This design comes from an exercise in tuning for small area, a short achievable clock period and few clock cycles on the open sky130 flow, not from production work.
At most, simulation tests tie the RTL to the original design; equivalence was not proved.
The series may have gaps, and a smaller design here may also do less where the tests do not look.
The RTL of runs 2 and 5 to 8 was laid out without a check of its function.

### run.sh
#!/bin/bash
# synth_recipe.tcl (not shown) runs the flow's synth.tcl, then flattens the netlist and writes it again
# the make line also repeats each setting of config.mk as NAME=value (left out here)
make -C /OpenROAD-flow-scripts/flow DESIGN_CONFIG=/design/flow/config.mk WORK_HOME=/design/flow/orfs CLKGATE_MAP_FILE= SYNTH_SCRIPT=/design/flow/synth_recipe.tcl finish
### config.mk
export PLATFORM = sky130hd
export DESIGN_NAME = Mips_Processor
export DESIGN_NICKNAME = Mips_Processor
export VERILOG_FILES = /design/flow/design.v
export SDC_FILE = /design/flow/constraint.sdc
export NUM_CORES = 4
export LEC_CHECK = 0
export CAP_MARGIN = 20
export CORE_MARGIN = 2
export CORE_UTILIZATION = 40
export PLACE_DENSITY = 0.6
export SLEW_MARGIN = 20
### constraint.sdc
create_clock -name core_clock -period 11.0 [get_ports {clk}]
set_input_delay 2.2000 -clock core_clock [delete_from_list [all_inputs] [get_ports {clk}]]
set_output_delay 2.2000 -clock core_clock [all_outputs]
set_load 0.01 [all_outputs]
### design.v
module Mips_Processor (
    input             clk,
    input             rst,
    output     [15:0] mem_addr,
    output            mem_wr,
    output     [15:0] mem_wdata,
    input      [15:0] mem_rdata,
    output reg        wb_we,
    output reg [3:0]  wb_rd,
    output reg [15:0] wb_data
);
    localparam OP_ADD  = 4'd0,  OP_ADDM = 4'd1,  OP_SUB = 4'd2,  OP_ADDI = 4'd3;
    localparam OP_MUL  = 4'd4,  OP_AND  = 4'd5,  OP_SHL = 4'd6,  OP_LW   = 4'd7;
    localparam OP_LWI  = 4'd8,  OP_SW   = 4'd9,  OP_SWI = 4'd10, OP_CLR  = 4'd11;
    localparam OP_LI   = 4'd12, OP_CMP  = 4'd13, OP_BNE = 4'd14, OP_J    = 4'd15;
    reg  [15:0] pc;
    reg         ifid_valid;
    reg  [15:0] ifid_instr, ifid_pcp2;
    reg         idex_valid;
    reg  [3:0]  idex_op, idex_r1, idex_r2;
    reg  [15:0] idex_v1, idex_v2, idex_imm;
    reg         exmem_valid;
    reg  [3:0]  exmem_op, exmem_rd;
    reg  [15:0] exmem_res, exmem_s;
    reg         exmem_phase;
    reg  [15:0] sr, hi, lo;
    reg  [15:0] rf [0:15];
    function writes_reg(input [3:0] op);
        writes_reg = (op == OP_ADD) || (op == OP_ADDM) || (op == OP_SUB) || (op == OP_ADDI) ||
                     (op == OP_AND) || (op == OP_SHL) || (op == OP_LW) || (op == OP_LWI) ||
                     (op == OP_CLR) || (op == OP_LI);
    endfunction
    function uses_ba(input [3:0] op);
        uses_ba = (op == OP_ADDM) || (op == OP_LW) || (op == OP_LWI) || (op == OP_SW) || (op == OP_SWI);
    endfunction
    function uses_mem(input [3:0] op);
        uses_mem = uses_ba(op);
    endfunction
    function is_load(input [3:0] op);
        is_load = (op == OP_ADDM) || (op == OP_LW) || (op == OP_LWI);
    endfunction
    function b_is_reg(input [3:0] op);
        b_is_reg = (op == OP_ADD) || (op == OP_SUB) || (op == OP_MUL) || (op == OP_AND) || (op == OP_CMP);
    endfunction
    function b_shifted(input [3:0] op);
        b_shifted = (op == OP_ADDM) || (op == OP_LW) || (op == OP_LI);
    endfunction
    function real_rd(input [3:0] r);
        real_rd = (r != 4'd0) && (r != 4'd9) && (r != 4'd12) && (r != 4'd13);
    endfunction
    wire mem_port   = exmem_valid && uses_mem(exmem_op);
    wire two_phase  = (exmem_op == OP_LWI) || (exmem_op == OP_SWI);
    wire stall_mem  = exmem_valid && two_phase && !exmem_phase;
    wire [15:0] data_addr = exmem_res;
    assign mem_addr  = mem_port ? data_addr : pc;
    assign mem_wr    = exmem_valid && ((exmem_op == OP_SW) || (exmem_op == OP_SWI && exmem_phase));
    assign mem_wdata = exmem_s;
    reg [15:0] mem_result;
    always @* begin
        case (exmem_op)
            OP_ADDM:       mem_result = exmem_s + mem_rdata;
            OP_LW, OP_LWI: mem_result = mem_rdata;
            default:       mem_result = exmem_res;
        endcase
    end
    wire mem_we       = exmem_valid && writes_reg(exmem_op) && !stall_mem;
    wire mem_fwd_ok   = exmem_valid && writes_reg(exmem_op) && !is_load(exmem_op) && real_rd(exmem_rd);
    wire wb_real      = wb_we && real_rd(wb_rd);
    function [15:0] fwd(input [3:0] r, input [15:0] v);
        if (mem_fwd_ok && exmem_rd == r)
            fwd = exmem_res;
        else if (wb_real && wb_rd == r)
            fwd = wb_data;
        else
            fwd = v;
    endfunction
    wire [15:0] f1 = fwd(idex_r1, idex_v1);
    wire [15:0] f2 = fwd(idex_r2, idex_v2);
    wire [15:0] ex_a = uses_ba(idex_op) ? f2 : f1;
    wire [15:0] ex_b = b_is_reg(idex_op) ? f2 : idex_imm;
    wire [16:0] ex_diff = {1'b0, ex_a} + {1'b0, ~ex_b} + 17'd1;
    wire        ex_eq   = (ex_a == ex_b);
    wire [31:0] ex_prod = ex_a * ex_b;
    wire [15:0] ex_shl  = (ex_b[15:4] != 12'd0) ? 16'd0 : (ex_a << ex_b[3:0]);
    reg [15:0] ex_res;
    always @* begin
        case (idex_op)
            OP_SUB:  ex_res = ex_diff[15:0];
            OP_AND:  ex_res = ex_a & ex_b;
            OP_SHL:  ex_res = ex_shl;
            OP_CLR:  ex_res = 16'd0;
            OP_LI:   ex_res = ex_b;
            default: ex_res = ex_a + ex_b;
        endcase
    end
    wire [15:0] ex_sr = {ex_eq, ex_diff[15], ex_diff[16],
                         (ex_a[15] != ex_b[15]) && (ex_diff[15] != ex_a[15]), 12'd0};
    wire [3:0]  id_op = ifid_instr[15:12];
    wire [3:0]  id_r1 = ifid_instr[11:8];
    wire [3:0]  id_r2 = uses_ba(id_op) ? 4'd10 : ifid_instr[7:4];
    wire [15:0] id_sx = {{8{ifid_instr[7]}}, ifid_instr[7:0]};
    wire [15:0] id_imm = b_shifted(id_op) ? {id_sx[14:0], 1'b0} : id_sx;
    function [15:0] rd_reg(input [3:0] r);
        if (r == 4'd0)
            rd_reg = 16'd0;
        else if (r == 4'd9)
            rd_reg = sr;
        else if (r == 4'd12)
            rd_reg = hi;
        else if (r == 4'd13)
            rd_reg = lo;
        else if (wb_real && wb_rd == r)
            rd_reg = wb_data;
        else
            rd_reg = rf[r];
    endfunction
    wire id_reads1 = ifid_valid && (id_op != OP_LI) && (id_op != OP_CLR) && (id_op != OP_BNE) &&
                     (id_op != OP_J) && (!uses_ba(id_op) || id_op == OP_ADDM || id_op == OP_SW || id_op == OP_SWI);
    wire id_reads2 = ifid_valid && (b_is_reg(id_op) || uses_ba(id_op));
    wire ex_load   = idex_valid && writes_reg(idex_op) && is_load(idex_op);
    wire load_use  = ex_load && ((id_reads1 && id_r1 == idex_r1) || (id_reads2 && id_r2 == idex_r1));
    function spec_hit(input [3:0] r);
        spec_hit = idex_valid && (((idex_op == OP_CMP) && r == 4'd9) ||
                                  ((idex_op == OP_MUL) && (r == 4'd12 || r == 4'd13)));
    endfunction
    wire spec_use  = (id_reads1 && spec_hit(id_r1)) || (id_reads2 && spec_hit(id_r2));
    wire stall_id  = load_use || spec_use;
    wire id_go     = ifid_valid && !stall_mem && !stall_id;
    wire ex_cmp    = idex_valid && (idex_op == OP_CMP);
    wire br_taken  = ifid_valid && (id_op == OP_BNE) && (ex_cmp ? !ex_eq : !sr[15]);
    wire redirect  = id_go && (br_taken || id_op == OP_J);
    wire [15:0] br_target = ifid_pcp2 + {id_sx[14:0], 1'b0};
    wire [15:0] j_target  = {ifid_pcp2[15:13], ifid_instr[11:0], 1'b0};
    wire fetch    = !mem_port;                  
    wire if_hold  = stall_mem || (ifid_valid && stall_id);
    wire [15:0] pcp2 = pc + 16'd2;
    integer i;
    always @(posedge clk) begin
        if (rst) begin
            pc <= 16'd0;
            ifid_valid <= 1'b0;
            idex_valid <= 1'b0;
            exmem_valid <= 1'b0;
            exmem_phase <= 1'b0;
            wb_we <= 1'b0;
            sr <= 16'd0;
            hi <= 16'd0;
            lo <= 16'd0;
            for (i = 0; i < 16; i = i + 1)
                rf[i] <= 16'd0;
        end else begin
            if (wb_real)
                rf[wb_rd] <= wb_data;
            wb_we   <= mem_we;
            wb_rd   <= exmem_rd;
            wb_data <= mem_result;
            if (stall_mem) begin
                exmem_phase <= 1'b1;
                exmem_res   <= mem_rdata;
                idex_v1     <= f1;
                idex_v2     <= f2;
            end else begin
                exmem_valid <= idex_valid && (idex_op != OP_BNE) && (idex_op != OP_J);
                exmem_op    <= idex_op;
                exmem_rd    <= idex_r1;
                exmem_res   <= ex_res;
                exmem_s     <= f1;
                exmem_phase <= 1'b0;
                if (idex_valid && idex_op == OP_CMP)
                    sr <= ex_sr;
                if (idex_valid && idex_op == OP_MUL) begin
                    hi <= ex_prod[31:16];
                    lo <= ex_prod[15:0];
                end
                idex_valid <= id_go;
                idex_op    <= id_op;
                idex_r1    <= id_r1;
                idex_r2    <= id_r2;
                idex_v1    <= rd_reg(id_r1);
                idex_v2    <= rd_reg(id_r2);
                idex_imm   <= id_imm;
            end
            if (redirect) begin
                pc <= (id_op == OP_J) ? j_target : br_target;
                ifid_valid <= 1'b0;
            end else if (!if_hold) begin
                if (fetch) begin
                    pc <= pcp2;
                    ifid_valid <= 1'b1;
                    ifid_instr <= mem_rdata;
                    ifid_pcp2  <= pcp2;
                end else begin
                    ifid_valid <= 1'b0;
                end
            end
        end
    end
endmodule
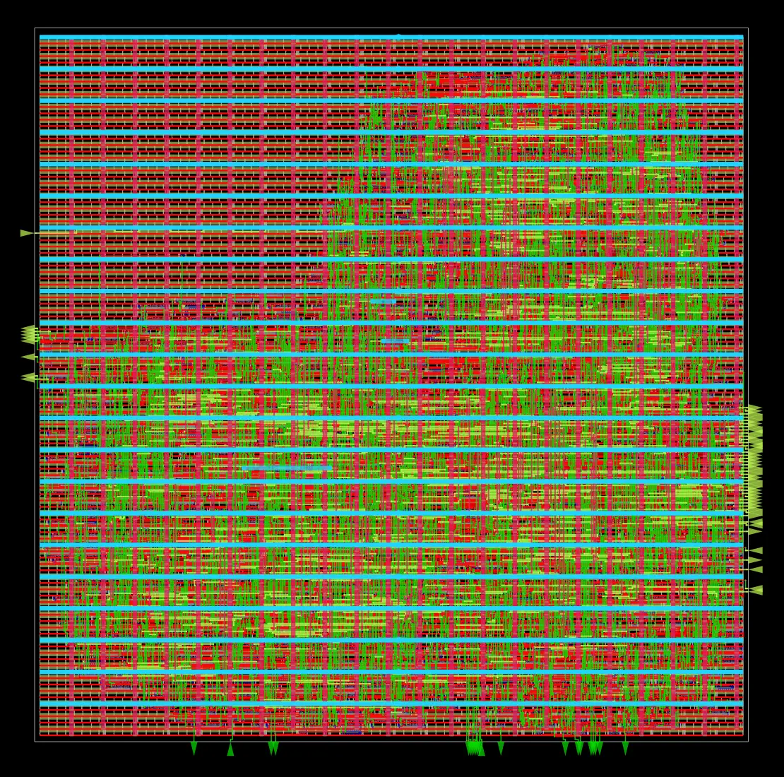
Fig. 1. Top view of the die (run 1).
IO Pins: 72
overall routed net length: 131,000 um
die outline height: 306 um
number of placement rows: 110
count of placed standard cells in the final layout, fillers left out: 4,922

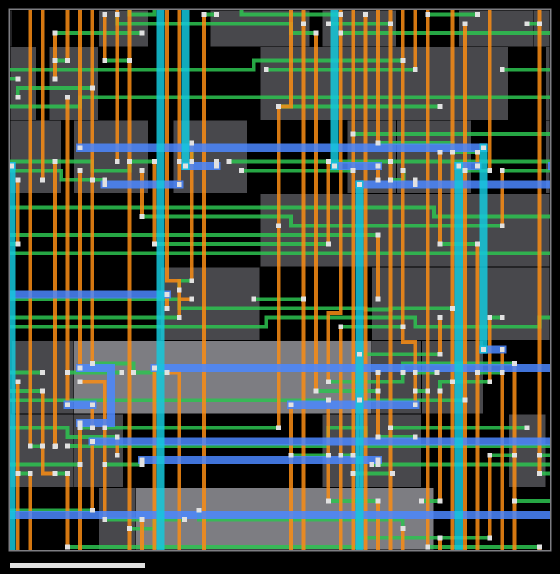
Fig. 2. Zoomed window (run 1).
Bar = 5 um. Region (143, 82) to (163, 102) um. Cells in grey, sequential cells in the stronger grey; small squares are vias.
layer	colour
met1	green
met2	orange
met4	cyan
met3	blue
sequential cells in the window	2
cells with their middle in the window	20
most frequent	a211oi_1 (4), a21oi_1 (3)
netlist names of flops here include	rf (2)

==> summary.md, run 1 <==
| Metric | Value |
|---|---|
| Proportion of layout cells with a drive suffix above 1 | `0.0996` |
| Total negative setup slack | `0 ns` |
| Post-detailed-route via-to-cell ratio | `6.03` |
| Final critical-path setup slack | `approximately 0.78 ns` |
| Slowest cell on the critical path | `o221ai_2` |
| Top cell type's share of synthesized area | `0.330` |
| Initial antenna violation count | `4` |
| Crit path time final | `10.22 ns` |
| Synth area leader | `edfxtp_1` |
| Most used flip-flop cell after synthesis | `edfxtp_1` |
| Synth-to-Final Area Change | `10.8%` |
| Worst setup SP type | `register` |
| Result of the run | `no timing/DRC/antenna violations` |
| Share of the yosys chip area belonging to registers | `0.364` |
| Remaining global-route overflow | `0` |
| Remaining number of nets flagged by the antenna check after routing | `0` |
| Setup repair bufs after CTS | `0` |
| Launch point of the worst reg-to-reg path | `exmem_op[0]` |
| Placer Congestion | `approximately 0.96` |
| TritonCTS clock tree | `built` |
| Critical path peak fanout | `36` |
| Number of hold violations in the final report | `0` |
| Total setup violations reported at the end of the flow | `0` |
| Total non-filler cell area in the finished layout | `roughly 40,000 um2` |
| Hold Path Depth | `2` |
| Post-CTS clock slew at the launch and capture registers of the worst setup and hold paths | `0.06 ns` |
| Initial DRC Count | `around 3,400` |
| Maximum clock insertion buffer count | `3` |
| Global-route wire length before repair | `193,000 um` |
| Worst min path class | `register to register` |
| Number of max-capacitance violations reported | `0` |
| Destination of the worst register-to-register timing path | `hi[15]` |
| Max transition margin | `0.238` |
| Number of buffers created by CTS | `48` |
| Area enclosed by the die boundary | `93,600 um2` |
| Longest individual stage delay on the worst path | `0.59 ns` |
| Post-synth cell types | `88` |
| Post-CTS Hold Buffers | `0` |
| Total GRT Usage | `0.277` |
| CP endpoint kind | `register` |
| Transition at the pin with the smallest max-transition slack | `1.11 ns` |
| Buffers added on ports | `71` |
| CTS resizes | `0` |
| Arrival time at the worst endpoint | `about 11 ns` |
| RSZ-0062 raised after global routing | `false` |
| Startpoint of the lowest-slack hold path | `lo[10]` |
| Layout Nets | `4,089` |
| Async set-reset flop share out of synthesis | `0` |
| Hold endpoint | `lo[10]` |
| Number of enable flip-flop cells after synthesis | `401` |
| Cell depth of the worst flop-to-flop path | `30` |
| CTS root buf | `clkbuf_16` |
| Total clock sinks | `~460` |
| Placement-stage cell area | `38,800 um2` |
| Pin count of the biggest net entering global routing | `67` |
| Worst reg2reg setup slack | `0.78 ns` |
| Mapped Area | `between 30,000 and 40,000 um2` |
| Avg Synthesized Cell Area | `9.95 um2` |
| Max frequency | `97.8 MHz` |
| Final routed DRC violation total | `0` |
| Tightest hold margin | `0.490 ns` |
| Pre-Repair DR Iteration Count | `6` |
| YS warnings | `1` |
| Final Slew Violations | `0` |
| Final critical-path share of the clock period | `0.929` |
| CTS H-Tree Depth | `2` |
| Data required time of the worst path | `around 11 ns` |
| DR vias | `29,677` |
| Starting density of the core | `0.404` |
| Later-pin clock latency in the skew report | `0.63 ns` |
| Top cells by area, synth | `edfxtp_1, fa_1, ha_1` |
| Die width | `306 um` |
| Via count of the first global-routing pass | `28,785` |
| Dpl ws | `0.924 ns` |
| Detailed-placement wirelength estimate | `between 90,000 and 100,000 um` |
| Cell with the most instances after synthesis | `nand2_1` |
| Routed wire length per instance | `26.5 um` |
| Startpoint-to-endpoint class of the critical path | `register to register` |
| Mapped Cells | `3,664` |
| Cell mode on critical path | `fa_1` |
| Most frequent cells after synthesis | `nand2_1, edfxtp_1, nor2_1` |
| Placeable core region | `90,100 um2` |
| Largest clock skew in the final design | `0.0253 ns` |
| Total of flip-flops plus latches after synthesis | `462` |
Testbench counts for the RTL of run 1, summed over its fixed seeds: cycles 23,836.
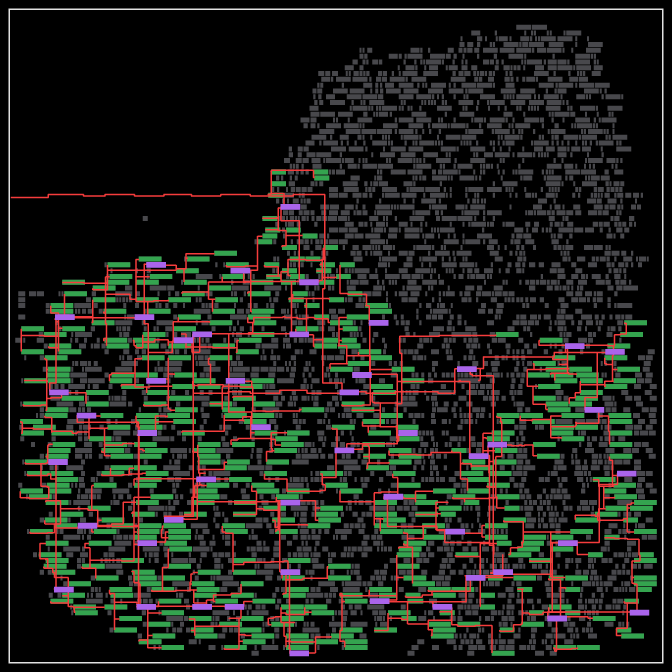
Fig. 3. Clock wires, drivers and flops (run 1).
[flip-flops] green | count: 462
[cells driving clock nets] purple | count: 48
[clock wires] red | length: 6,560 um
routed clock nets	49

[run 1: kinds of logic (layout without fill, tap and decap cells)]
logic type                 Yosys count  count (layout)  synth area share
AOI/OAI and AO/OA                  729             729             0.136
xor gates and xnor gates           116             116            0.0282
other                                1              66          0.000103
buffers and inverters              543             560            0.0566
muxes                              204             204            0.0851
DFF                                462             462             0.364
and+or+nand+nor                   1244            1244             0.164
adders and majority gates          365             365             0.166
[run 1: cell type report]
type | instances | area, um2
multi-input cells | 2722 | 21500
clock buffers | 70 | 1370
well taps | 1176 | 1470
diodes | 2 | 5.00
fillers | 8425 | 49800
repair buffers | 170 | 1460
flip-flops and latches | 462 | 13300
clock inverters | 18 | 174
inverters | 302 | 1130
[run 1: per-layer routing]
layer  share of wire  GRT usage  vias up
met2            0.45      0.434     1590
met3           0.094     0.0473      315
met5         0.00043          0        -
met1            0.41      0.385    14687
met4           0.045      0.104        6
li1                -          -    13079
[run 1: per-stage QoR]
stage	util	instances
finish	0.448	4922
global route	0.448	4920
CTS	0.448	4920
detailed placement	0.431	4832
global placement	0.431	4832
floorplan	-	3727
[run 1: worst max path at each step]
stage,depth (start not counted),from,slack (ns),end
3_5_place_dp,28,exmem_op[2],0.92,hi[15]
3_3_place_gp,30,exmem_op[2],1.12,hi[15]
5_1_grt,30,exmem_op[0],0.25,hi[15]
4_1_cts,30,exmem_op[1],0.91,hi[15]
6_report,30,exmem_op[0],0.78,hi[15]
2_1_floorplan,32,exmem_op[1],2.24,hi[15]
[run 1: cells in the final DEF (no fill, tap or decap), types with 16 or more instances in the layout]
cell type        Yosys  final
a211oi_1            87     87
a21o_1              27     27
a21oi_1            170    170
a221oi_1            16     16
a22oi_1             17     17
a311oi_1            27     27
a31oi_1             43     43
and2_1             202    202
and3_1              25     25
buf_4                0     99
clkbuf_16            0     49
clkdlybuf4s50_1      0     70
clkinv_1            11     19
conb_1               1     64
dfxtp_1             61     59
edfxtp_1           401    401
fa_1               198    198
ha_1               167    167
inv_1              280    279
mux2_2              38     38
mux2i_1             82     82
mux4_2              80     80
nand2_1            404    404
nand2b_1            24     24
nand3_1             92     91
nand4_1             32     32
nor2_1             284    277
nor2b_1             53     53
nor3_1              51     47
nor4_1              21     17
o211ai_1            18     18
o21a_1              26     26
o21ai_0            124    118
o2bb2ai_1           17     17
xnor2_1             85     85
xor2_1              30     30
[run 1: flip-flops by register name (all words and copies together) (netlist names), 4 cells and up, named ones only]
name,flops
lo,16
exmem_res,16
exmem_s,16
idex_imm,9
pc,16
wb_data,16
exmem_rd,4
wb_rd,4
ifid_instr,16
idex_r1,4
idex_v1,16
exmem_op,4
idex_v2,16
idex_r2,4
rf,256
hi,16
sr,4
ifid_pcp2,16
idex_op,4
[run 1: worst max-delay path: cells and delay by family (launching register included)]
kind                     cells  cell delay, ns
adder cells (fa/ha/maj)      8            3.57
buffers and inverters        7            1.42
AND/OR/NAND/NOR              5            1.12
AO/OA/AOI/OAI                9            3.01
flip-flops                   1            0.49
multiplexers                 1            0.42
## Run 2: files that changed since run 1, shown whole
==> design.v <==
module Mips_Processor (
    input             clk,
    input             rst,
    output     [15:0] mem_addr,
    output            mem_wr,
    output     [15:0] mem_wdata,
    input      [15:0] mem_rdata,
    output reg        wb_we,
    output reg [3:0]  wb_rd,
    output reg [15:0] wb_data
);
    localparam OP_ADD  = 4'd0,  OP_ADDM = 4'd1,  OP_SUB = 4'd2,  OP_ADDI = 4'd3;
    localparam OP_MUL  = 4'd4,  OP_AND  = 4'd5,  OP_SHL = 4'd6,  OP_LW   = 4'd7;
    localparam OP_LWI  = 4'd8,  OP_SW   = 4'd9,  OP_SWI = 4'd10, OP_CLR  = 4'd11;
    localparam OP_LI   = 4'd12, OP_CMP  = 4'd13, OP_BNE = 4'd14, OP_J    = 4'd15;
    function writes_reg(input [3:0] op);
        writes_reg = (op == OP_ADD) || (op == OP_ADDM) || (op == OP_SUB) || (op == OP_ADDI) ||
                     (op == OP_AND) || (op == OP_SHL) || (op == OP_LW) || (op == OP_LWI) ||
                     (op == OP_CLR) || (op == OP_LI);
    endfunction
    function uses_ba(input [3:0] op);
        uses_ba = (op == OP_ADDM) || (op == OP_LW) || (op == OP_LWI) || (op == OP_SW) || (op == OP_SWI);
    endfunction
    function is_load(input [3:0] op);
        is_load = (op == OP_ADDM) || (op == OP_LW) || (op == OP_LWI);
    endfunction
    function b_is_reg(input [3:0] op);
        b_is_reg = (op == OP_ADD) || (op == OP_SUB) || (op == OP_MUL) || (op == OP_AND) || (op == OP_CMP);
    endfunction
    function real_rd(input [3:0] r);
        real_rd = (r != 4'd0) && (r != 4'd9) && (r != 4'd12) && (r != 4'd13);
    endfunction
    function is_hilo(input [3:0] r);
        is_hilo = (r == 4'd12) || (r == 4'd13);
    endfunction
    reg  [15:0] pc;
    reg         d_valid;
    reg  [15:0] d_ir;
    reg         e_valid;
    reg  [3:0]  e_op, e_rd;
    reg  [15:0] e_v1, e_v2, e_imm;
    reg         e_fm1, e_fw1, e_fm2, e_fw2;
    reg         e_fwd;           
    reg         m_valid, m_port, m_wr, m_phase, m_fwd;
    reg  [3:0]  m_op, m_rd;
    reg  [15:0] m_res, m_s;
    reg  [3:0]  sr;              
    reg  [15:0] hi, lo, mcand;
    reg  [2:0]  mcnt;
    reg  [15:0] rf [0:15];
    wire m_two  = (m_op == OP_LWI) || (m_op == OP_SWI);
    wire freeze = m_valid && m_two && !m_phase;    
    assign mem_addr  = m_port ? m_res : pc;
    assign mem_wr    = m_wr;
    assign mem_wdata = m_s;
    reg [15:0] m_result;
    always @* begin
        case (m_op)
            OP_ADDM:       m_result = m_s + mem_rdata;
            OP_LW, OP_LWI: m_result = mem_rdata;
            default:       m_result = m_res;
        endcase
    end
    wire [15:0] f1 = e_fm1 ? m_res : (e_fw1 ? wb_data : e_v1);
    wire [15:0] f2 = e_fm2 ? m_res : (e_fw2 ? wb_data : e_v2);
    wire        e_sub = (e_op == OP_SUB) || (e_op == OP_CMP);
    wire [15:0] e_b   = b_is_reg(e_op) ? f2 : e_imm;
    wire [16:0] e_sum = {1'b0, f1} + {1'b0, e_sub ? ~e_b : e_b} + {16'd0, e_sub};
    wire        e_eq  = (f1 == f2);
    wire [15:0] e_shl = (e_imm[7:4] != 4'd0) ? 16'd0 : (f1 << e_imm[3:0]);
    wire [3:0]  e_sr  = {e_eq, e_sum[15], e_sum[16], (f1[15] != f2[15]) && (e_sum[15] != f1[15])};
    reg [15:0] e_res;
    always @* begin
        case (e_op)
            OP_AND:         e_res = f1 & f2;
            OP_SHL:         e_res = e_shl;
            OP_CLR, OP_LI:  e_res = e_imm;
            OP_CMP:         e_res = {e_sr, 12'd0};
            default:        e_res = e_sum[15:0];
        endcase
    end
    wire e_cmp = e_valid && (e_op == OP_CMP);
    wire e_mul = e_valid && (e_op == OP_MUL);
    wire [3:0]  d_op  = d_ir[15:12];
    wire        d_ba  = uses_ba(d_op);
    wire [3:0]  d_r1  = d_ba ? 4'd10 : d_ir[11:8];
    wire [3:0]  d_r2  = d_ba ? d_ir[11:8] : d_ir[7:4];
    wire        d_rd1 = (d_op != OP_LI) && (d_op != OP_CLR) && (d_op != OP_BNE) && (d_op != OP_J);
    wire        d_rd2 = b_is_reg(d_op) || (d_op == OP_ADDM) || (d_op == OP_SW) || (d_op == OP_SWI);
    wire [15:0] d_sx  = {{8{d_ir[7]}}, d_ir[7:0]};
    wire [15:0] d_sx2 = {d_sx[14:0], 1'b0};
    reg  [15:0] d_imm;
    always @* begin
        case (d_op)
            OP_ADDM, OP_LW, OP_LI: d_imm = d_sx2;
            OP_CLR:                d_imm = 16'd0;
            default:               d_imm = d_sx;
        endcase
    end
    wire [3:0]  d_dest = (d_op == OP_CMP) ? 4'd9 : d_ir[11:8];
    wire        d_fwd  = (writes_reg(d_op) && !is_load(d_op) && real_rd(d_ir[11:8])) || (d_op == OP_CMP);
    function [15:0] rd_reg(input [3:0] r);
        if (r == 4'd0)
            rd_reg = 16'd0;
        else if (r == 4'd9)
            rd_reg = {sr, 12'd0};
        else if (r == 4'd12)
            rd_reg = hi;
        else if (r == 4'd13)
            rd_reg = lo;
        else if (wb_we && wb_rd == r)
            rd_reg = wb_data;
        else
            rd_reg = rf[r];
    endfunction
    wire e_load  = e_valid && is_load(e_op) && real_rd(e_rd);
    wire m_wreal = m_valid && writes_reg(m_op) && real_rd(m_rd);
    wire load_use = e_load && ((d_rd1 && d_r1 == e_rd) || (d_rd2 && d_r2 == e_rd));
    wire mul_busy = e_mul || (mcnt != 3'd0);
    wire hilo_use = mul_busy && ((d_rd1 && is_hilo(d_r1)) || (d_rd2 && is_hilo(d_r2)));
    wire stall_d  = load_use || hilo_use;
    wire d_adv    = d_valid && !freeze && !stall_d;
    wire br_taken = !(e_cmp ? e_eq : sr[3]);
    wire mispred  = d_valid && (d_op == OP_BNE) && !freeze && !br_taken;
    wire [15:0] pcp2   = pc + 16'd2;
    wire [3:0]  f_op   = mem_rdata[15:12];
    wire [15:0] f_sx2  = {{7{mem_rdata[7]}}, mem_rdata[7:0], 1'b0};
    wire        take   = !m_port && (!d_valid || d_adv) && !mispred;
    integer i;
    always @(posedge clk) begin
        if (rst) begin
            pc <= 16'd0;
            d_valid <= 1'b0;
            e_valid <= 1'b0;
            m_valid <= 1'b0;
            m_port <= 1'b0;
            m_wr <= 1'b0;
            m_phase <= 1'b0;
            wb_we <= 1'b0;
            sr <= 4'd0;
            hi <= 16'd0;
            lo <= 16'd0;
            mcnt <= 3'd0;
            for (i = 0; i < 16; i = i + 1)
                rf[i] <= 16'd0;
        end else begin
            if (wb_we && real_rd(wb_rd))
                rf[wb_rd] <= wb_data;
            wb_we   <= m_valid && writes_reg(m_op) && !freeze;
            wb_rd   <= m_rd;
            wb_data <= m_result;
            if (e_mul && !freeze) begin
                hi    <= 16'd0;
                lo    <= f2;
                mcand <= f1;
                mcnt  <= 3'd4;
            end else if (mcnt != 3'd0) begin
                {hi, lo} <= {({4'd0, hi} + mcand * lo[3:0]), lo[15:4]};
                mcnt <= mcnt - 3'd1;
            end
            if (freeze) begin
                m_phase <= 1'b1;
                m_res   <= mem_rdata;
                m_wr    <= (m_op == OP_SWI);
                e_v1    <= f1;
                e_v2    <= f2;
                e_fw1   <= 1'b0;
                e_fw2   <= 1'b0;
            end else begin
                m_valid <= e_valid;
                m_op    <= e_op;
                m_rd    <= e_rd;
                m_res   <= e_res;
                m_s     <= f2;
                m_fwd   <= e_valid && e_fwd;
                m_port  <= e_valid && uses_ba(e_op);
                m_wr    <= e_valid && (e_op == OP_SW);
                m_phase <= 1'b0;
                if (e_cmp)
                    sr <= e_sr;
                e_valid <= d_adv && (d_op != OP_BNE);
                e_op    <= d_op;
                e_rd    <= d_dest;
                e_fwd   <= d_fwd;
                e_v1    <= rd_reg(d_r1);
                e_v2    <= rd_reg(d_r2);
                e_imm   <= d_imm;
                e_fm1   <= e_valid && e_fwd && (e_rd == d_r1);
                e_fm2   <= e_valid && e_fwd && (e_rd == d_r2);
                e_fw1   <= m_wreal && (m_rd == d_r1);
                e_fw2   <= m_wreal && (m_rd == d_r2);
            end
            if (mispred) begin
                pc <= pc - d_sx2;
                d_valid <= 1'b0;
            end else if (take) begin
                if (f_op == OP_J) begin
                    pc <= {pcp2[15:13], mem_rdata[11:0], 1'b0};
                    d_valid <= 1'b0;
                end else begin
                    pc <= (f_op == OP_BNE) ? pcp2 + f_sx2 : pcp2;
                    d_valid <= 1'b1;
                    d_ir <= mem_rdata;
                end
            end else if (d_adv) begin
                d_valid <= 1'b0;
            end
        end
    end
endmodule
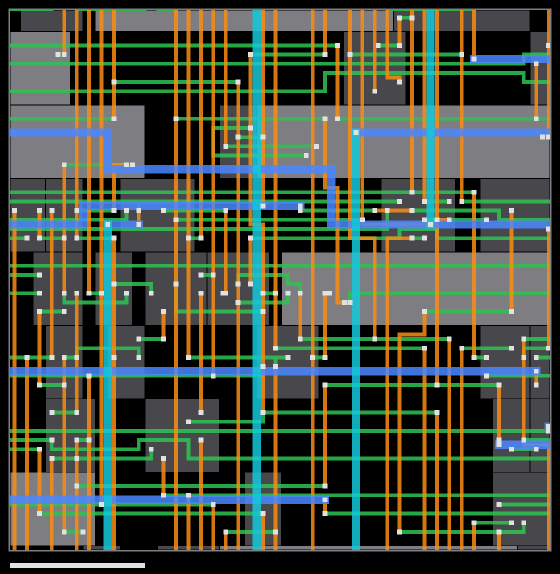
Fig. 4. Zoomed window (run 2).
Bar = 5 um. Region (133, 76) to (153, 96) um. Cells in grey, sequential cells in the stronger grey; small squares are vias.
layer	colour
met4	cyan
met3	blue
met1	green
met2	orange
sequential cells in the window	2
most frequent	nand2_1 (6), a211oi_1 (3), a21oi_1 (3)
netlist names of flops here include	rf (2)
cells with their middle in the window	23

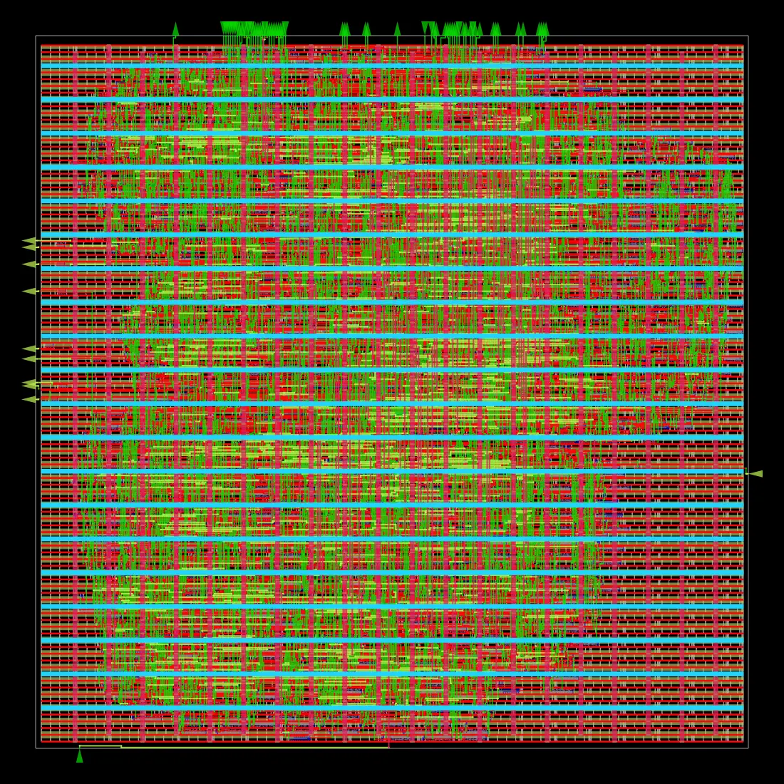
Fig. 5. Top view of the die (run 2).
total non-filler cell area in the finished layout: 35,800 um2
die width: 287 um
count of placed standard cells in the final layout, fillers left out: 4,541

==> run 2 against run 1 <==
Net effect:
- final cell count fell by 7.7%
- setup slack improved by 5.2 ns
- non-clock buffer count fell by 6
- clock-buffer cell count shrank 2
- sequential cell count rose by 1
==> summary.md, run 2 <==
| Metric | Value |
|---|---|
| Placer Congestion | `0.971` |
| Number of enable flip-flop cells after synthesis | `roughly 400` |
| YS warnings | `1` |
| Total clock sinks | `463` |
| Detailed-placement wirelength estimate | `80,200 um` |
| Post-placement cell count | `4,441` |
| Arrival time at the worst endpoint | `about 5.4 ns` |
| Number of max-capacitance violations reported | `0` |
| Total GRT Usage | `0.278` |
| Transition at the pin with the smallest max-transition slack | `between 1 and 1.5 ns` |
| Via count of the first global-routing pass | `25,959` |
| Mapped Area | `32,000 um2` |
| Total of flip-flops plus latches after synthesis | `463` |
| Routed wire length per instance | `approximately 26 um` |
| Synth area leader | `edfxtp_1` |
| Final routed DRC violation total | `0` |
| Async set-reset flop share out of synthesis | `0` |
| Initial antenna violation count | `5` |
| Number of buffers created by CTS | `55` |
| CTS H-Tree Depth | `2` |
| Avg Synthesized Cell Area | `9.35 um2` |
| Later-pin clock latency in the skew report | `0.65 ns` |
| Number of hold violations in the final report | `0` |
| Largest register FFs | `approximately 260` |
| Max frequency | `200 MHz` |
| Post-synth cell types | `101` |
| Proportion of layout cells with a drive suffix above 1 | `0.0808` |
| Mapped Cells | `3,423` |
| Post-CTS Hold Buffers | `0` |
| RSZ-0062 raised after global routing | `false` |
| Antenna cells | `0` |
| Most frequent cells in the layout | `nand2_1, edfxtp_1, nor2_1` |
| Total setup violations reported at the end of the flow | `0` |
| Commonest non-fill, non-tap cell in the layout | `nand2_1` |
| DR vias | `27,593` |
| Buffers added on ports | `71` |
| Remaining number of nets flagged by the antenna check after routing | `0` |
| Layout Nets | `between 3,000 and 4,000` |
| Fill cell instance count of the final layout | `7,675` |
| Global-route wire length before repair | `roughly 170,000 um` |
| Post-detailed-route via-to-cell ratio | `6.08` |
| Most used flip-flop cell after synthesis | `edfxtp_1` |
| Core Util, Final | `0.452` |
| Top cells by area, synth | `edfxtp_1, nand2_1, ha_1` |
| Startpoint-to-endpoint class of the critical path | `register to register` |
| Crit path time final | `roughly 5.0 ns` |
| Synth-to-Final Area Change | `11.8%` |
| Placeable core region | `79,100 um2` |
| Remaining global-route overflow | `0` |
| Initial DRC Count | `3,882` |
| Pin count of the biggest net entering global routing | `69` |
| Maximum clock insertion buffer count | `3` |
| Data required time of the worst path | `11.37 ns` |
| Number of placement rows | `around 100` |
| Share of the yosys chip area belonging to registers | `0.415` |
| Setup repair bufs after CTS | `0` |
| CP endpoint kind | `register` |
| Top cell type's share of synthesized area | `0.377` |
| CTS resizes | `0` |
| Largest reg by FF count | `rf` |
| CTS root buf | `clkbuf_16` |
| Final Slew Violations | `0` |
| Most frequent cells after synthesis | `nand2_1, edfxtp_1, nor2_1` |
| Worst setup SP type | `register` |
| Worst min path class | `register to register` |
| Result of the run | `no timing/DRC/antenna violations` |
| Overall routed net length | `117,000 um` |
| Post-CTS clock slew at the launch and capture registers of the worst setup and hold paths | `0.06 ns` |
| Max transition margin | `0.262` |
| Starting density of the core | `0.404` |
| Critical path peak fanout | `17` |
| Total negative setup slack | `0 ns` |
| Cell with the most instances after synthesis | `nand2_1` |
| Final critical-path share of the clock period | `0.455` |
| Cell depth of the worst flop-to-flop path | `12` |
| Largest clock skew in the final design | `0.0303 ns` |
| IO Pins | `72` |
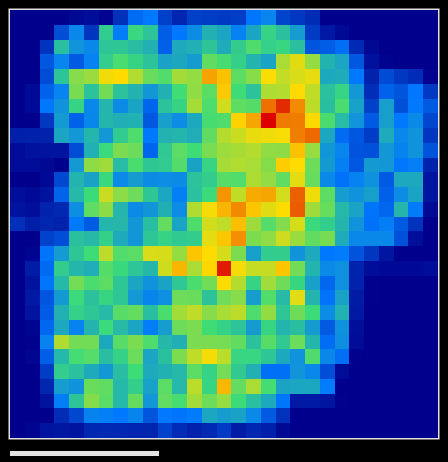
Fig. 6. Wire density map (run 2).
Bar = 100 um. The die is cut into 29 by 29 equal tiles; dark blue is low, red is high, scaled to the fullest tile. Values are wire area over tile area, all layers added.
tiles over half the peak	27%
fullest tile	0.73
mean over tiles	0.24

run 2: cell types whose count changed after synthesis, moves of 61 or more:
| cell | delta |
|---|---|
| nor2_1 | -76 |
| ha_1 | -61 |
| nand2_1 | +152 |
| fa_1 | -151 |
| mux4_2 | -61 |
| inv_1 | -186 |
run 2: per-layer routing:
layer	wire length, um	vias up	track usage
met5	0	-	0
met2	50800	1447	0.421
li1	-	12532	-
met3	11200	250	0.0462
met4	5460	0	0.118
met1	49300	13364	0.393
run 2: kinds of logic (layout without fill, tap and decap cells):
logic type / after synthesis / count (layout) / share of synthesized area
simple gates: 1375 / 1375 / 0.206
compound gates: 791 / 791 / 0.166
flops: 463 / 463 / 0.415
buf+inv: 357 / 362 / 0.0476
mux: 169 / 169 / 0.0615
fa+ha+maj: 154 / 154 / 0.0712
xor+xnor: 113 / 113 / 0.0315
other cells: 1 / 64 / 0.000117
run 2: cell type report:
| class | instances | area [um2] | share of cell area |
|---|---|---|---|
| clock inverters | 31 | 438 | 0.0122 |
| inverters | 99 | 374 | 0.0105 |
| repair buffers | 164 | 1410 | 0.0393 |
| clock buffers | 68 | 1450 | 0.0404 |
| well taps | 1050 | 1310 | 0.0367 |
| multi-input cells | 2666 | 17500 | 0.489 |
| flip-flops and latches | 463 | 13300 | 0.372 |
run 2: critical path, cell delays in order (launching register included):
cell	delay, ns
edfxtp_1	1.08
mux2i_1	0.16
o21ai_0	0.77
buf_2	0.30
ha_1	0.24
nor4_1	0.24
nand4_1	0.31
nor2_1	0.19
a21oi_1	0.11
or3_1	0.66
nand2_1	0.34
a211oi_2	0.08
buf_4	0.24
run 2: path summary, 6_finish.rpt:
path | start | to | slack [ns]
max | wb_data[13] | d_ir[14] | 5.99
min | mcnt[1] | mcnt[1] | 0.49
max reg2reg | wb_data[13] | d_ir[14] | 5.99
min reg2reg | mcnt[1] | mcnt[1] | 0.49
run 2: stage by stage:
step	hold WS, ns	setup slack (ns)	cell area, um2
6_report	0.493	5.99	35800
4_1_cts	0.505	6.04	35800
5_1_grt	0.518	5.68	35800
3_3_place_gp	0.467	5.34	33900
2_1_floorplan	0.428	4.52	32200
3_5_place_dp	0.491	5.40	33900
Fig. 7: run 2, met3 routing
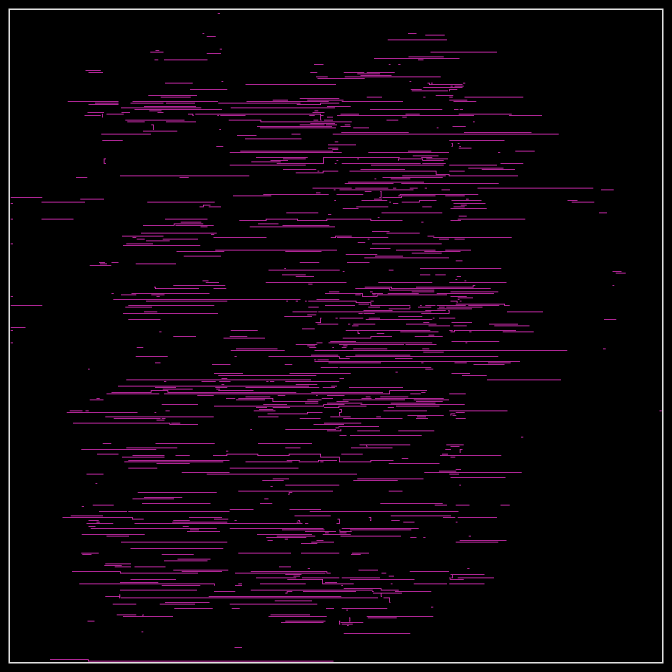

==> run 2 -> run 3 <==
--- a/design.v
+++ b/design.v
@@ -120,12 +120,13 @@
     wire hilo_use = mul_busy && ((d_rd1 && is_hilo(d_r1)) || (d_rd2 && is_hilo(d_r2)));
     wire stall_d  = load_use || hilo_use;
     wire d_adv    = d_valid && !freeze && !stall_d;
-    wire br_taken = !(e_cmp ? e_eq : sr[3]);
-    wire mispred  = d_valid && (d_op == OP_BNE) && !freeze && !br_taken;
+    wire d_bne    = d_valid && (d_op == OP_BNE);
+    wire mis_e    = e_valid && (e_op == OP_BNE) && sr[3] && !freeze;
+    wire mis_d    = d_bne && !e_cmp && sr[3] && !freeze && !mis_e;
     wire [15:0] pcp2   = pc + 16'd2;
     wire [3:0]  f_op   = mem_rdata[15:12];
     wire [15:0] f_sx2  = {{7{mem_rdata[7]}}, mem_rdata[7:0], 1'b0};
-    wire        take   = !m_port && (!d_valid || d_adv) && !mispred;
+    wire        take   = !m_port && (!d_valid || d_adv) && !mis_d && !mis_e;
     integer i;
     always @(posedge clk) begin
         if (rst) begin
@@ -178,11 +179,11 @@
                 m_phase <= 1'b0;
                 if (e_cmp)
                     sr <= e_sr;
-                e_valid <= d_adv && (d_op != OP_BNE);
+                e_valid <= d_adv && !mis_e && (!d_bne || e_cmp);
                 e_op    <= d_op;
                 e_rd    <= d_dest;
                 e_fwd   <= d_fwd;
-                e_v1    <= rd_reg(d_r1);
+                e_v1    <= d_bne ? pc - d_sx2 : rd_reg(d_r1);    
                 e_v2    <= rd_reg(d_r2);
                 e_imm   <= d_imm;
                 e_fm1   <= e_valid && e_fwd && (e_rd == d_r1);
@@ -190,7 +191,10 @@
                 e_fw1   <= m_wreal && (m_rd == d_r1);
                 e_fw2   <= m_wreal && (m_rd == d_r2);
             end
-            if (mispred) begin
+            if (mis_e) begin
+                pc <= e_v1;
+                d_valid <= 1'b0;
+            end else if (mis_d) begin
                 pc <= pc - d_sx2;
                 d_valid <= 1'b0;
             end else if (take) begin
==> flow/run.sh (new file) <==
#!/bin/bash
# Standard layout, with timing repair aimed at 8 ns of setup slack.
set -euo pipefail
bash standard.sh SETUP_SLACK_MARGIN=8 finish > flow_make.log 2>&1
==> standard.sh (new file) <==
#!/bin/bash
# synth_recipe.tcl (not shown) runs the flow's synth.tcl, then flattens the netlist and writes it again
# the make line also repeats each setting of config.mk as NAME=value (left out here)
make -C /OpenROAD-flow-scripts/flow DESIGN_CONFIG=/design/flow/config.mk WORK_HOME=/design/flow/orfs CLKGATE_MAP_FILE= SYNTH_SCRIPT=/design/flow/synth_recipe.tcl "${@:-finish}"
removed: run.sh
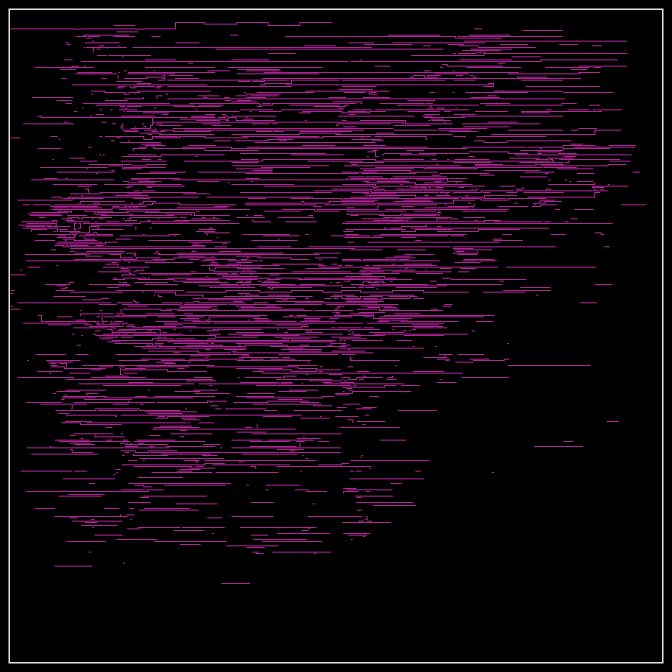
Fig. 8. Met3 routing (run 3).
share of all routed wire	15%
main direction	horizontal

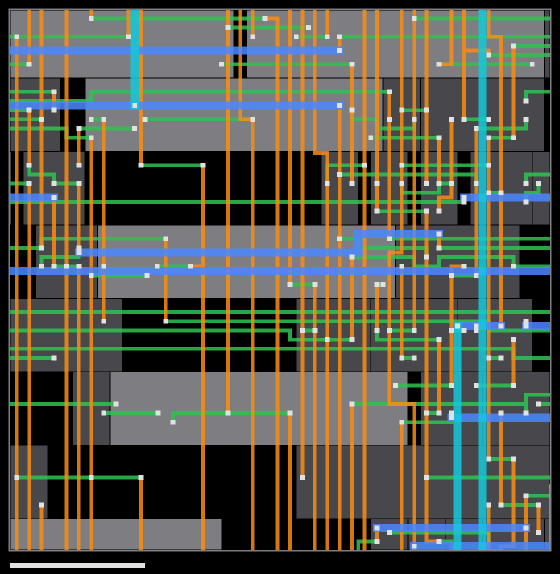
Fig. 9. Zoomed window (run 3).
Bar = 5 um. Region (132, 75) to (152, 95) um. Cells in grey, sequential cells in the stronger grey; small squares are vias.
layer	colour
met3	blue
met1	green
met4	cyan
met2	orange
cells with their middle in the window	23
netlist names of flops here include	rf (5)
most frequent	edfxtp_1 (5), nand2_1 (4), and2_1 (3)
sequential cells in the window	5

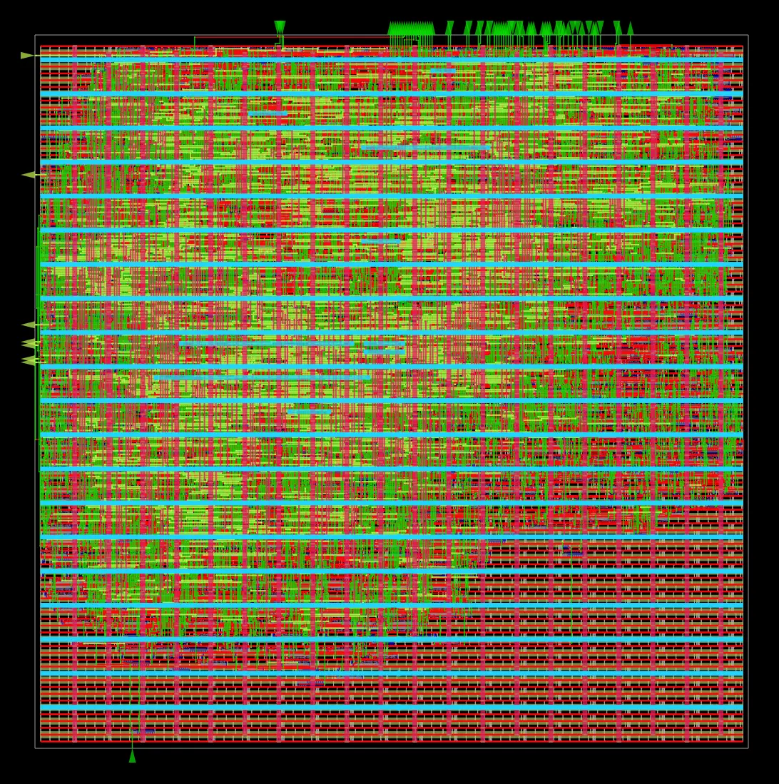
Fig. 10. Top view of the die (run 3).
die width: 285 um
area enclosed by the die boundary: 81,000 um2
number of placement rows: 102
count of placed standard cells in the final layout, fillers left out: 4,912

==> run 3 against run 2 <==
Net effect:
- critical path depth increased by 5
- setup slack gained 0.74 ns
- hold slack better by 0.0065 ns
- synthesized cell count fell by 3.2%
- routed wire length grew 29%
- global-route usage rose by 7.2 points
- final area grew 27%
- via count up 15%
- sequential cell count rose by 1
- critical endpoint is now hi[15]
==> summary.md, run 3 <==
| Metric | Value |
|---|---|
| Result of the run | `no timing/DRC/antenna violations` |
| Pin count of the biggest net entering global routing | `86` |
| IO Pins | `72` |
| RSZ-0062 raised after global routing | `true` |
| Routed wire length per instance | `30.7 um` |
| CP endpoint kind | `register` |
| Final critical-path setup slack | `6.73 ns` |
| Cell depth of the worst flop-to-flop path | `17` |
| Routing layer with the top usage in global route | `met2` |
| Synth area leader | `edfxtp_1` |
| Top cells by area, synth | `edfxtp_1, nand2_1, and2_1` |
| Maximum clock insertion buffer count | `3` |
| Startpoint-to-endpoint class of the critical path | `register to register` |
| Number of hold violations in the final report | `0` |
| Total GRT Usage | `0.350` |
| Cell with the most instances after synthesis | `nand2_1` |
| Worst min path class | `register to register` |
| Max transition margin | `0.194` |
| Overall routed net length | `151,000 um` |
| Max frequency | `~230 MHz` |
| YS warnings | `1` |
| CTS H-Tree Depth | `2` |
| Number of max-capacitance violations reported | `0` |
| Remaining number of nets flagged by the antenna check after routing | `0` |
| Detailed-placement wirelength estimate | `82,800 um` |
| Final routed DRC violation total | `0` |
| Core Util, Final | `0.583` |
| Proportion of layout cells with a drive suffix above 1 | `0.331` |
| Transition at the pin with the smallest max-transition slack | `1.19 ns` |
| Largest reg by FF count | `rf` |
| Total clock sinks | `464` |
| Post-CTS clock slew at the launch and capture registers of the worst setup and hold paths | `0.06 ns` |
| Share of the yosys chip area belonging to registers | `0.423` |
| Async set-reset flop share out of synthesis | `0` |
| Arrival time at the worst endpoint | `4.74 ns` |
| Worst setup SP type | `register` |
| Later-pin clock latency in the skew report | `0.70 ns` |
| Mapped Cells | `between 3,000 and 4,000` |
| Final Slew Violations | `0` |
| DR vias | `31,720` |
| Placer Congestion | `1.00` |
| Remaining global-route overflow | `0` |
| Via count of the first global-routing pass | `28,932` |
| Layout Nets | `~4,000` |
| Post-detailed-route via-to-cell ratio | `between 6 and 7` |
| Commonest non-fill, non-tap cell in the layout | `nand2_1` |
| Synth-to-Final Area Change | `43.8%` |
| Largest register FFs | `256` |
| Most used flip-flop cell after synthesis | `edfxtp_1` |
| Most frequent cells in the layout | `nand2_1, edfxtp_1, buf_4` |
| Critical path peak fanout | `5` |
| Met1 usage in global routing | `0.466` |
| Post-CTS Hold Buffers | `0` |
| Largest clock skew in the final design | `0.114 ns` |
| Mapped Area | `roughly 31,000 um2` |
| Most frequent cells after synthesis | `nand2_1, edfxtp_1, and2_1` |
| Placeable core region | `a little under 80,000 um2` |
| Top cell type's share of synthesized area | `0.383` |
| Data required time of the worst path | `roughly 11 ns` |
| Global-route wire length before repair | `~210,000 um` |
| Post-synth cell types | `a little under 100` |
| Starting density of the core | `0.405` |
| Total of flip-flops plus latches after synthesis | `464` |
| Total negative setup slack | `0 ns` |
| Met3 routing resource usage after global routing | `0.110` |
| TritonCTS clock tree | `built` |
| Buffers added on ports | `slightly above 70` |
| Avg Synthesized Cell Area | `around 9.5 um2` |
| Number of enable flip-flop cells after synthesis | `402` |
| Dpl ws | `5.42 ns` |
| CTS root buf | `clkbuf_16` |
| Hold Path Depth | `2` |
| Total setup violations reported at the end of the flow | `0` |
Testbench counts for the RTL of run 3, summed over its fixed seeds: cycles 23,254.
[run 3: cell count changes after synthesis, sizes merged, moves of 14 or more]
cell,previous run,this run
and2,175,295
nand3,118,42
nor3,88,35
nand2,556,504
and3,54,21
buf,98,65
a31oi,52,82
a211oi,115,143
nor2,213,189
a221oi,10,30
clkbuf,160,177
a311o,15,1
mux2,30,16
xnor2,57,71
[run 3: final cells by class]
class	count	area, um2
Timing Repair inverter	2	32.5
Multi-Input combinational cell	2584	20800
Clock buffer	67	1430
Clock inverter	35	447
Antenna cell	1	2.50
Timing Repair Buffer	627	7540
Tap cell	1040	1300
Sequential cell	464	13300
Fill cell	6191	32400
Inverter	92	375
[run 3: path summary, 6_finish.rpt]
path | end | from | slack (ns)
setup / recovery | hi[15] | lo[1] | 6.73
hold / removal | mcnt[1] | mcnt[1] | 0.50
setup reg to reg | hi[15] | lo[1] | 6.73
hold reg to reg | mcnt[1] | mcnt[1] | 0.50
[run 3: routing by layer]
| layer | wire (um) | part of all wire |
|---|---|---|
| met1 | 55600 | 0.37 |
| met2 | 62400 | 0.41 |
| met3 | 21900 | 0.15 |
| met4 | 10800 | 0.071 |
| met5 | 283 | 0.0019 |
[run 3: per-stage QoR]
step                      hold WS [ns]  instance area, um2  cells
final                            0.500               45300   4912
after CTS                        0.505               43200   4811
after global routing             0.546               45300   4911
after floorplan                  0.443               32800   3376
after global placement           0.472               34300   4328
after detailed placement         0.493               34300   4329
[run 3: critical path, stage by stage, from the launching register on]
cell and delay, ns:
dfxtp_4 0.40, buf_12 0.14, nand2_4 0.04, fa_1 0.51, fa_1 0.45, fa_1 0.54
inv_2 0.05, ha_4 0.21, a21o_1 0.17, a21o_1 0.18, nand2_2 0.09, a211oi_2 0.07
o31a_1 0.30, o41ai_4 0.37, o21bai_2 0.13, a41oi_2 0.15, mux2i_1 0.19, o211ai_1 0.09
[run 3: cell families (layout without fill, tap and decap cells)]
| kind of cell | Yosys count | after routing | synth area share |
|---|---|---|---|
| and+or+nand+nor | 1232 | 1234 | 0.191 |
| AOI/OAI and AO/OA | 874 | 878 | 0.191 |
| DFF | 464 | 464 | 0.423 |
| buffers and inverters | 334 | 823 | 0.0423 |
| adders and majority gates | 153 | 153 | 0.0720 |
| muxes | 134 | 134 | 0.0472 |
| xor gates and xnor gates | 121 | 121 | 0.0336 |
| other | 1 | 65 | 0.000119 |
[run 3: timing repair]
item | in CTS | in global routing
buffers inserted | 336 | 95
cloned | 44 | 5
resized for setup | 916 | 247
pin swaps | 265 | 219
setup endpoints to repair | 578 | 290
Fig. 11: run 3, clock wires, drivers and flops
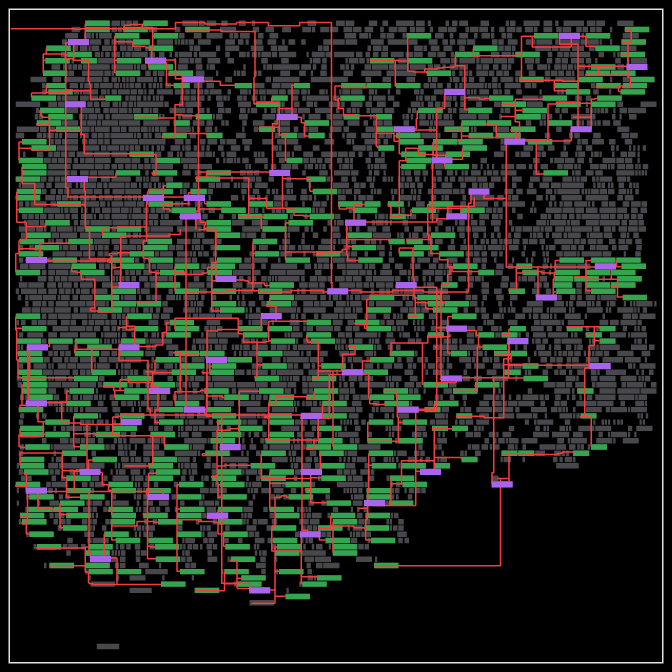

==> run 3 -> run 4 <==
==> flow/run.sh (replaced) <==
#!/bin/bash
# Standard layout, with timing repair aimed at 7 ns of setup slack.
set -euo pipefail
bash standard.sh SETUP_SLACK_MARGIN=7 finish > flow_make.log 2>&1
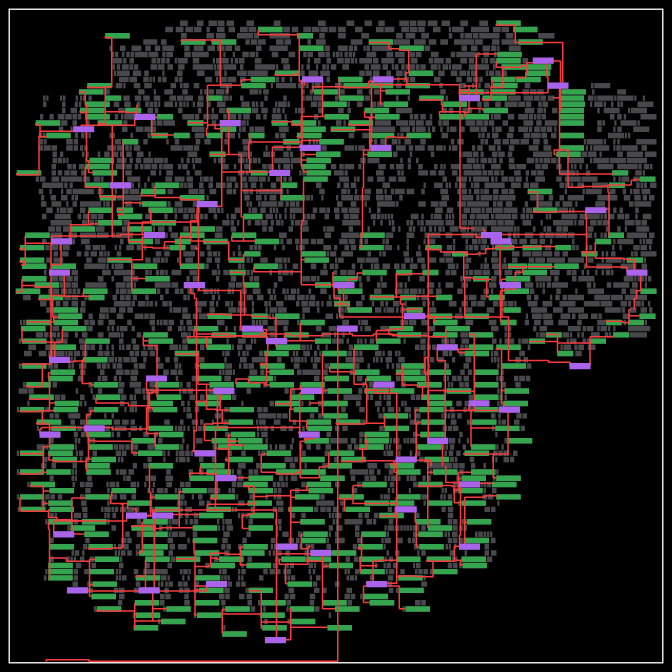
Fig. 12. Clock wires, drivers and flops (run 4).
[flip-flops] green | count: 464
[clock wires] red | length: 7,110 um
[cells driving clock nets] purple | count: 56
flops lie	all over the die
largest clock skew in the final design: 0.0667 ns
later-pin clock latency in the skew report: 0.66 ns

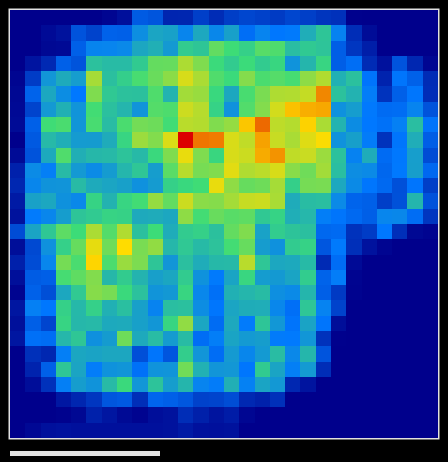
Fig. 13. Wire density map (run 4).
Bar = 100 um. The die is cut into 28 by 28 equal tiles; dark blue is low, red is high, scaled to the fullest tile. Values are wire area over tile area, all layers added.
emptiest ninth of the die	lower right
tiles over half the peak	19%
nearly empty tiles	19%

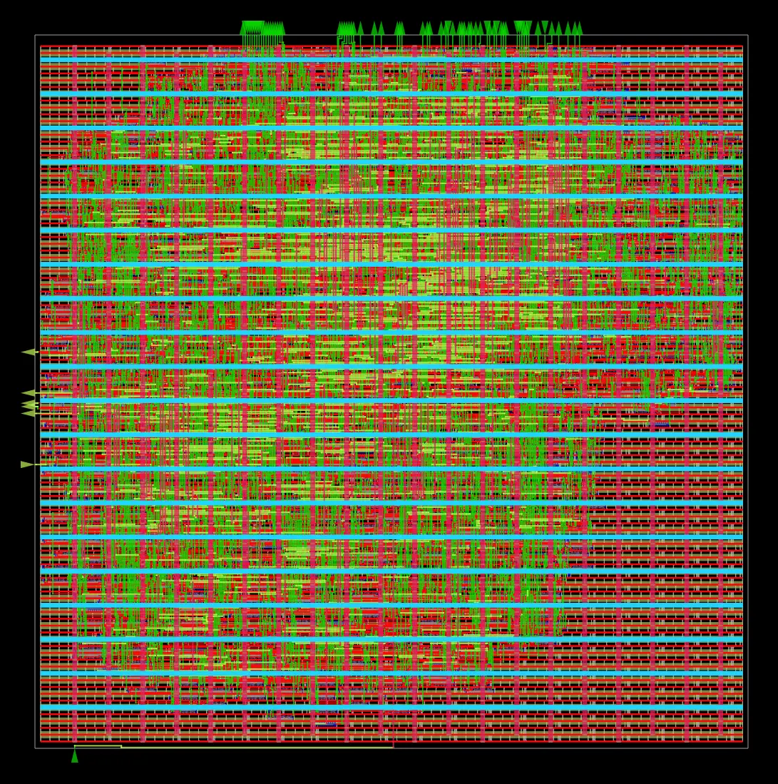
Fig. 14. Top view of the die (run 4).
count of placed standard cells in the final layout, fillers left out: 4,571
die outline height: 285 um
total non-filler cell area in the finished layout: 37,600 um2

==> run 4 against run 3 <==
Net effect:
- still clean
- setup slack better by 0.15 ns
- core utilization is 9.9 points lower
- clock-buffer cell count down 3
- non-clock buffer count is 336 lower
- synthesized area did not move
- via count down 12%
- first-iteration DRC count shrank 32%
- routed wire length shrank 20%
- hold slack worse by 0.0075 ns
- clock skew down 0.048 ns
- final area shrank 17%
- critical endpoint unchanged
==> summary.md, run 4 <==
| Metric | Value |
|---|---|
| Top cells by area, synth | `edfxtp_1, nand2_1, and2_1` |
| Startpoint of the lowest-slack hold path | `sr[1]` |
| Post-CTS clock slew at the launch and capture registers of the worst setup and hold paths | `0.07 ns` |
| Total clock sinks | `464` |
| Maximum clock insertion buffer count | `3` |
| Share of the yosys chip area belonging to registers | `0.423` |
| Final routed DRC violation total | `0` |
| Slowest cell on the critical path | `fa_1` |
| Number of hold violations in the final report | `0` |
| Critical path peak fanout | `6` |
| TritonCTS clock tree | `built` |
| Initial antenna violation count | `4` |
| Post-synth cell types | `98` |
| Proportion of layout cells with a drive suffix above 1 | `0.156` |
| Max transition margin | `0.218` |
| Async set-reset flop share out of synthesis | `0` |
| Remaining number of nets flagged by the antenna check after routing | `0` |
| Most frequent cells in the layout | `nand2_1, edfxtp_1, and2_1` |
| Total setup violations reported at the end of the flow | `0` |
| Worst setup SP type | `register` |
| Pin count of the biggest net entering global routing | `75` |
| DR vias | `28,015` |
| CP endpoint kind | `register` |
| Cell depth of the worst flop-to-flop path | `17` |
| Crit path time final | `a little over 4 ns` |
| Initial DRC Count | `roughly 3,500` |
| Transition at the pin with the smallest max-transition slack | `1.17 ns` |
| Synth-to-Final Area Change | `19.4%` |
| Cell mode on critical path | `fa_1` |
| Total GRT Usage | `0.288` |
| Overall routed net length | `121,000 um` |
| Met2 track utilization from global routing | `0.429` |
| Worst min path class | `register to register` |
| Largest reg by FF count | `rf` |
| Remaining global-route overflow | `0` |
| Number of enable flip-flop cells after synthesis | `402` |
| Data required time of the worst path | `11.52 ns` |
| Longest individual stage delay on the worst path | `roughly 0.55 ns` |
| Top cell type's share of synthesized area | `0.383` |
| Post-CTS Hold Buffers | `0` |
| Cell-by-cell listing of the critical path | `buf_12 -> nand2_4 -> fa_1 -> inv_1 -> fa_1 -> fa_1 -> ha_4 -> o21ai_2 -> nand2b_1 -> a21oi_2 -> a211oi_2 -> o31a_1 -> o41ai_4 -> o21bai_2 -> a41oi_2 -> mux2i_1 -> o211ai_1` |
| Arrival time at the worst endpoint | `4.64 ns` |
| IO Pins | `72` |
| Mapped Cells | `approximately 3,300` |
| Most used flip-flop cell after synthesis | `edfxtp_1` |
| Avg Synthesized Cell Area | `9.51 um2` |
| Pre-Repair DR Iteration Count | `6` |
| Mapped Area | `between 30,000 and 40,000 um2` |
| Cell with the most instances after synthesis | `nand2_1` |
| Total negative setup slack | `0 ns` |
| Synth area leader | `edfxtp_1` |
| RSZ-0062 raised after global routing | `true` |
| Total of flip-flops plus latches after synthesis | `464` |
| Routed wire length per instance | `26.4 um` |
| CTS H-Tree Depth | `2` |
| Result of the run | `no timing/DRC/antenna violations` |
run 4: metrics by stage:
step | worst slack [ns] | instances | hold slack, ns | util
2_1_floorplan | 6.53 | 3376 | 0.443 | -
3_3_place_gp | 5.53 | 4336 | 0.470 | 0.435
3_5_place_dp | 5.54 | 4336 | 0.479 | 0.435
4_1_cts | 6.85 | 4507 | 0.489 | 0.471
5_1_grt | 6.66 | 4568 | 0.523 | 0.484
6_report | 6.88 | 4571 | 0.492 | 0.484
run 4: cell type report:
type	count	area, um2
inverters	92	350
repair buffers	291	2650
diodes	3	7.51
clock inverters	37	343
fillers	7168	40100
flip-flops and latches	464	13300
clock buffers	64	1430
multi-input cells	2580	18200
well taps	1040	1300
run 4: logic make-up (layout without fill, tap and decap cells):
group | count (synthesis) | count (layout) | synth area share
fa+ha+maj | 153 | 153 | 0.0720
other cells | 1 | 67 | 0.000119
mux | 134 | 134 | 0.0472
simple gates | 1232 | 1232 | 0.191
flops | 464 | 464 | 0.423
compound gates | 874 | 876 | 0.191
xor+xnor | 121 | 121 | 0.0336
buf+inv | 334 | 484 | 0.0423
run 4: how the worst max path moves through the flow:
stage,startpoint,end,slack [ns],cells past startpoint
2_1_floorplan,mem_rdata[0],pc[15],6.53,12
3_3_place_gp,mem_rdata[0],pc[15],5.53,13
3_5_place_dp,mem_rdata[0],pc[15],5.54,13
4_1_cts,lo[1],hi[13],6.85,17
5_1_grt,lo[1],hi[15],6.66,17
6_report,lo[1],hi[15],6.88,17
run 4: routing by layer:
metal / wire (um) / vias up
li1: - / 12423
met4: 5570 / 0
met1: 49600 / 13754
met2: 52200 / 1522
met5: 0 / -
met3: 13400 / 316
run 4: worst register-to-register path: stages, from the launching register on:
cell,delay (ns)
dfxtp_4,0.38
buf_12,0.12
nand2_4,0.05
fa_1,0.54
inv_1,0.06
fa_1,0.46
fa_1,0.55
ha_4,0.22
o21ai_2,0.12
nand2b_1,0.07
a21oi_2,0.18
a211oi_2,0.06
o31a_1,0.31
o41ai_4,0.29
o21bai_2,0.12
a41oi_2,0.16
mux2i_1,0.20
o211ai_1,0.10
run 4: repair_timing:
action                                  4_1_cts  5_1_grt
resized for setup                           174      123
pin swaps                                    27       69
gates cloned                                  2        0
buffers inserted                             68       61
endpoints found under the setup margin      206       84
--- run 5 (changed files replaced; the others as in run 4) ---
==> design.v <==
module Mips_Processor (
    input             clk,
    input             rst,
    output     [15:0] mem_addr,
    output            mem_wr,
    output     [15:0] mem_wdata,
    input      [15:0] mem_rdata,
    output reg        wb_we,
    output reg [3:0]  wb_rd,
    output reg [15:0] wb_data
);
    localparam OP_ADD  = 4'd0,  OP_ADDM = 4'd1,  OP_SUB = 4'd2,  OP_ADDI = 4'd3;
    localparam OP_MUL  = 4'd4,  OP_AND  = 4'd5,  OP_SHL = 4'd6,  OP_LW   = 4'd7;
    localparam OP_LWI  = 4'd8,  OP_SW   = 4'd9,  OP_SWI = 4'd10, OP_CLR  = 4'd11;
    localparam OP_LI   = 4'd12, OP_CMP  = 4'd13, OP_BNE = 4'd14, OP_J    = 4'd15;
    function writes_reg(input [3:0] op);
        writes_reg = (op == OP_ADD) || (op == OP_ADDM) || (op == OP_SUB) || (op == OP_ADDI) ||
                     (op == OP_AND) || (op == OP_SHL) || (op == OP_LW) || (op == OP_LWI) ||
                     (op == OP_CLR) || (op == OP_LI);
    endfunction
    function uses_ba(input [3:0] op);
        uses_ba = (op == OP_ADDM) || (op == OP_LW) || (op == OP_LWI) || (op == OP_SW) || (op == OP_SWI);
    endfunction
    function is_load(input [3:0] op);
        is_load = (op == OP_ADDM) || (op == OP_LW) || (op == OP_LWI);
    endfunction
    function b_is_reg(input [3:0] op);
        b_is_reg = (op == OP_ADD) || (op == OP_SUB) || (op == OP_MUL) || (op == OP_AND) || (op == OP_CMP);
    endfunction
    function real_rd(input [3:0] r);
        real_rd = (r != 4'd0) && (r != 4'd9) && (r != 4'd12) && (r != 4'd13);
    endfunction
    function is_hilo(input [3:0] r);
        is_hilo = (r == 4'd12) || (r == 4'd13);
    endfunction
    reg  [15:0] pc;
    reg         d_valid;
    reg  [15:0] d_ir;
    reg         e_valid;
    reg  [3:0]  e_rd;
    reg  [15:0] e_v1, e_v2, e_imm;
    reg         e_fm1, e_fw1, e_fm2, e_fw2;
    reg         e_fwd;           
    reg         e_ldr;           
    reg         e_sub, e_breg, e_s_and, e_s_shl, e_s_imm, e_cmp, e_mul, e_bne;
    reg         e_mem, e_sw, e_two, e_ld, e_addm, e_wr;
    reg         m_valid, m_port, m_wr, m_phase, m_swi;
    reg         m_two, m_ld, m_addm, m_wrr;
    reg  [3:0]  m_rd;
    reg  [15:0] m_res, m_s;
    reg  [3:0]  sr;              
    reg  [15:0] hi, lo, mcand;
    reg  [2:0]  mcnt;
    reg  [15:0] rf [0:15];
    reg  [15:0] rv;              
    wire freeze = m_valid && m_two && !m_phase;    
    assign mem_addr  = m_port ? m_res : pc;
    assign mem_wr    = m_wr;
    assign mem_wdata = m_s;
    wire [15:0] m_result = m_ld ? mem_rdata : (m_addm ? m_s + mem_rdata : m_res);
    wire [15:0] f1 = e_fm1 ? m_res : (e_fw1 ? wb_data : e_v1);
    wire [15:0] f2 = e_fm2 ? m_res : (e_fw2 ? wb_data : e_v2);
    wire [15:0] e_b   = e_breg ? f2 : e_imm;
    wire [16:0] e_sum = {1'b0, f1} + {1'b0, e_sub ? ~e_b : e_b} + {16'd0, e_sub};
    wire        e_eq  = (f1 == f2);
    wire [15:0] e_shl = (e_imm[7:4] != 4'd0) ? 16'd0 : (f1 << e_imm[3:0]);
    wire [3:0]  e_sr  = {e_eq, e_sum[15], e_sum[16], (f1[15] != f2[15]) && (e_sum[15] != f1[15])};
    wire [15:0] e_res = e_s_and ? (f1 & f2) :
                        e_s_shl ? e_shl :
                        e_s_imm ? e_imm :
                        e_cmp   ? {e_sr, 12'd0} : e_sum[15:0];
    wire e_cmpv = e_valid && e_cmp;
    wire e_mulv = e_valid && e_mul;
    wire [3:0]  d_op  = d_ir[15:12];
    wire        d_ba  = uses_ba(d_op);
    wire [3:0]  d_r1  = d_ba ? 4'd10 : d_ir[11:8];
    wire [3:0]  d_r2  = d_ba ? d_ir[11:8] : d_ir[7:4];
    wire        d_rd1 = (d_op != OP_LI) && (d_op != OP_CLR) && (d_op != OP_BNE) && (d_op != OP_J);
    wire        d_rd2 = b_is_reg(d_op) || (d_op == OP_ADDM) || (d_op == OP_SW) || (d_op == OP_SWI);
    wire [15:0] d_sx  = {{8{d_ir[7]}}, d_ir[7:0]};
    wire [15:0] d_sx2 = {d_sx[14:0], 1'b0};
    reg  [15:0] d_imm;
    always @* begin
        case (d_op)
            OP_ADDM, OP_LW, OP_LI: d_imm = d_sx2;
            OP_CLR:                d_imm = 16'd0;
            default:               d_imm = d_sx;
        endcase
    end
    wire [3:0]  d_dest = (d_op == OP_CMP) ? 4'd9 : d_ir[11:8];
    wire        d_fwd  = (writes_reg(d_op) && !is_load(d_op) && real_rd(d_ir[11:8])) || (d_op == OP_CMP);
    function [15:0] rd_reg(input [3:0] r);
        if (r == 4'd0)
            rd_reg = 16'd0;
        else if (r == 4'd9)
            rd_reg = {sr, 12'd0};
        else if (r == 4'd12)
            rd_reg = hi;
        else if (r == 4'd13)
            rd_reg = lo;
        else if (wb_we && wb_rd == r)
            rd_reg = wb_data;
        else
            rd_reg = rv[r] ? rf[r] : 16'd0;
    endfunction
    wire [15:0] d_ra = rd_reg(d_ir[11:8]);
    wire [15:0] d_rb = rd_reg(d_ir[7:4]);
    wire [15:0] d_ba_v = rd_reg(4'd10);
    wire m_wreal  = m_valid && m_wrr && real_rd(m_rd);
    wire load_use = e_valid && e_ldr && ((d_rd1 && d_r1 == e_rd) || (d_rd2 && d_r2 == e_rd));
    wire mul_busy = e_mulv || (mcnt != 3'd0);
    wire hilo_use = mul_busy && ((d_rd1 && is_hilo(d_r1)) || (d_rd2 && is_hilo(d_r2)));
    wire stall_d  = load_use || hilo_use;
    wire d_adv    = d_valid && !freeze && !stall_d;
    wire d_bne    = d_valid && (d_op == OP_BNE);
    wire mis_e    = e_valid && e_bne && sr[3] && !freeze;
    wire mis_d    = d_bne && !e_cmpv && sr[3] && !freeze && !mis_e;
    wire [15:0] pcp2   = pc + 16'd2;
    wire [3:0]  f_op   = mem_rdata[15:12];
    wire [9:0]  f_lo   = {1'b0, pcp2[8:0]} + {1'b0, mem_rdata[7:0], 1'b0};
    wire [6:0]  f_hi0  = pcp2[15:9];
    wire [6:0]  f_hip  = pcp2[15:9] + 7'd1;
    wire [6:0]  f_him  = pcp2[15:9] - 7'd1;
    wire [6:0]  f_hi   = (f_lo[9] == mem_rdata[7]) ? f_hi0 : (f_lo[9] ? f_hip : f_him);
    wire [15:0] f_btgt = {f_hi, f_lo[8:0]};
    wire        take   = !m_port && (!d_valid || d_adv) && !mis_d && !mis_e;
    always @(posedge clk) begin
        if (wb_we && real_rd(wb_rd))
            rf[wb_rd] <= wb_data;
        if (rst) begin
            pc <= 16'd0;
            d_valid <= 1'b0;
            e_valid <= 1'b0;
            m_valid <= 1'b0;
            m_port <= 1'b0;
            m_wr <= 1'b0;
            m_phase <= 1'b0;
            wb_we <= 1'b0;
            sr <= 4'd0;
            hi <= 16'd0;
            lo <= 16'd0;
            mcnt <= 3'd0;
            rv <= 16'd0;
        end else begin
            if (wb_we && real_rd(wb_rd))
                rv[wb_rd] <= 1'b1;
            wb_we   <= m_valid && m_wrr && !freeze;
            wb_rd   <= m_rd;
            wb_data <= m_result;
            if (e_mulv && !freeze) begin
                hi    <= 16'd0;
                lo    <= f2;
                mcand <= f1;
                mcnt  <= 3'd4;
            end else if (mcnt != 3'd0) begin
                {hi, lo} <= {({4'd0, hi} + mcand * lo[3:0]), lo[15:4]};
                mcnt <= mcnt - 3'd1;
            end
            if (freeze) begin
                m_phase <= 1'b1;
                m_res   <= mem_rdata;
                m_wr    <= m_swi;
                e_v1    <= f1;
                e_v2    <= f2;
                e_fw1   <= 1'b0;
                e_fw2   <= 1'b0;
            end else begin
                m_valid <= e_valid;
                m_rd    <= e_rd;
                m_res   <= e_res;
                m_s     <= f2;
                m_port  <= e_valid && e_mem;
                m_wr    <= e_valid && e_sw;
                m_phase <= 1'b0;
                m_two   <= e_two;
                m_swi   <= e_two && !e_wr;
                m_ld    <= e_ld;
                m_addm  <= e_addm;
                m_wrr   <= e_wr;
                if (e_cmpv)
                    sr <= e_sr;
                e_valid <= d_adv && !mis_e && (!d_bne || e_cmpv);
                e_rd    <= d_dest;
                e_fwd   <= d_fwd;
                e_ldr   <= is_load(d_op) && real_rd(d_ir[11:8]);
                e_v1    <= d_bne ? pc - d_sx2 : (d_ba ? d_ba_v : d_ra);    
                e_v2    <= d_ba ? d_ra : d_rb;
                e_imm   <= d_imm;
                e_fm1   <= e_valid && e_fwd && (e_rd == d_r1);
                e_fm2   <= e_valid && e_fwd && (e_rd == d_r2);
                e_fw1   <= m_wreal && (m_rd == d_r1);
                e_fw2   <= m_wreal && (m_rd == d_r2);
                e_sub   <= (d_op == OP_SUB) || (d_op == OP_CMP);
                e_breg  <= b_is_reg(d_op);
                e_s_and <= (d_op == OP_AND);
                e_s_shl <= (d_op == OP_SHL);
                e_s_imm <= (d_op == OP_CLR) || (d_op == OP_LI);
                e_cmp   <= (d_op == OP_CMP);
                e_mul   <= (d_op == OP_MUL);
                e_bne   <= (d_op == OP_BNE);
                e_mem   <= d_ba;
                e_sw    <= (d_op == OP_SW);
                e_two   <= (d_op == OP_LWI) || (d_op == OP_SWI);
                e_ld    <= (d_op == OP_LW) || (d_op == OP_LWI);
                e_addm  <= (d_op == OP_ADDM);
                e_wr    <= writes_reg(d_op);
            end
            if (mis_e) begin
                pc <= e_v1;
                d_valid <= 1'b0;
            end else if (mis_d) begin
                pc <= pc - d_sx2;
                d_valid <= 1'b0;
            end else if (take) begin
                if (f_op == OP_J) begin
                    pc <= {pcp2[15:13], mem_rdata[11:0], 1'b0};
                    d_valid <= 1'b0;
                end else begin
                    pc <= (f_op == OP_BNE) ? f_btgt : pcp2;
                    d_valid <= 1'b1;
                    d_ir <= mem_rdata;
                end
            end else if (d_adv) begin
                d_valid <= 1'b0;
            end
        end
    end
endmodule
==> run 5 against run 4 <==
Net effect:
- global-route usage decreased by 0.66 points
- clock skew decreased by 0.022 ns
- via count decreased by 8.5%
- synthesized cell count decreased by 16%
- routed wire length decreased by 2.0%
- die area increased by 2.1%
- first-iteration DRC count decreased by 2.9%
- sequential cell count increased by 36
- critical endpoint is now pc[14]
- highest routed layer is now met5
==> summary.md, run 5 <==
| Metric | Value |
|---|---|
| CP endpoint kind | `register` |
| Total clock sinks | `500` |
| Commonest non-fill, non-tap cell in the layout | `edfxtp_1` |
| Post-CTS clock slew at the launch and capture registers of the worst setup and hold paths | `0.07 ns` |
| Startpoint-to-endpoint class of the critical path | `primary input to register` |
| Proportion of layout cells with a drive suffix above 1 | `0.223` |
| Post-detailed-route via-to-cell ratio | `~6.3` |
| Synthesized-area fraction occupied by and/or/nand/nor cells | `0.109` |
| Detailed-placement wirelength estimate | `79,800 um` |
| Initial DRC Count | `3,371` |
| Post-CTS Hold Buffers | `0` |
| Share of synthesized area spent on multiplexers | `0.181` |
| Number of enable flip-flop cells after synthesis | `roughly 410` |
| Largest family of logic cells by synthesized area | `multiplexers` |
| Largest reg by FF count | `rf` |
| Later-pin clock latency in the skew report | `0.67 ns` |
| Xor/xnor cell area share of the yosys netlist | `0.0307` |
| Most used flip-flop cell after synthesis | `edfxtp_1` |
| Global-route wire length before repair | `171,000 um` |
| IO Pins | `72` |
| Synth area leader | `edfxtp_1` |
| YS warnings | `1` |
| Result of the run | `no timing/DRC/antenna violations` |
| Total negative setup slack | `0 ns` |
| Largest clock skew in the final design | `0.0443 ns` |
| Count of placed standard cells in the final layout, fillers left out | `approximately 4,000` |
| Fill cell instance count of the final layout | `7,101` |
| Largest register FFs | `256` |
| Data required time of the worst path | `about 12 ns` |
| Remaining global-route overflow | `0` |
| Layout Nets | `approximately 3,200` |
| Top cells by area, synth | `edfxtp_1, mux4_2, dfxtp_1` |
| Mapped Cells | `2,793` |
| Placer Congestion | `0.975` |
| Placeable core region | `79,300 um2` |
| Max transition margin | `0.251` |
| Maximum clock insertion buffer count | `3` |
| Total of flip-flops plus latches after synthesis | `500` |
| Worst setup SP type | `primary input` |
| Total setup violations reported at the end of the flow | `0` |
| Mapped Area | `32,200 um2` |
| Pre-Repair DR Iteration Count | `8` |
| Most frequent cells after synthesis | `edfxtp_1, nand2_1, nor2_1` |
| Routed wire length per instance | `28.9 um` |
| Final Slew Violations | `0` |
| Number of max-capacitance violations reported | `0` |
| Number of buffers created by CTS | `58` |
| TritonCTS clock tree | `built` |
| Post-placement cell count | `3,865` |
| Arrival time at the worst endpoint | `approximately 5.0 ns` |
| Top cell type's share of synthesized area | `0.387` |
| Post-Synth Adder-Cell Area | `0.0726` |
| Most frequent cells in the layout | `edfxtp_1, nand2_1, nor2_1` |
| Critical path peak fanout | `4` |
| Final critical-path setup slack | `6.58 ns` |
| Synth-to-Final Area Change | `18.7%` |
| Transition at the pin with the smallest max-transition slack | `1.11 ns` |
| Initial antenna violation count | `5` |
| Max frequency | `226 MHz` |
| Final critical-path share of the clock period | `0.402` |
| Starting density of the core | `0.406` |
| Placement-stage cell area | `34,400 um2` |
| RSZ-0062 raised after global routing | `true` |
| Avg Synthesized Cell Area | `approximately 12 um2` |
| Cell with the most instances after synthesis | `edfxtp_1` |
| Post-synth cell types | `94` |
| Worst min path class | `register to register` |
| Remaining number of nets flagged by the antenna check after routing | `0` |
| Number of hold violations in the final report | `0` |
| Via count of the first global-routing pass | `24,906` |
| Pin count of the biggest net entering global routing | `just over 60` |
| Crit path time final | `4.42 ns` |
| CTS H-Tree Depth | `2` |
| Dpl ws | `5.18 ns` |
| Final routed DRC violation total | `0` |
| Share of the synthesized area in compound gates (AO/OA/AOI/OAI) | `0.128` |
| CTS root buf | `clkbuf_16` |
| Async set-reset flop share out of synthesis | `0` |
## run 5: cell count changes in the layout (fill, tap and decap cells not counted), sizes merged, moves of 22 or more
cell,previous run,this run
a211oi,143,62
a311oi,47,8
a31oi,82,20
and2,295,55
buf,227,204
dfxtp,62,86
inv,95,117
mux2,16,47
mux2i,108,140
mux4,10,171
nand2,504,200
nor2b,54,14
o21ai,131,177
## run 5: final timing paths
check,startpoint,end,slack [ns],depth (start not counted)
hold / removal,e_addm,m_addm,0.42,0
setup / recovery,mem_rdata[0],pc[14],6.58,17
setup reg to reg,pc[5],pc[14],6.73,18
hold reg to reg,e_addm,m_addm,0.42,0
## run 5: per-stage QoR
step | util | hold WS, ns
6_report | 0.482 | 0.423
5_1_grt | 0.482 | 0.434
4_1_cts | 0.475 | 0.423
3_5_place_dp | 0.434 | 0.407
3_3_place_gp | 0.434 | 0.409
2_1_floorplan | - | 0.400
## run 5: timing repair
| action | CTS | global route |
|---|---|---|
| cloned | 1 | 0 |
| pin swaps | 46 | 45 |
| setup endpoints to repair | 116 | 92 |
| resized for setup | 222 | 100 |
| setup buffers | 91 | 20 |
## run 5: kinds of logic (layout without fill, tap and decap cells)
logic type / count (synthesis) / after routing
and+or+nand+nor: 709 / 710
AOI/OAI and AO/OA: 649 / 649
DFF: 500 / 500
muxes: 358 / 358
buffers and inverters: 307 / 488
adders and majority gates: 158 / 158
xor gates and xnor gates: 111 / 111
other: 1 / 66
## run 5: per-layer routing
layer / routed length, um / share of wire / global-route usage
met1: 46200 / 0.39 / 0.370
met2: 53800 / 0.46 / 0.442
met3: 10600 / 0.090 / 0.0545
met4: 7550 / 0.064 / 0.149
met5: 57 / 0.00048 / 0
## run 5: final cells by class
cell class                      instances  area (um2)  share of cell area
Inverter                              118         453              0.0119
Antenna cell                            2        5.00            0.000131
Multi-Input combinational cell       2050       17800               0.466
Timing Repair Buffer                  260        2450              0.0641
Tap cell                             1050        1310              0.0344
Clock buffer                           70        1530              0.0400
Sequential cell                       500       14200               0.371
Clock inverter                         40         453              0.0119
## run 5: critical path: stages
cell and delay [ns]:
buf_12 0.08, ha_4 0.13, inv_2 0.03, fa_2 0.33
nand2b_4 0.16, a21oi_4 0.17, o21a_4 0.19, inv_4 0.06
ha_4 0.26, nand3b_1 0.11, o311ai_4 0.34, a31oi_1 0.14
nor2b_1 0.18, a21oi_2 0.05, xnor2_1 0.16, a31oi_1 0.10
a311oi_1 0.27
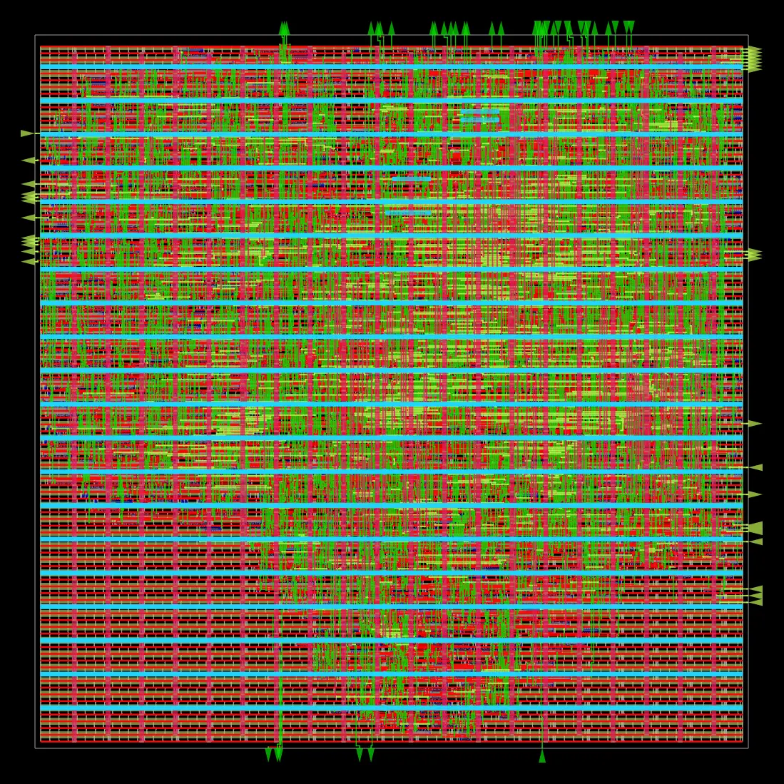
Fig. 15. Top view of the die (run 5).
die width: 288 um
Core Util, Final: 0.482
area enclosed by the die boundary: 82,700 um2
total non-filler cell area in the finished layout: 38,200 um2
number of placement rows: 103

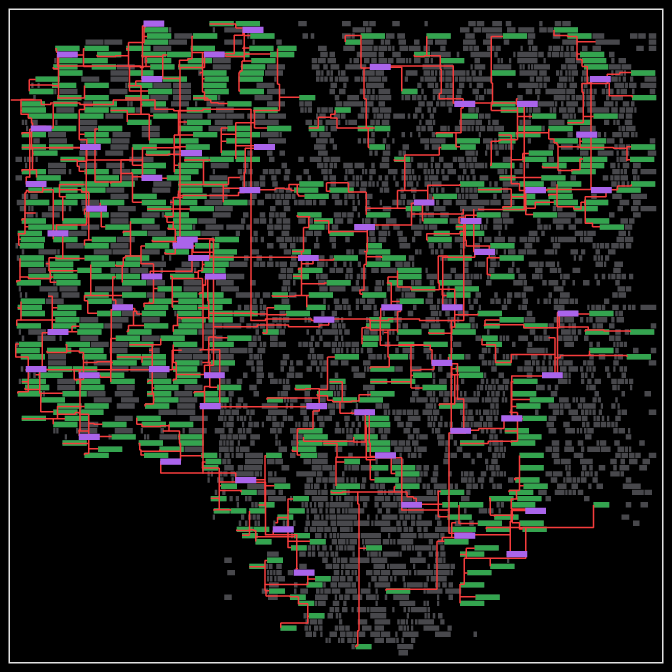
Fig. 16. Clock wires, drivers and flops (run 5).
[flip-flops] green | count: 500
[clock wires] red | length: 7,260 um
[cells driving clock nets] purple | count: 58
routed clock nets	59

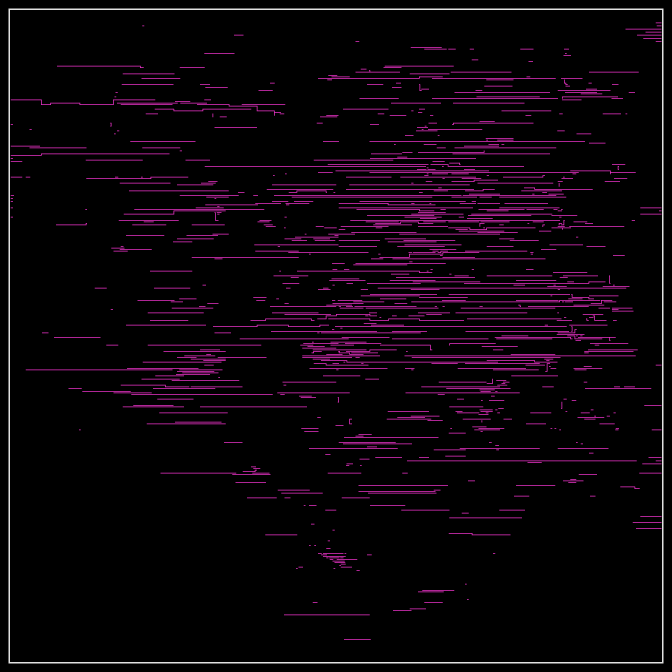
Fig. 17. Met3 routing (run 5).
nets with wire on the layer	430
longest straight run	109 um
share of all routed wire	9.0%
main direction	horizontal
wire length on this layer	10,600 um
met3 routing resource usage after global routing: 0.0545
overall routed net length: 118,000 um
DR vias: 25,640

==> run 5 -> run 6 <==
==> flow/run.sh (replaced) <==
#!/bin/bash
# Standard layout, with timing repair aimed at 7.5 ns of setup slack.
set -euo pipefail
bash standard.sh SETUP_SLACK_MARGIN=7.5 finish > flow_make.log 2>&1
==> run 6 against run 5 <==
Net effect:
- non-clock buffer count is 147 higher
- final area up 6.1%
- register-to-register slack gained 0.11 ns
- clock-buffer cell count rose by 3
- hold slack better by 0.0046 ns
- sequential cell count is the same
- critical path type unchanged
- critical endpoint is now wb_data[14]
==> summary.md, run 6 <==
| Metric | Value |
|---|---|
| Pre-Repair DR Iteration Count | `6` |
| Footprint of the multi-input gates | `18,400 um2` |
| Number of enable flip-flop cells after synthesis | `414` |
| Remaining global-route overflow | `0` |
| Avg Synthesized Cell Area | `11.5 um2` |
| CP endpoint kind | `register` |
| Synth area leader | `edfxtp_1` |
| Worst setup SP type | `primary input` |
| Post-CTS Hold Buffers | `0` |
| Starting density of the core | `0.406` |
| Buffers added on ports | `71` |
| Crit path time final | `4.46 ns` |
| Placeable core region | `about 80,000 um2` |
| Worst min path class | `register to register` |
| Placer Congestion | `between 0.9 and 1` |
| Mapped Area | `32,200 um2` |
| TritonCTS clock tree | `built` |
| Number of placement rows | `103` |
| Post-synth cell types | `94` |
| Top cell type's share of synthesized area | `0.387` |
| Startpoint-to-endpoint class of the critical path | `primary input to register` |
| Cell depth of the worst flop-to-flop path | `16` |
| Result of the run | `no timing/DRC/antenna violations` |
| Synth-to-Final Area Change | `26.0%` |
| Cell with the most instances after synthesis | `edfxtp_1` |
| YS warnings | `1` |
| Total negative setup slack | `0 ns` |
| Largest register FFs | `256` |
| Maximum clock insertion buffer count | `3` |
| Transition at the pin with the smallest max-transition slack | `1.06 ns` |
| Max frequency | `224 MHz` |
| Worst reg2reg setup slack | `6.84 ns` |
| Critical path peak fanout | `3` |
| Max transition margin | `0.291` |
| Global-route wire length before repair | `~180,000 um` |
| CTS H-Tree Depth | `2` |
| Final routed DRC violation total | `0` |
| Data required time of the worst path | `11.41 ns` |
| Critical Path End | `wb_data[14]` |
| Number of max-capacitance violations reported | `0` |
| Arrival time at the worst endpoint | `4.87 ns` |
==> run 6: timing repair <==
action,4_1_cts,5_1_grt
resized for setup,579,115
pin swaps,114,79
cloned,17,2
setup endpoints to repair,204,168
setup buffers,178,58
==> run 6: worst min-delay path by stage <==
stage	startpoint	endpoint	slack, ns	cells past startpoint
floorplan	e_addm	m_addm	0.40	0
global placement	e_ld	m_ld	0.41	0
detailed placement	e_addm	m_addm	0.41	0
CTS	e_addm	m_addm	0.42	0
global route	e_addm	m_addm	0.43	0
finish	e_addm	m_addm	0.43	0
==> run 6: metrics by stage <==
step / setup slack (ns) / instances / instance area (um2) / hold slack [ns]
2_1_floorplan: 6.27 / 2856 / 32700 / 0.400
3_3_place_gp: 5.19 / 3871 / 34600 / 0.410
3_5_place_dp: 5.13 / 3871 / 34600 / 0.408
4_1_cts: 6.70 / 4175 / 39600 / 0.422
5_1_grt: 6.43 / 4235 / 40500 / 0.426
6_report: 6.54 / 4237 / 40500 / 0.428
==> run 6: worst max-delay path: stages <==
cell	delay (ns)
buf_12	0.10
buf_4	0.13
buf_8	0.12
ha_4	0.15
inv_2	0.05
fa_2	0.21
nor2b_2	0.05
o21ai_2	0.22
a21boi_2	0.11
o41a_1	0.35
a41o_1	0.23
o41ai_2	0.32
o21ai_1	0.14
xor2_1	0.17
a221o_1	0.31
==> run 6: layer usage <==
metal  wire (um)  global-route usage  vias up
li1            -                   -    11323
met1       48600               0.394    13361
met2       55900               0.454     1569
met3       13800              0.0753      402
met4        8600               0.172       16
met5         111                   0        -
==> run 6: area by class of cell <==
type,count,share of cell area
clock buffers,73,0.0390
diodes,2,0.000124
inverters,118,0.0120
clock inverters,36,0.0107
well taps,1050,0.0324
multi-input cells,2051,0.453
flip-flops and latches,500,0.350
repair buffers,407,0.103
==> run 6: kinds of logic (layout without fill, tap and decap cells) <==
| logic type | count (synthesis) | in the layout | share of synthesized area |
|---|---|---|---|
| buf+inv | 307 | 634 | 0.0382 |
| compound gates | 649 | 649 | 0.128 |
| mux | 358 | 358 | 0.181 |
| fa+ha+maj | 158 | 158 | 0.0726 |
| simple gates | 709 | 711 | 0.109 |
| flops | 500 | 500 | 0.440 |
| xor+xnor | 111 | 111 | 0.0307 |
| other cells | 1 | 66 | 0.000117 |
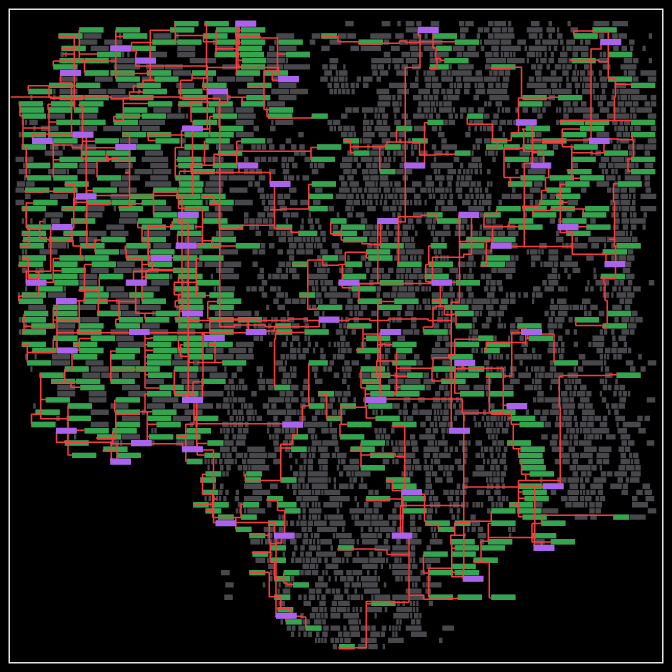
Fig. 18. Clock wires, drivers and flops (run 6).
[flip-flops] green | count: 500
[clock wires] red | length: 7,190 um
[cells driving clock nets] purple | count: 59
flops lie	all over the die
largest clock skew in the final design: 0.0666 ns
later-pin clock latency in the skew report: 0.68 ns

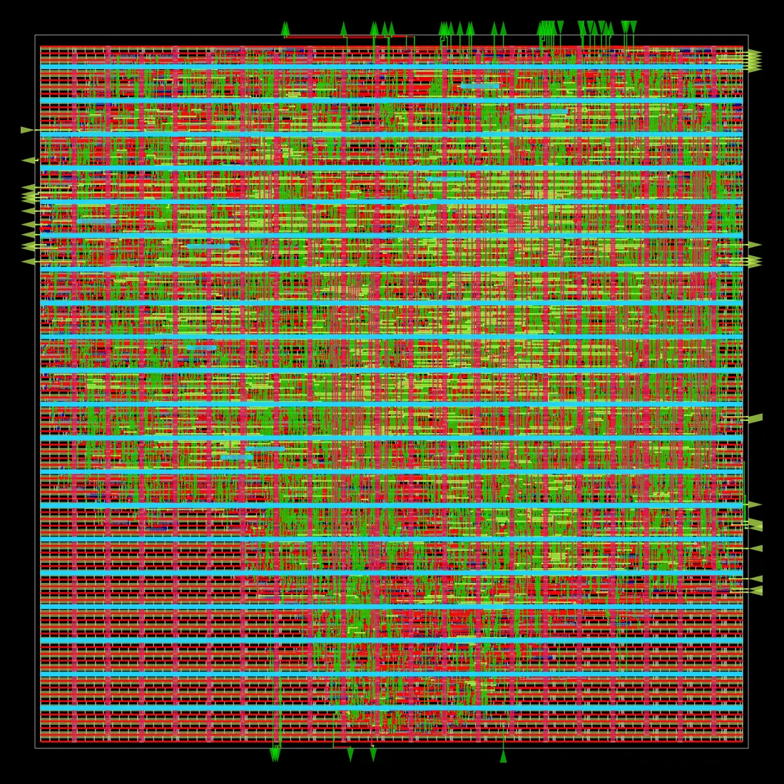
Fig. 19. Top view of the die (run 6).
overall routed net length: 127,000 um
count of placed standard cells in the final layout, fillers left out: 4,237
total non-filler cell area in the finished layout: 40,500 um2
die outline height: 288 um
Core Util, Final: 0.511

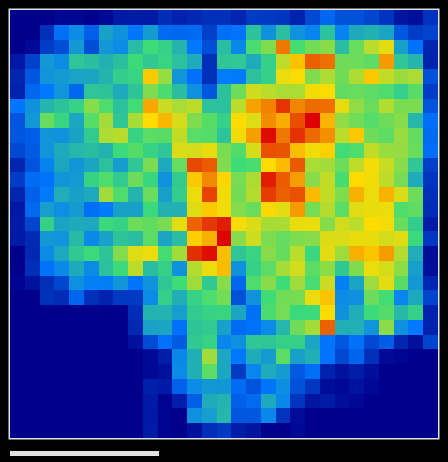
Fig. 20. Wire density map (run 6).
Bar = 100 um. The die is cut into 29 by 29 equal tiles; dark blue is low, red is high, scaled to the fullest tile. Values are wire area over tile area, all layers added.
nearly empty tiles	17%
densest ninth of the die	centre
fullest tile	0.73
mean over tiles	0.27
emptiest ninth of the die	lower left
tiles over half the peak	34%
routed wire length per instance: 30.0 um
Total GRT Usage: 0.300
DR vias: 26,671

==> run 6 -> run 7 <==
--- a/design.v
+++ b/design.v
@@ -51,8 +51,8 @@
     reg  [3:0]  sr;              
     reg  [15:0] hi, lo, mcand;
     reg  [2:0]  mcnt;
-    reg  [15:0] rf [0:15];
-    reg  [15:0] rv;              
+    reg  [15:0] x1, x2, x3, x4, x5, x6, x7, x8, x10, x11, x14, x15;
+    reg         rst_q;           
     wire freeze = m_valid && m_two && !m_phase;    
     assign mem_addr  = m_port ? m_res : pc;
     assign mem_wr    = m_wr;
@@ -89,23 +89,30 @@
     end
     wire [3:0]  d_dest = (d_op == OP_CMP) ? 4'd9 : d_ir[11:8];
     wire        d_fwd  = (writes_reg(d_op) && !is_load(d_op) && real_rd(d_ir[11:8])) || (d_op == OP_CMP);
-    function [15:0] rd_reg(input [3:0] r);
-        if (r == 4'd0)
-            rd_reg = 16'd0;
-        else if (r == 4'd9)
-            rd_reg = {sr, 12'd0};
-        else if (r == 4'd12)
-            rd_reg = hi;
-        else if (r == 4'd13)
-            rd_reg = lo;
-        else if (wb_we && wb_rd == r)
-            rd_reg = wb_data;
-        else
-            rd_reg = rv[r] ? rf[r] : 16'd0;
-    endfunction
-    wire [15:0] d_ra = rd_reg(d_ir[11:8]);
-    wire [15:0] d_rb = rd_reg(d_ir[7:4]);
-    wire [15:0] d_ba_v = rd_reg(4'd10);
+    function [15:0] rf_rd(input [3:0] r);
+        case (r)
+            4'd1:    rf_rd = x1;
+            4'd2:    rf_rd = x2;
+            4'd3:    rf_rd = x3;
+            4'd4:    rf_rd = x4;
+            4'd5:    rf_rd = x5;
+            4'd6:    rf_rd = x6;
+            4'd7:    rf_rd = x7;
+            4'd8:    rf_rd = x8;
+            4'd9:    rf_rd = {sr, 12'd0};
+            4'd10:   rf_rd = x10;
+            4'd11:   rf_rd = x11;
+            4'd12:   rf_rd = hi;
+            4'd13:   rf_rd = lo;
+            4'd14:   rf_rd = x14;
+            4'd15:   rf_rd = x15;
+            default: rf_rd = 16'd0;
+        endcase
+    endfunction
+    wire        wb_real = wb_we && real_rd(wb_rd);
+    wire [15:0] d_ra    = (wb_real && wb_rd == d_ir[11:8]) ? wb_data : rf_rd(d_ir[11:8]);
+    wire [15:0] d_rb    = (wb_real && wb_rd == d_ir[7:4]) ? wb_data : rf_rd(d_ir[7:4]);
+    wire [15:0] d_ba_v  = (wb_we && wb_rd == 4'd10) ? wb_data : x10;
     wire m_wreal  = m_valid && m_wrr && real_rd(m_rd);
     wire load_use = e_valid && e_ldr && ((d_rd1 && d_r1 == e_rd) || (d_rd2 && d_r2 == e_rd));
     wire mul_busy = e_mulv || (mcnt != 3'd0);
@@ -121,12 +128,26 @@
     wire [6:0]  f_hi0  = pcp2[15:9];
     wire [6:0]  f_hip  = pcp2[15:9] + 7'd1;
     wire [6:0]  f_him  = pcp2[15:9] - 7'd1;
-    wire [6:0]  f_hi   = (f_lo[9] == mem_rdata[7]) ? f_hi0 : (f_lo[9] ? f_hip : f_him);
+    wire        f_s0   = (f_lo[9] == mem_rdata[7]);
+    wire        f_sp   = f_lo[9] && !mem_rdata[7];
+    wire        f_sm   = !f_lo[9] && mem_rdata[7];
+    wire [6:0]  f_hi   = ({7{f_s0}} & f_hi0) | ({7{f_sp}} & f_hip) | ({7{f_sm}} & f_him);
     wire [15:0] f_btgt = {f_hi, f_lo[8:0]};
     wire        take   = !m_port && (!d_valid || d_adv) && !mis_d && !mis_e;
     always @(posedge clk) begin
-        if (wb_we && real_rd(wb_rd))
-            rf[wb_rd] <= wb_data;
+        rst_q <= rst;
+        if (rst_q || (wb_we && wb_rd == 4'd1))  x1  <= rst_q ? 16'd0 : wb_data;
+        if (rst_q || (wb_we && wb_rd == 4'd2))  x2  <= rst_q ? 16'd0 : wb_data;
+        if (rst_q || (wb_we && wb_rd == 4'd3))  x3  <= rst_q ? 16'd0 : wb_data;
+        if (rst_q || (wb_we && wb_rd == 4'd4))  x4  <= rst_q ? 16'd0 : wb_data;
+        if (rst_q || (wb_we && wb_rd == 4'd5))  x5  <= rst_q ? 16'd0 : wb_data;
+        if (rst_q || (wb_we && wb_rd == 4'd6))  x6  <= rst_q ? 16'd0 : wb_data;
+        if (rst_q || (wb_we && wb_rd == 4'd7))  x7  <= rst_q ? 16'd0 : wb_data;
+        if (rst_q || (wb_we && wb_rd == 4'd8))  x8  <= rst_q ? 16'd0 : wb_data;
+        if (rst_q || (wb_we && wb_rd == 4'd10)) x10 <= rst_q ? 16'd0 : wb_data;
+        if (rst_q || (wb_we && wb_rd == 4'd11)) x11 <= rst_q ? 16'd0 : wb_data;
+        if (rst_q || (wb_we && wb_rd == 4'd14)) x14 <= rst_q ? 16'd0 : wb_data;
+        if (rst_q || (wb_we && wb_rd == 4'd15)) x15 <= rst_q ? 16'd0 : wb_data;
         if (rst) begin
             pc <= 16'd0;
             d_valid <= 1'b0;
@@ -140,10 +161,7 @@
             hi <= 16'd0;
             lo <= 16'd0;
             mcnt <= 3'd0;
-            rv <= 16'd0;
         end else begin
-            if (wb_we && real_rd(wb_rd))
-                rv[wb_rd] <= 1'b1;
             wb_we   <= m_valid && m_wrr && !freeze;
             wb_rd   <= m_rd;
             wb_data <= m_result;
==> flow/run.sh (replaced) <==
#!/bin/bash
# Standard layout, with timing repair aimed at 7 ns of setup slack.
set -euo pipefail
bash standard.sh SETUP_SLACK_MARGIN=7 finish > flow_make.log 2>&1
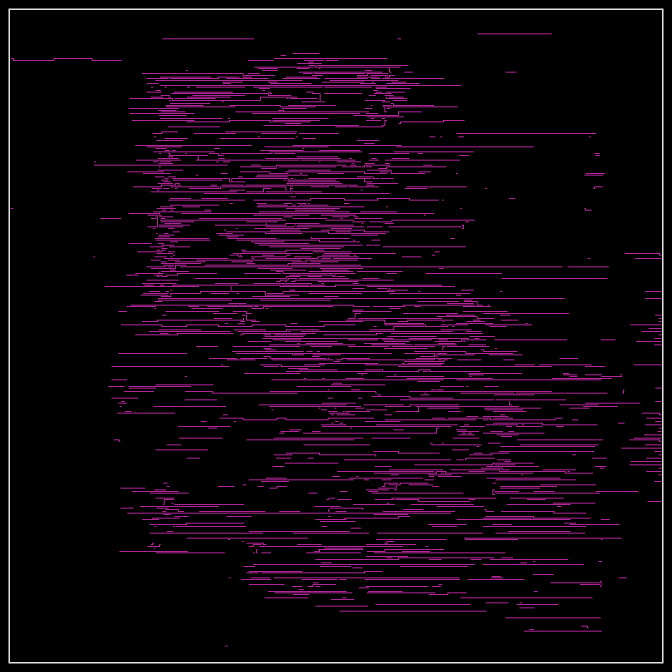
Fig. 21. Met3 routing (run 7).
nets with wire on the layer	527
longest straight run	166 um
main direction	horizontal
share of all routed wire	13%
wire length on this layer	16,000 um

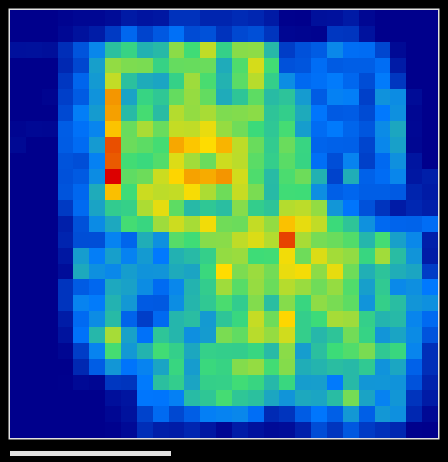
Fig. 22. Wire density map (run 7).
Bar = 100 um. The die is cut into 27 by 27 equal tiles; dark blue is low, red is high, scaled to the fullest tile. Values are wire area over tile area, all layers added.
densest ninth of the die	centre
nearly empty tiles	18%
fullest tile	0.99
DR vias: 25,738
overall routed net length: 121,000 um

==> run 7 against run 6 <==
Net effect:
- routed wire length down 4.8%
- via count is 3.5% lower
- non-clock buffer count is 130 lower
- highest routed layer unchanged
==> summary.md, run 7 <==
| Metric | Value |
|---|---|
| Share of the yosys chip area belonging to registers | `0.427` |
| Most frequent cells after synthesis | `edfxtp_1, nand2_1, nor2_1` |
| Post-CTS clock slew at the launch and capture registers of the worst setup and hold paths | `0.06 ns` |
| Largest clock skew in the final design | `0.0275 ns` |
| Avg Synthesized Cell Area | `just under 10 um2` |
| YS warnings | `1` |
| Detailed-placement wirelength estimate | `82,600 um` |
| Pin count of the biggest net entering global routing | `70` |
| Max frequency | `approximately 210 MHz` |
| Fill cell instance count of the final layout | `6,182` |
| TritonCTS clock tree | `built` |
| Setup crit start | `mem_rdata[0]` |
| Most used flip-flop cell after synthesis | `edfxtp_1` |
| Number of enable flip-flop cells after synthesis | `350` |
| Later-pin clock latency in the skew report | `0.63 ns` |
| Commonest non-fill, non-tap cell in the layout | `edfxtp_1` |
| Synth area leader | `edfxtp_1` |
| Placement-stage cell area | `29,700 um2` |
| Max transition margin | `0.181` |
| Arrival time at the worst endpoint | `5.33 ns` |
| Proportion of layout cells with a drive suffix above 1 | `0.180` |
| RSZ-0062 raised after global routing | `true` |
| Remaining global-route overflow | `0` |
| Pre-Repair DR Iteration Count | `9` |
| Top cell type's share of synthesized area | `0.382` |
| Buffers added on ports | `71` |
| Worst min path class | `register to register` |
| Post-placement cell count | `3,646` |
| Global-route wire length before repair | `171,000 um` |
| Cell with the most instances after synthesis | `edfxtp_1` |
| Startpoint of the lowest-slack hold path | `e_ld` |
| Area enclosed by the die boundary | `71,000 um2` |
| Post-synth cell types | `92` |
| Layout Nets | `3,098` |
| IO Pins | `roughly 70` |
| Crit path time final | `4.83 ns` |
| Total setup violations reported at the end of the flow | `0` |
| Synth-to-Final Area Change | `20.6%` |
| Transition at the pin with the smallest max-transition slack | `1.22 ns` |
| Area taken by flip-flops and latches | `between 10,000 and 15,000 um2` |
| Total non-filler cell area in the finished layout | `33,200 um2` |
| Post-detailed-route via-to-cell ratio | `about 6.7` |
| Hold Path Depth | `0` |
| Final critical-path share of the clock period | `0.439` |
| Placeable core region | `68,300 um2` |
| Initial antenna violation count | `4` |
| Number of hold violations in the final report | `0` |
| Number of max-capacitance violations reported | `0` |
| Top cells by area, synth | `edfxtp_1, ha_1, dfxtp_1` |
| Async set-reset flop share out of synthesis | `0` |
| Footprint of the multi-input gates | `around 16,000 um2` |
| Critical path peak fanout | `3` |
| Routed wire length per instance | `between 30 and 40 um` |
| Total clock sinks | `approximately 410` |
| Mapped Cells | `2,778` |
| CTS root buf | `clkbuf_16` |
| Most frequent cells in the layout | `edfxtp_1, nand2_1, buf_4` |
| Worst reg2reg setup slack | `6.92 ns` |
| Maximum clock insertion buffer count | `3` |
| CTS H-Tree Depth | `2` |
| Number of buffers created by CTS | `48` |
| Final Slew Violations | `0` |
| Startpoint-to-endpoint class of the critical path | `primary input to register` |
| CP endpoint kind | `register` |
| Total negative setup slack | `0 ns` |
| Final routed DRC violation total | `0` |
| Remaining number of nets flagged by the antenna check after routing | `0` |
| Die width | `approximately 270 um` |
| Via count of the first global-routing pass | `24,213` |
| Data required time of the worst path | `approximately 11 ns` |
| Count of placed standard cells in the final layout, fillers left out | `3,852` |
| Core Util, Final | `0.486` |
| Placer Congestion | `0.981` |
| Die outline height | `roughly 270 um` |
| Cell depth of the worst flop-to-flop path | `16` |
| Number of placement rows | `96` |
| Mapped Area | `27,500 um2` |
| Total of flip-flops plus latches after synthesis | `413` |
| Starting density of the core | `0.403` |
| Initial DRC Count | `4,092` |
| Launch point of the worst reg-to-reg path | `mcand[4]` |
| Total GRT Usage | `0.331` |
| Worst setup SP type | `primary input` |
| Result of the run | `no timing/DRC/antenna violations` |
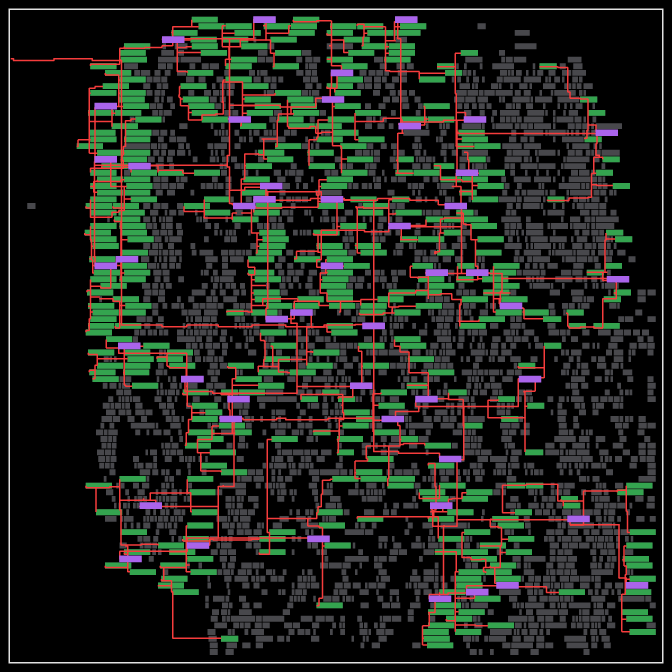
Fig. 23. Clock wires, drivers and flops (run 7).
[cells driving clock nets] purple | count: 48
[clock wires] red | length: 5,710 um
[flip-flops] green | count: 413
routed clock nets	49

[run 7: cell types whose count changed after synthesis, sizes merged, moves of 26 or more]
| cell | before | now |
|---|---|---|
| a21oi | 174 | 141 |
| mux2i | 140 | 109 |
| mux4 | 171 | 1 |
| a22oi | 14 | 87 |
| edfxtp | 414 | 350 |
| a221oi | 18 | 54 |
| buf | 67 | 41 |
| a22o | 4 | 45 |
| nand2 | 200 | 266 |
| nand3 | 42 | 71 |
[run 7: final cells by class]
type	instances	share of cell area
antenna	3	0.000226
inverter	135	0.0154
clock buffer	56	0.0380
clock inverter	33	0.0140
sequential	413	0.355
tap	882	0.0332
timing repair buffer	277	0.0726
multi-input combinational	2053	0.472
[run 7: kinds of logic after synthesis]
| family | Yosys count | synth area share |
|---|---|---|
| buffers and inverters | 312 | 0.0443 |
| adders and majority gates | 152 | 0.0819 |
| and+or+nand+nor | 806 | 0.144 |
| AOI/OAI and AO/OA | 840 | 0.212 |
| muxes | 145 | 0.0547 |
| DFF | 413 | 0.427 |
| xor gates and xnor gates | 110 | 0.0355 |
[run 7: path summary, 6_finish.rpt]
kind         endpoint
min              m_ld
max            pc[12]
max reg2reg    hi[15]
min reg2reg      m_ld
[run 7: per-layer routing]
metal,global-route usage,vias to the layer above,part of all wire,routed length (um)
met4,0.189,8,0.068,8240
met2,0.481,1947,0.42,50400
li1,-,10807,-,-
met5,0,-,0.00045,54
met3,0.0936,466,0.13,16000
met1,0.442,12510,0.38,46300
[run 7: worst max-delay path, cell delays in order]
cell and delay, ns:
buf_12 0.10, ha_4 0.15, fa_2 0.34, a21o_1 0.17, a21oi_2 0.17, o21ai_2 0.08, a21o_1 0.16, a21o_1 0.16
a21o_1 0.19, ha_4 0.22, or3_4 0.38, or3_1 0.32, a221o_1 0.28, o211ai_1 0.11, a211oi_1 0.06, a21oi_1 0.13
a21oi_1 0.07
[run 7: metrics by stage]
stage / hold WS (ns) / setup WS [ns]
after CTS: 0.419 / 6.18
after detailed placement: 0.408 / 4.79
after global placement: 0.411 / 4.82
after floorplan: 0.400 / 5.71
after global routing: 0.424 / 6.11
final: 0.417 / 6.17
[run 7: what timing repair did]
action / CTS / global route
hold buffers: 0 / 0
pin swaps: 41 / 52
setup endpoints to repair: 100 / 68
resized for setup: 163 / 109
buffers inserted: 90 / 23
==> run 7 -> run 8 <==
==> flow/run.sh (replaced) <==
#!/bin/bash
# Standard layout, with timing repair aimed at 7.2 ns of setup slack.
set -euo pipefail
bash standard.sh SETUP_SLACK_MARGIN=7.2 finish > flow_make.log 2>&1
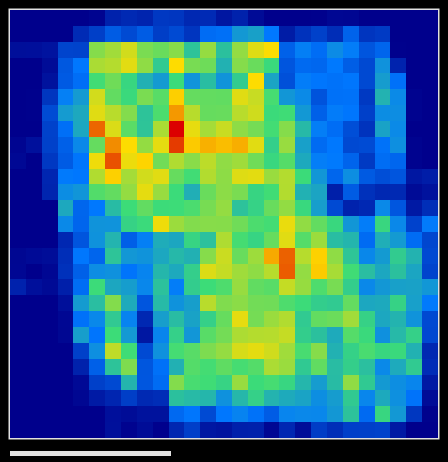
Fig. 24. Wire density map (run 8).
Bar = 100 um. The die is cut into 27 by 27 equal tiles; dark blue is low, red is high, scaled to the fullest tile. Values are wire area over tile area, all layers added.
mean over tiles	0.31
fullest tile	0.95
nearly empty tiles	16%
emptiest ninth of the die	lower left
tiles over half the peak	28%
densest ninth of the die	centre
Total GRT Usage: 0.338
routed wire length per instance: 31.7 um
overall routed net length: 123,000 um
DR vias: 25,792

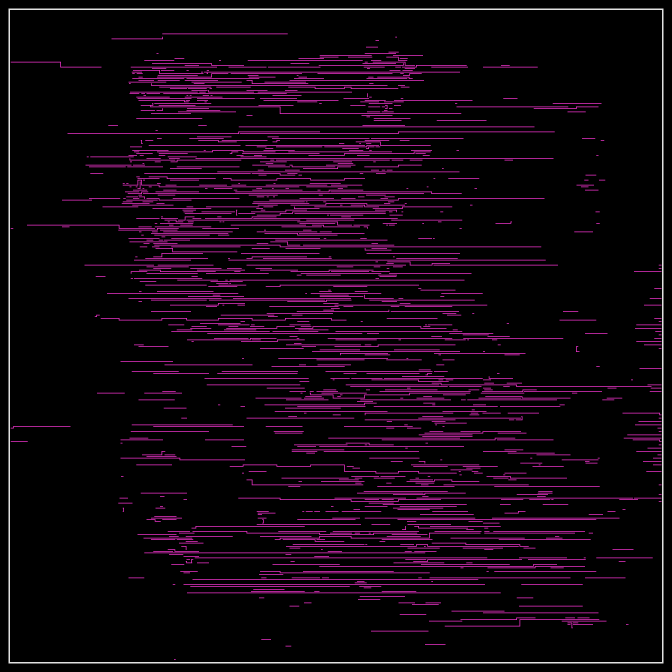
Fig. 25. Met3 routing (run 8).
longest straight run	146 um
nets with wire on the layer	532
share of all routed wire	14%
wire length on this layer	16,700 um
met3 routing resource usage after global routing: 0.110

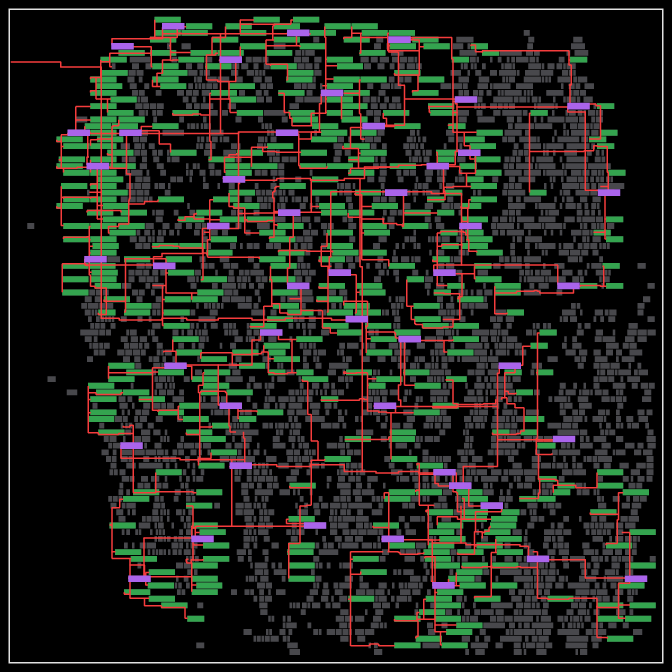
Fig. 26. Clock wires, drivers and flops (run 8).
[flip-flops] green | count: 413
[cells driving clock nets] purple | count: 47
[clock wires] red | length: 6,310 um
routed clock nets	48

==> run 8 against run 7 <==
Net effect:
- via count up 0.21%
- setup slack got worse by 0.018 ns
==> summary.md, run 8 <==
| Metric | Value |
|---|---|
| Highest metal layer with signal wires | `met5` |
| Number of buffers created by CTS | `47` |
| Die width | `266 um` |
| Transition at the pin with the smallest max-transition slack | `1.29 ns` |
| Commonest non-fill, non-tap cell in the layout | `edfxtp_1` |
| Via count of the first global-routing pass | `around 25,000` |
| Startpoint-to-endpoint class of the critical path | `primary input to register` |
| Synth area leader | `edfxtp_1` |
| Crit path time final | `4.85 ns` |
| Avg Synthesized Cell Area | `a little under 10 um2` |
| Pin count of the biggest net entering global routing | `74` |
| CP endpoint kind | `register` |
| Placeable core region | `68,300 um2` |
| Final critical-path share of the clock period | `0.441` |
| Total setup violations reported at the end of the flow | `0` |
| CTS root buf | `clkbuf_16` |
| Largest clock skew in the final design | `0.0514 ns` |
| Share of the yosys chip area belonging to registers | `0.427` |
| Starting density of the core | `0.403` |
| Total clock sinks | `just over 400` |
| Remaining global-route overflow | `0` |
| CTS H-Tree Depth | `2` |
| Remaining number of nets flagged by the antenna check after routing | `0` |
| Footprint of the multi-input gates | `between 15,000 and 20,000 um2` |
| Final Slew Violations | `0` |
| Placer Congestion | `0.998` |
| Proportion of layout cells with a drive suffix above 1 | `0.194` |
| Arrival time at the worst endpoint | `5.37 ns` |
| Buffers added on ports | `71` |
| Total of flip-flops plus latches after synthesis | `413` |
| DRT met1 WL | `~47,000 um` |
| Max frequency | `between 200 and 250 MHz` |
| Max transition margin | `0.137` |
| Top cell type's share of synthesized area | `0.382` |
| Post-synth cell types | `92` |
| Mapped Cells | `2,778` |
| Maximum clock insertion buffer count | `3` |
| Data required time of the worst path | `11.52 ns` |
| Final routed DRC violation total | `0` |
| Pre-Repair DR Iteration Count | `9` |
| Area taken by flip-flops and latches | `roughly 12,000 um2` |
| Met2 routed WL | `51,200 um` |
| Mapped Area | `between 20,000 and 30,000 um2` |
| Die outline height | `between 200 and 300 um` |
| Async set-reset flop share out of synthesis | `0` |
| Worst setup SP type | `primary input` |
| Post-CTS clock slew at the launch and capture registers of the worst setup and hold paths | `~0.070 ns` |
| IO Pins | `roughly 70` |
| Cell with the most instances after synthesis | `edfxtp_1` |
| Most frequent cells in the layout | `edfxtp_1, nand2_1, buf_4` |
| Area enclosed by the die boundary | `71,000 um2` |
| Number of placement rows | `between 90 and 100` |
| Critical path peak fanout | `3` |
| Total negative setup slack | `0 ns` |
| Later-pin clock latency in the skew report | `about 0.64 ns` |
| RSZ-0062 raised after global routing | `true` |
| Post-detailed-route via-to-cell ratio | `6.64` |
| TritonCTS clock tree | `built` |
| Top cells by area, synth | `edfxtp_1, ha_1, dfxtp_1` |
| Worst min path class | `register to register` |
| Number of enable flip-flop cells after synthesis | `350` |
| Detailed-placement wirelength estimate | `a little over 80,000 um` |
| Layout Nets | `3,128` |
| Initial antenna violation count | `6` |
| Number of max-capacitance violations reported | `0` |
| Initial DRC Count | `3,814` |
| Synth-to-Final Area Change | `21.2%` |
| Number of hold violations in the final report | `0` |
| Result of the run | `no timing/DRC/antenna violations` |
| Most frequent cells after synthesis | `edfxtp_1, nand2_1, nor2_1` |
| YS warnings | `1` |
| Met3 layer wire length in the routed design | `roughly 17,000 um` |
| Most used flip-flop cell after synthesis | `edfxtp_1` |
| Global-route wire length before repair | `174,000 um` |
| Post-CTS Hold Buffers | `0` |
| Fill cell instance count of the final layout | `6,124` |
## run 8: repair_timing
| item | CTS | global route |
|---|---|---|
| pin swaps | 36 | 62 |
| setup endpoints to repair | 135 | 85 |
| resized for setup | 252 | 123 |
| buffers inserted | 104 | 36 |
## run 8: final timing paths
check,start,slack (ns),cells after the start,endpoint
worst min register to register,e_ld,0.43,0,m_ld
worst max-delay path,mem_rdata[0],6.15,17,pc[12]
worst max register to register,mcand[9],6.87,16,hi[15]
worst min-delay path,e_ld,0.43,0,m_ld
## run 8: kinds of logic (layout without fill, tap and decap cells)
| kind of cell | Yosys count | in the layout | share of synthesized area |
|---|---|---|---|
| fa+ha+maj | 152 | 152 | 0.0819 |
| other cells | 0 | 3 | 0 |
| simple gates | 806 | 806 | 0.144 |
| mux | 145 | 145 | 0.0547 |
| xor+xnor | 110 | 110 | 0.0355 |
| buf+inv | 312 | 531 | 0.0443 |
| compound gates | 840 | 840 | 0.212 |
| flops | 413 | 413 | 0.427 |
## run 8: critical path, stage by stage
cell      delay [ns]
buf_12          0.10
ha_4            0.15
fa_2            0.34
a21o_1          0.18
a21oi_2         0.17
o21ai_2         0.08
a21o_1          0.16
a21o_1          0.16
a21o_1          0.20
ha_4            0.22
or3_4           0.39
or3_1           0.32
a221o_1         0.27
o211ai_1        0.14
a211oi_2        0.07
a21oi_1         0.14
a21oi_1         0.07
## run 8: area by class of cell
cell class / count / area share
Tap cell: 882 / 0.0330
Sequential cell: 413 / 0.353
Antenna cell: 3 / 0.000225
Clock inverter: 24 / 0.00772
Timing Repair Buffer: 308 / 0.0816
Clock buffer: 64 / 0.0395
Inverter: 135 / 0.0153
Multi-Input combinational cell: 2053 / 0.469
## run 8: per-layer routing
layer	up-vias	global-route usage
li1	10878	-
met1	12490	0.438
met2	1923	0.495
met3	497	0.110
met4	4	0.195
met5	-	0
## run 8: per-stage QoR
stage	worst slack, ns	instances	hold slack [ns]	instance area (um2)	util
2_1_floorplan	5.71	2778	0.400	27900	-
3_3_place_gp	4.79	3648	0.421	29800	0.436
3_5_place_dp	4.79	3649	0.422	29800	0.437
4_1_cts	6.20	3841	0.436	32600	0.478
5_1_grt	6.07	3881	0.452	33400	0.489
6_report	6.15	3882	0.431	33400	0.489
## Run 9: large edit since run 8, in outline
design.v: 246 -> 289 lines; modules unchanged: 0
  Mips_Processor: edited, 246 -> 289 lines
==> flow/run.sh (replaced) <==
#!/bin/bash
# Standard layout with extra make settings: a tighter timing-repair target,
# and the settings listed on the make line below.
set -euo pipefail
bash standard.sh 'SETUP_SLACK_MARGIN=7' 'BUFFER_PORTS_ARGS=-buffer_cell sky130_fd_sc_hd__buf_4' finish > flow_make.log 2>&1
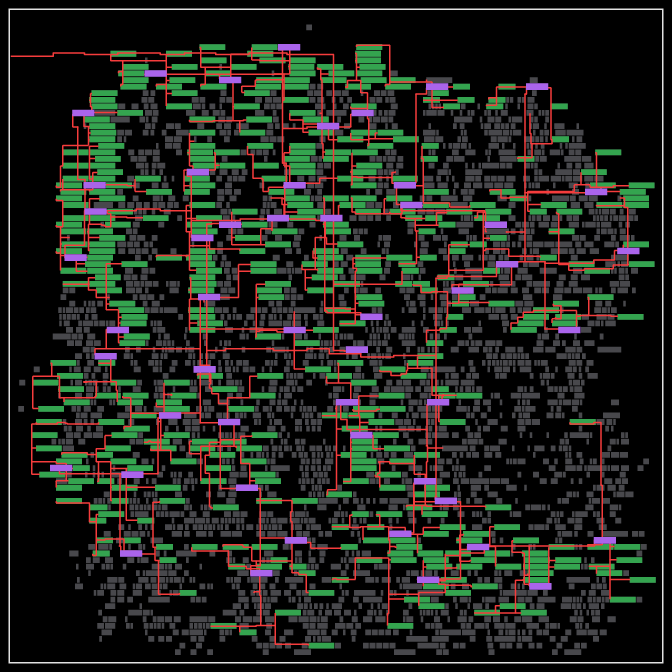
Fig. 27. Clock wires, drivers and flops (run 9).
[clock wires] red | length: 6,090 um
[flip-flops] green | count: 435
[cells driving clock nets] purple | count: 50
routed clock nets	51

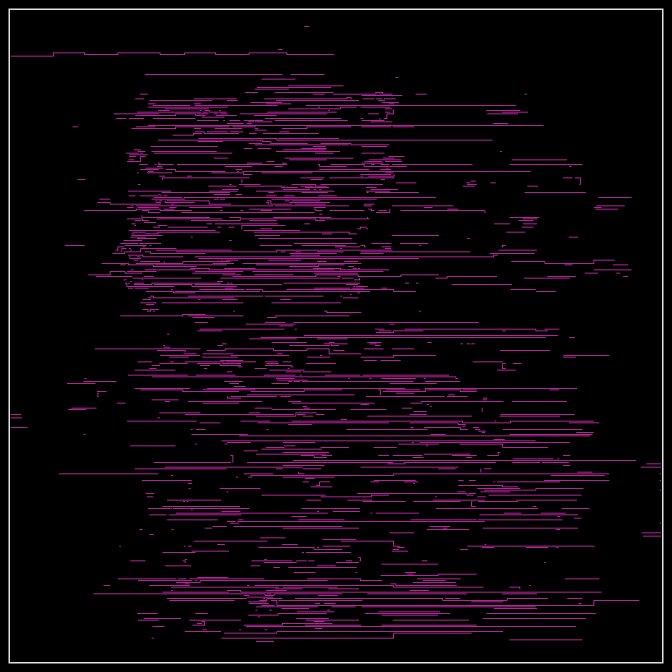
Fig. 28. Met3 routing (run 9).
share of all routed wire	13%
wire length on this layer	15,000 um
longest straight run	163 um
main direction	horizontal
overall routed net length: 118,000 um
met3 routing resource usage after global routing: 0.0864
DR vias: 25,612

==> run 9 against run 8 <==
Net effect:
- critical path type unchanged
- critical path depth is 2 higher
- sequential share of layout area is 2.7 points higher
- critical endpoint is now pc[9]
- synthesized cell count is 1.6% higher
- non-clock buffer count is 99 lower
- first-iteration DRC count is 2.9% lower
==> summary.md, run 9 <==
| Metric | Value |
|---|---|
| Post-placement cell count | `3,739` |
| Layout Nets | `3,062` |
| Total GRT Usage | `0.313` |
| Number of placement rows | `97` |
| Share of the yosys chip area belonging to registers | `0.440` |
| Post-detailed-route via-to-cell ratio | `6.59` |
| Commonest non-fill, non-tap cell in the layout | `edfxtp_1` |
| Largest register FFs | `18` |
| Top cells by area, synth | `edfxtp_1, ha_1, dfxtp_1` |
| Max frequency | `222 MHz` |
| Cell with the most instances after synthesis | `edfxtp_1` |
| CTS root buf | `clkbuf_16` |
| Placer Congestion | `~1` |
| Result of the run | `no timing/DRC/antenna violations` |
| Placeable core region | `69,900 um2` |
| Mapped Cells | `2,822` |
| Data required time of the worst path | `11.48 ns` |
| Total of flip-flops plus latches after synthesis | `approximately 440` |
| Pin count of the biggest net entering global routing | `60` |
| Critical path peak fanout | `3` |
| Number of buffers created by CTS | `50` |
| YS warnings | `1` |
| Family of cells with the greatest summed delay on the critical path | `compound AO/OA/AOI/OAI gates` |
| Avg Synthesized Cell Area | `10.0 um2` |
| Worst min path class | `register to register` |
| Transition at the pin with the smallest max-transition slack | `1.23 ns` |
| TritonCTS clock tree | `built` |
| Via count of the first global-routing pass | `24,299` |
| Synth area leader | `edfxtp_1` |
| Final Slew Violations | `0` |
| Total clock sinks | `435` |
| Final routed DRC violation total | `0` |
| Number of hold violations in the final report | `0` |
| Initial DRC Count | `between 3,000 and 4,000` |
| Count of placed standard cells in the final layout, fillers left out | `3,889` |
| Die width | `270 um` |
Testbench counts for the RTL of run 9, summed over its fixed seeds: cycles 23,254.
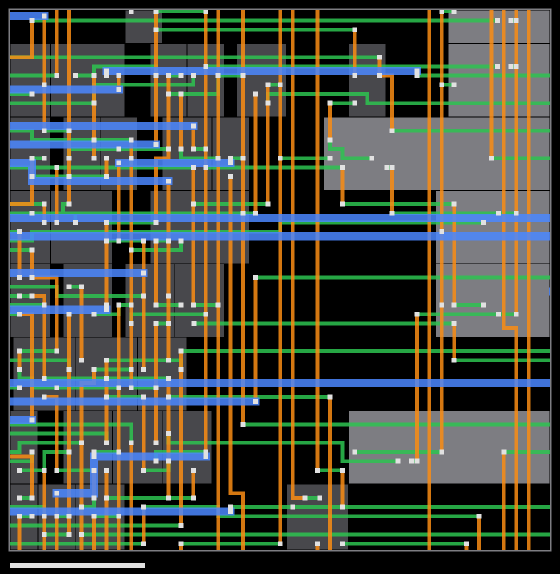
Fig. 29. Zoomed window (run 9).
Bar = 5 um. Region (125, 71) to (145, 91) um. Cells in grey, sequential cells in the stronger grey; small squares are vias.
layer	colour
met1	green
met3	blue
met2	orange
most frequent	a21oi_1 (7), nor2_1 (6), o21ai_0 (4)
cells with their middle in the window	31
sequential cells in the window	2
netlist names of flops here include	e_imm (2)

## run 9: layout make-up
type,count,area share
Clock buffer,67,0.0417
Sequential cell,435,0.380
Antenna cell,1,0.0000765
Multi-Input combinational cell,2104,0.470
Tap cell,940,0.0359
Inverter,108,0.0126
Timing Repair Buffer,209,0.0507
Clock inverter,25,0.00883
## run 9: cells by family (layout without fill, tap and decap cells)
family / after synthesis / in the layout / synth area share
adder cells (fa/ha/maj): 137 / 137 / 0.0659
flip-flops: 435 / 435 / 0.440
multiplexers: 179 / 179 / 0.0687
AND/OR/NAND/NOR: 796 / 796 / 0.134
buffers and inverters: 283 / 409 / 0.0411
AO/OA/AOI/OAI: 873 / 873 / 0.212
other: 0 / 1 / 0
XOR/XNOR: 119 / 119 / 0.0374
## run 9: final timing paths
kind | depth (start not counted) | startpoint | slack (ns) | endpoint
setup reg to reg | 8 | d_ir[7] | 7.04 | e_v2[11]
hold reg to reg | 0 | e_addm | 0.43 | m_addm
hold / removal | 0 | e_addm | 0.43 | m_addm
setup / recovery | 19 | mem_rdata[0] | 6.50 | pc[9]
## run 9: timing repair
action / 4_1_cts / 5_1_grt
buffers inserted: 25 / 32
pin swaps: 28 / 28
gates cloned: 0 / 0
setup endpoints to repair: 52 / 46
resized for setup: 61 / 55
hold endpoints to repair: 0 / 0
## run 9: metrics by stage
step,setup slack [ns],cell area [um2]
finish,6.50,32700
global route,6.36,32700
CTS,6.26,32200
detailed placement,5.46,30100
global placement,5.46,30100
floorplan,6.03,28400
## run 9: per-layer routing
metal / global-route usage / up-vias / part of all wire
met5: 0 / - / 0
met4: 0.151 / 0 / 0.054
met3: 0.0864 / 385 / 0.13
met2: 0.463 / 1779 / 0.43
met1: 0.423 / 12490 / 0.39
li1: - / 10958 / -

==> what the ideal ports hide <==
No port has a modelled driver above. Below, the same layouts with a new extraction and two added sets of constraints. Step 1, drivers: a clkbuf_16 drives clk and a buf_2 each remaining input, both assumed. Step 2 moves the port delays by t, midway between the first and last clock arrival at a register: inputs arrive t later, outputs are due t later. That takes back most of the time a late clock gives input paths. a / b / c = ideal / step 1 / step 2; a / b = the first two.
| run | shift t [ns] | setup WS [ns] | hold slack, ns | worst setup path after step 2 | clock arrival spread, ns |
|---|---|---|---|---|---|
| run 1 | 0.680 | 0.779 / 0.779 / 0.779 | 0.490 / 0.490 / 0.490 | register to register | 0.027 / 0.027 |
| run 2 | 0.698 | 5.993 / 5.993 / 5.340 | 0.493 / 0.493 / 0.493 | input to register | 0.031 / 0.031 |
| run 3 | 0.711 | 6.728 / 6.728 / 6.229 | 0.500 / 0.500 / 0.500 | input to register | 0.114 / 0.115 |
| run 4 | 0.683 | 6.880 / 6.880 / 6.406 | 0.492 / 0.492 / 0.492 | input to register | 0.068 / 0.068 |
| run 5 | 0.712 | 6.576 / 6.578 / 5.867 | 0.423 / 0.423 / 0.423 | input to register | 0.045 / 0.045 |
| run 6 | 0.717 | 6.540 / 6.556 / 5.839 | 0.428 / 0.428 / 0.428 | input to register | 0.068 / 0.067 |
| run 7 | 0.680 | 6.166 / 6.186 / 5.505 | 0.417 / 0.417 / 0.417 | input to register | 0.035 / 0.035 |
| run 8 | 0.679 | 6.148 / 6.170 / 5.491 | 0.431 / 0.431 / 0.431 | input to register | 0.054 / 0.054 |
| run 9 | 0.676 | 6.499 / 6.514 / 5.838 | 0.425 / 0.425 / 0.425 | input to register | 0.040 / 0.040 |
After both steps every run listed still meets setup and hold. For run 5, which loses most, drivers alone change the setup slack by +0.002 ns; drivers and shift together by -0.709 ns.
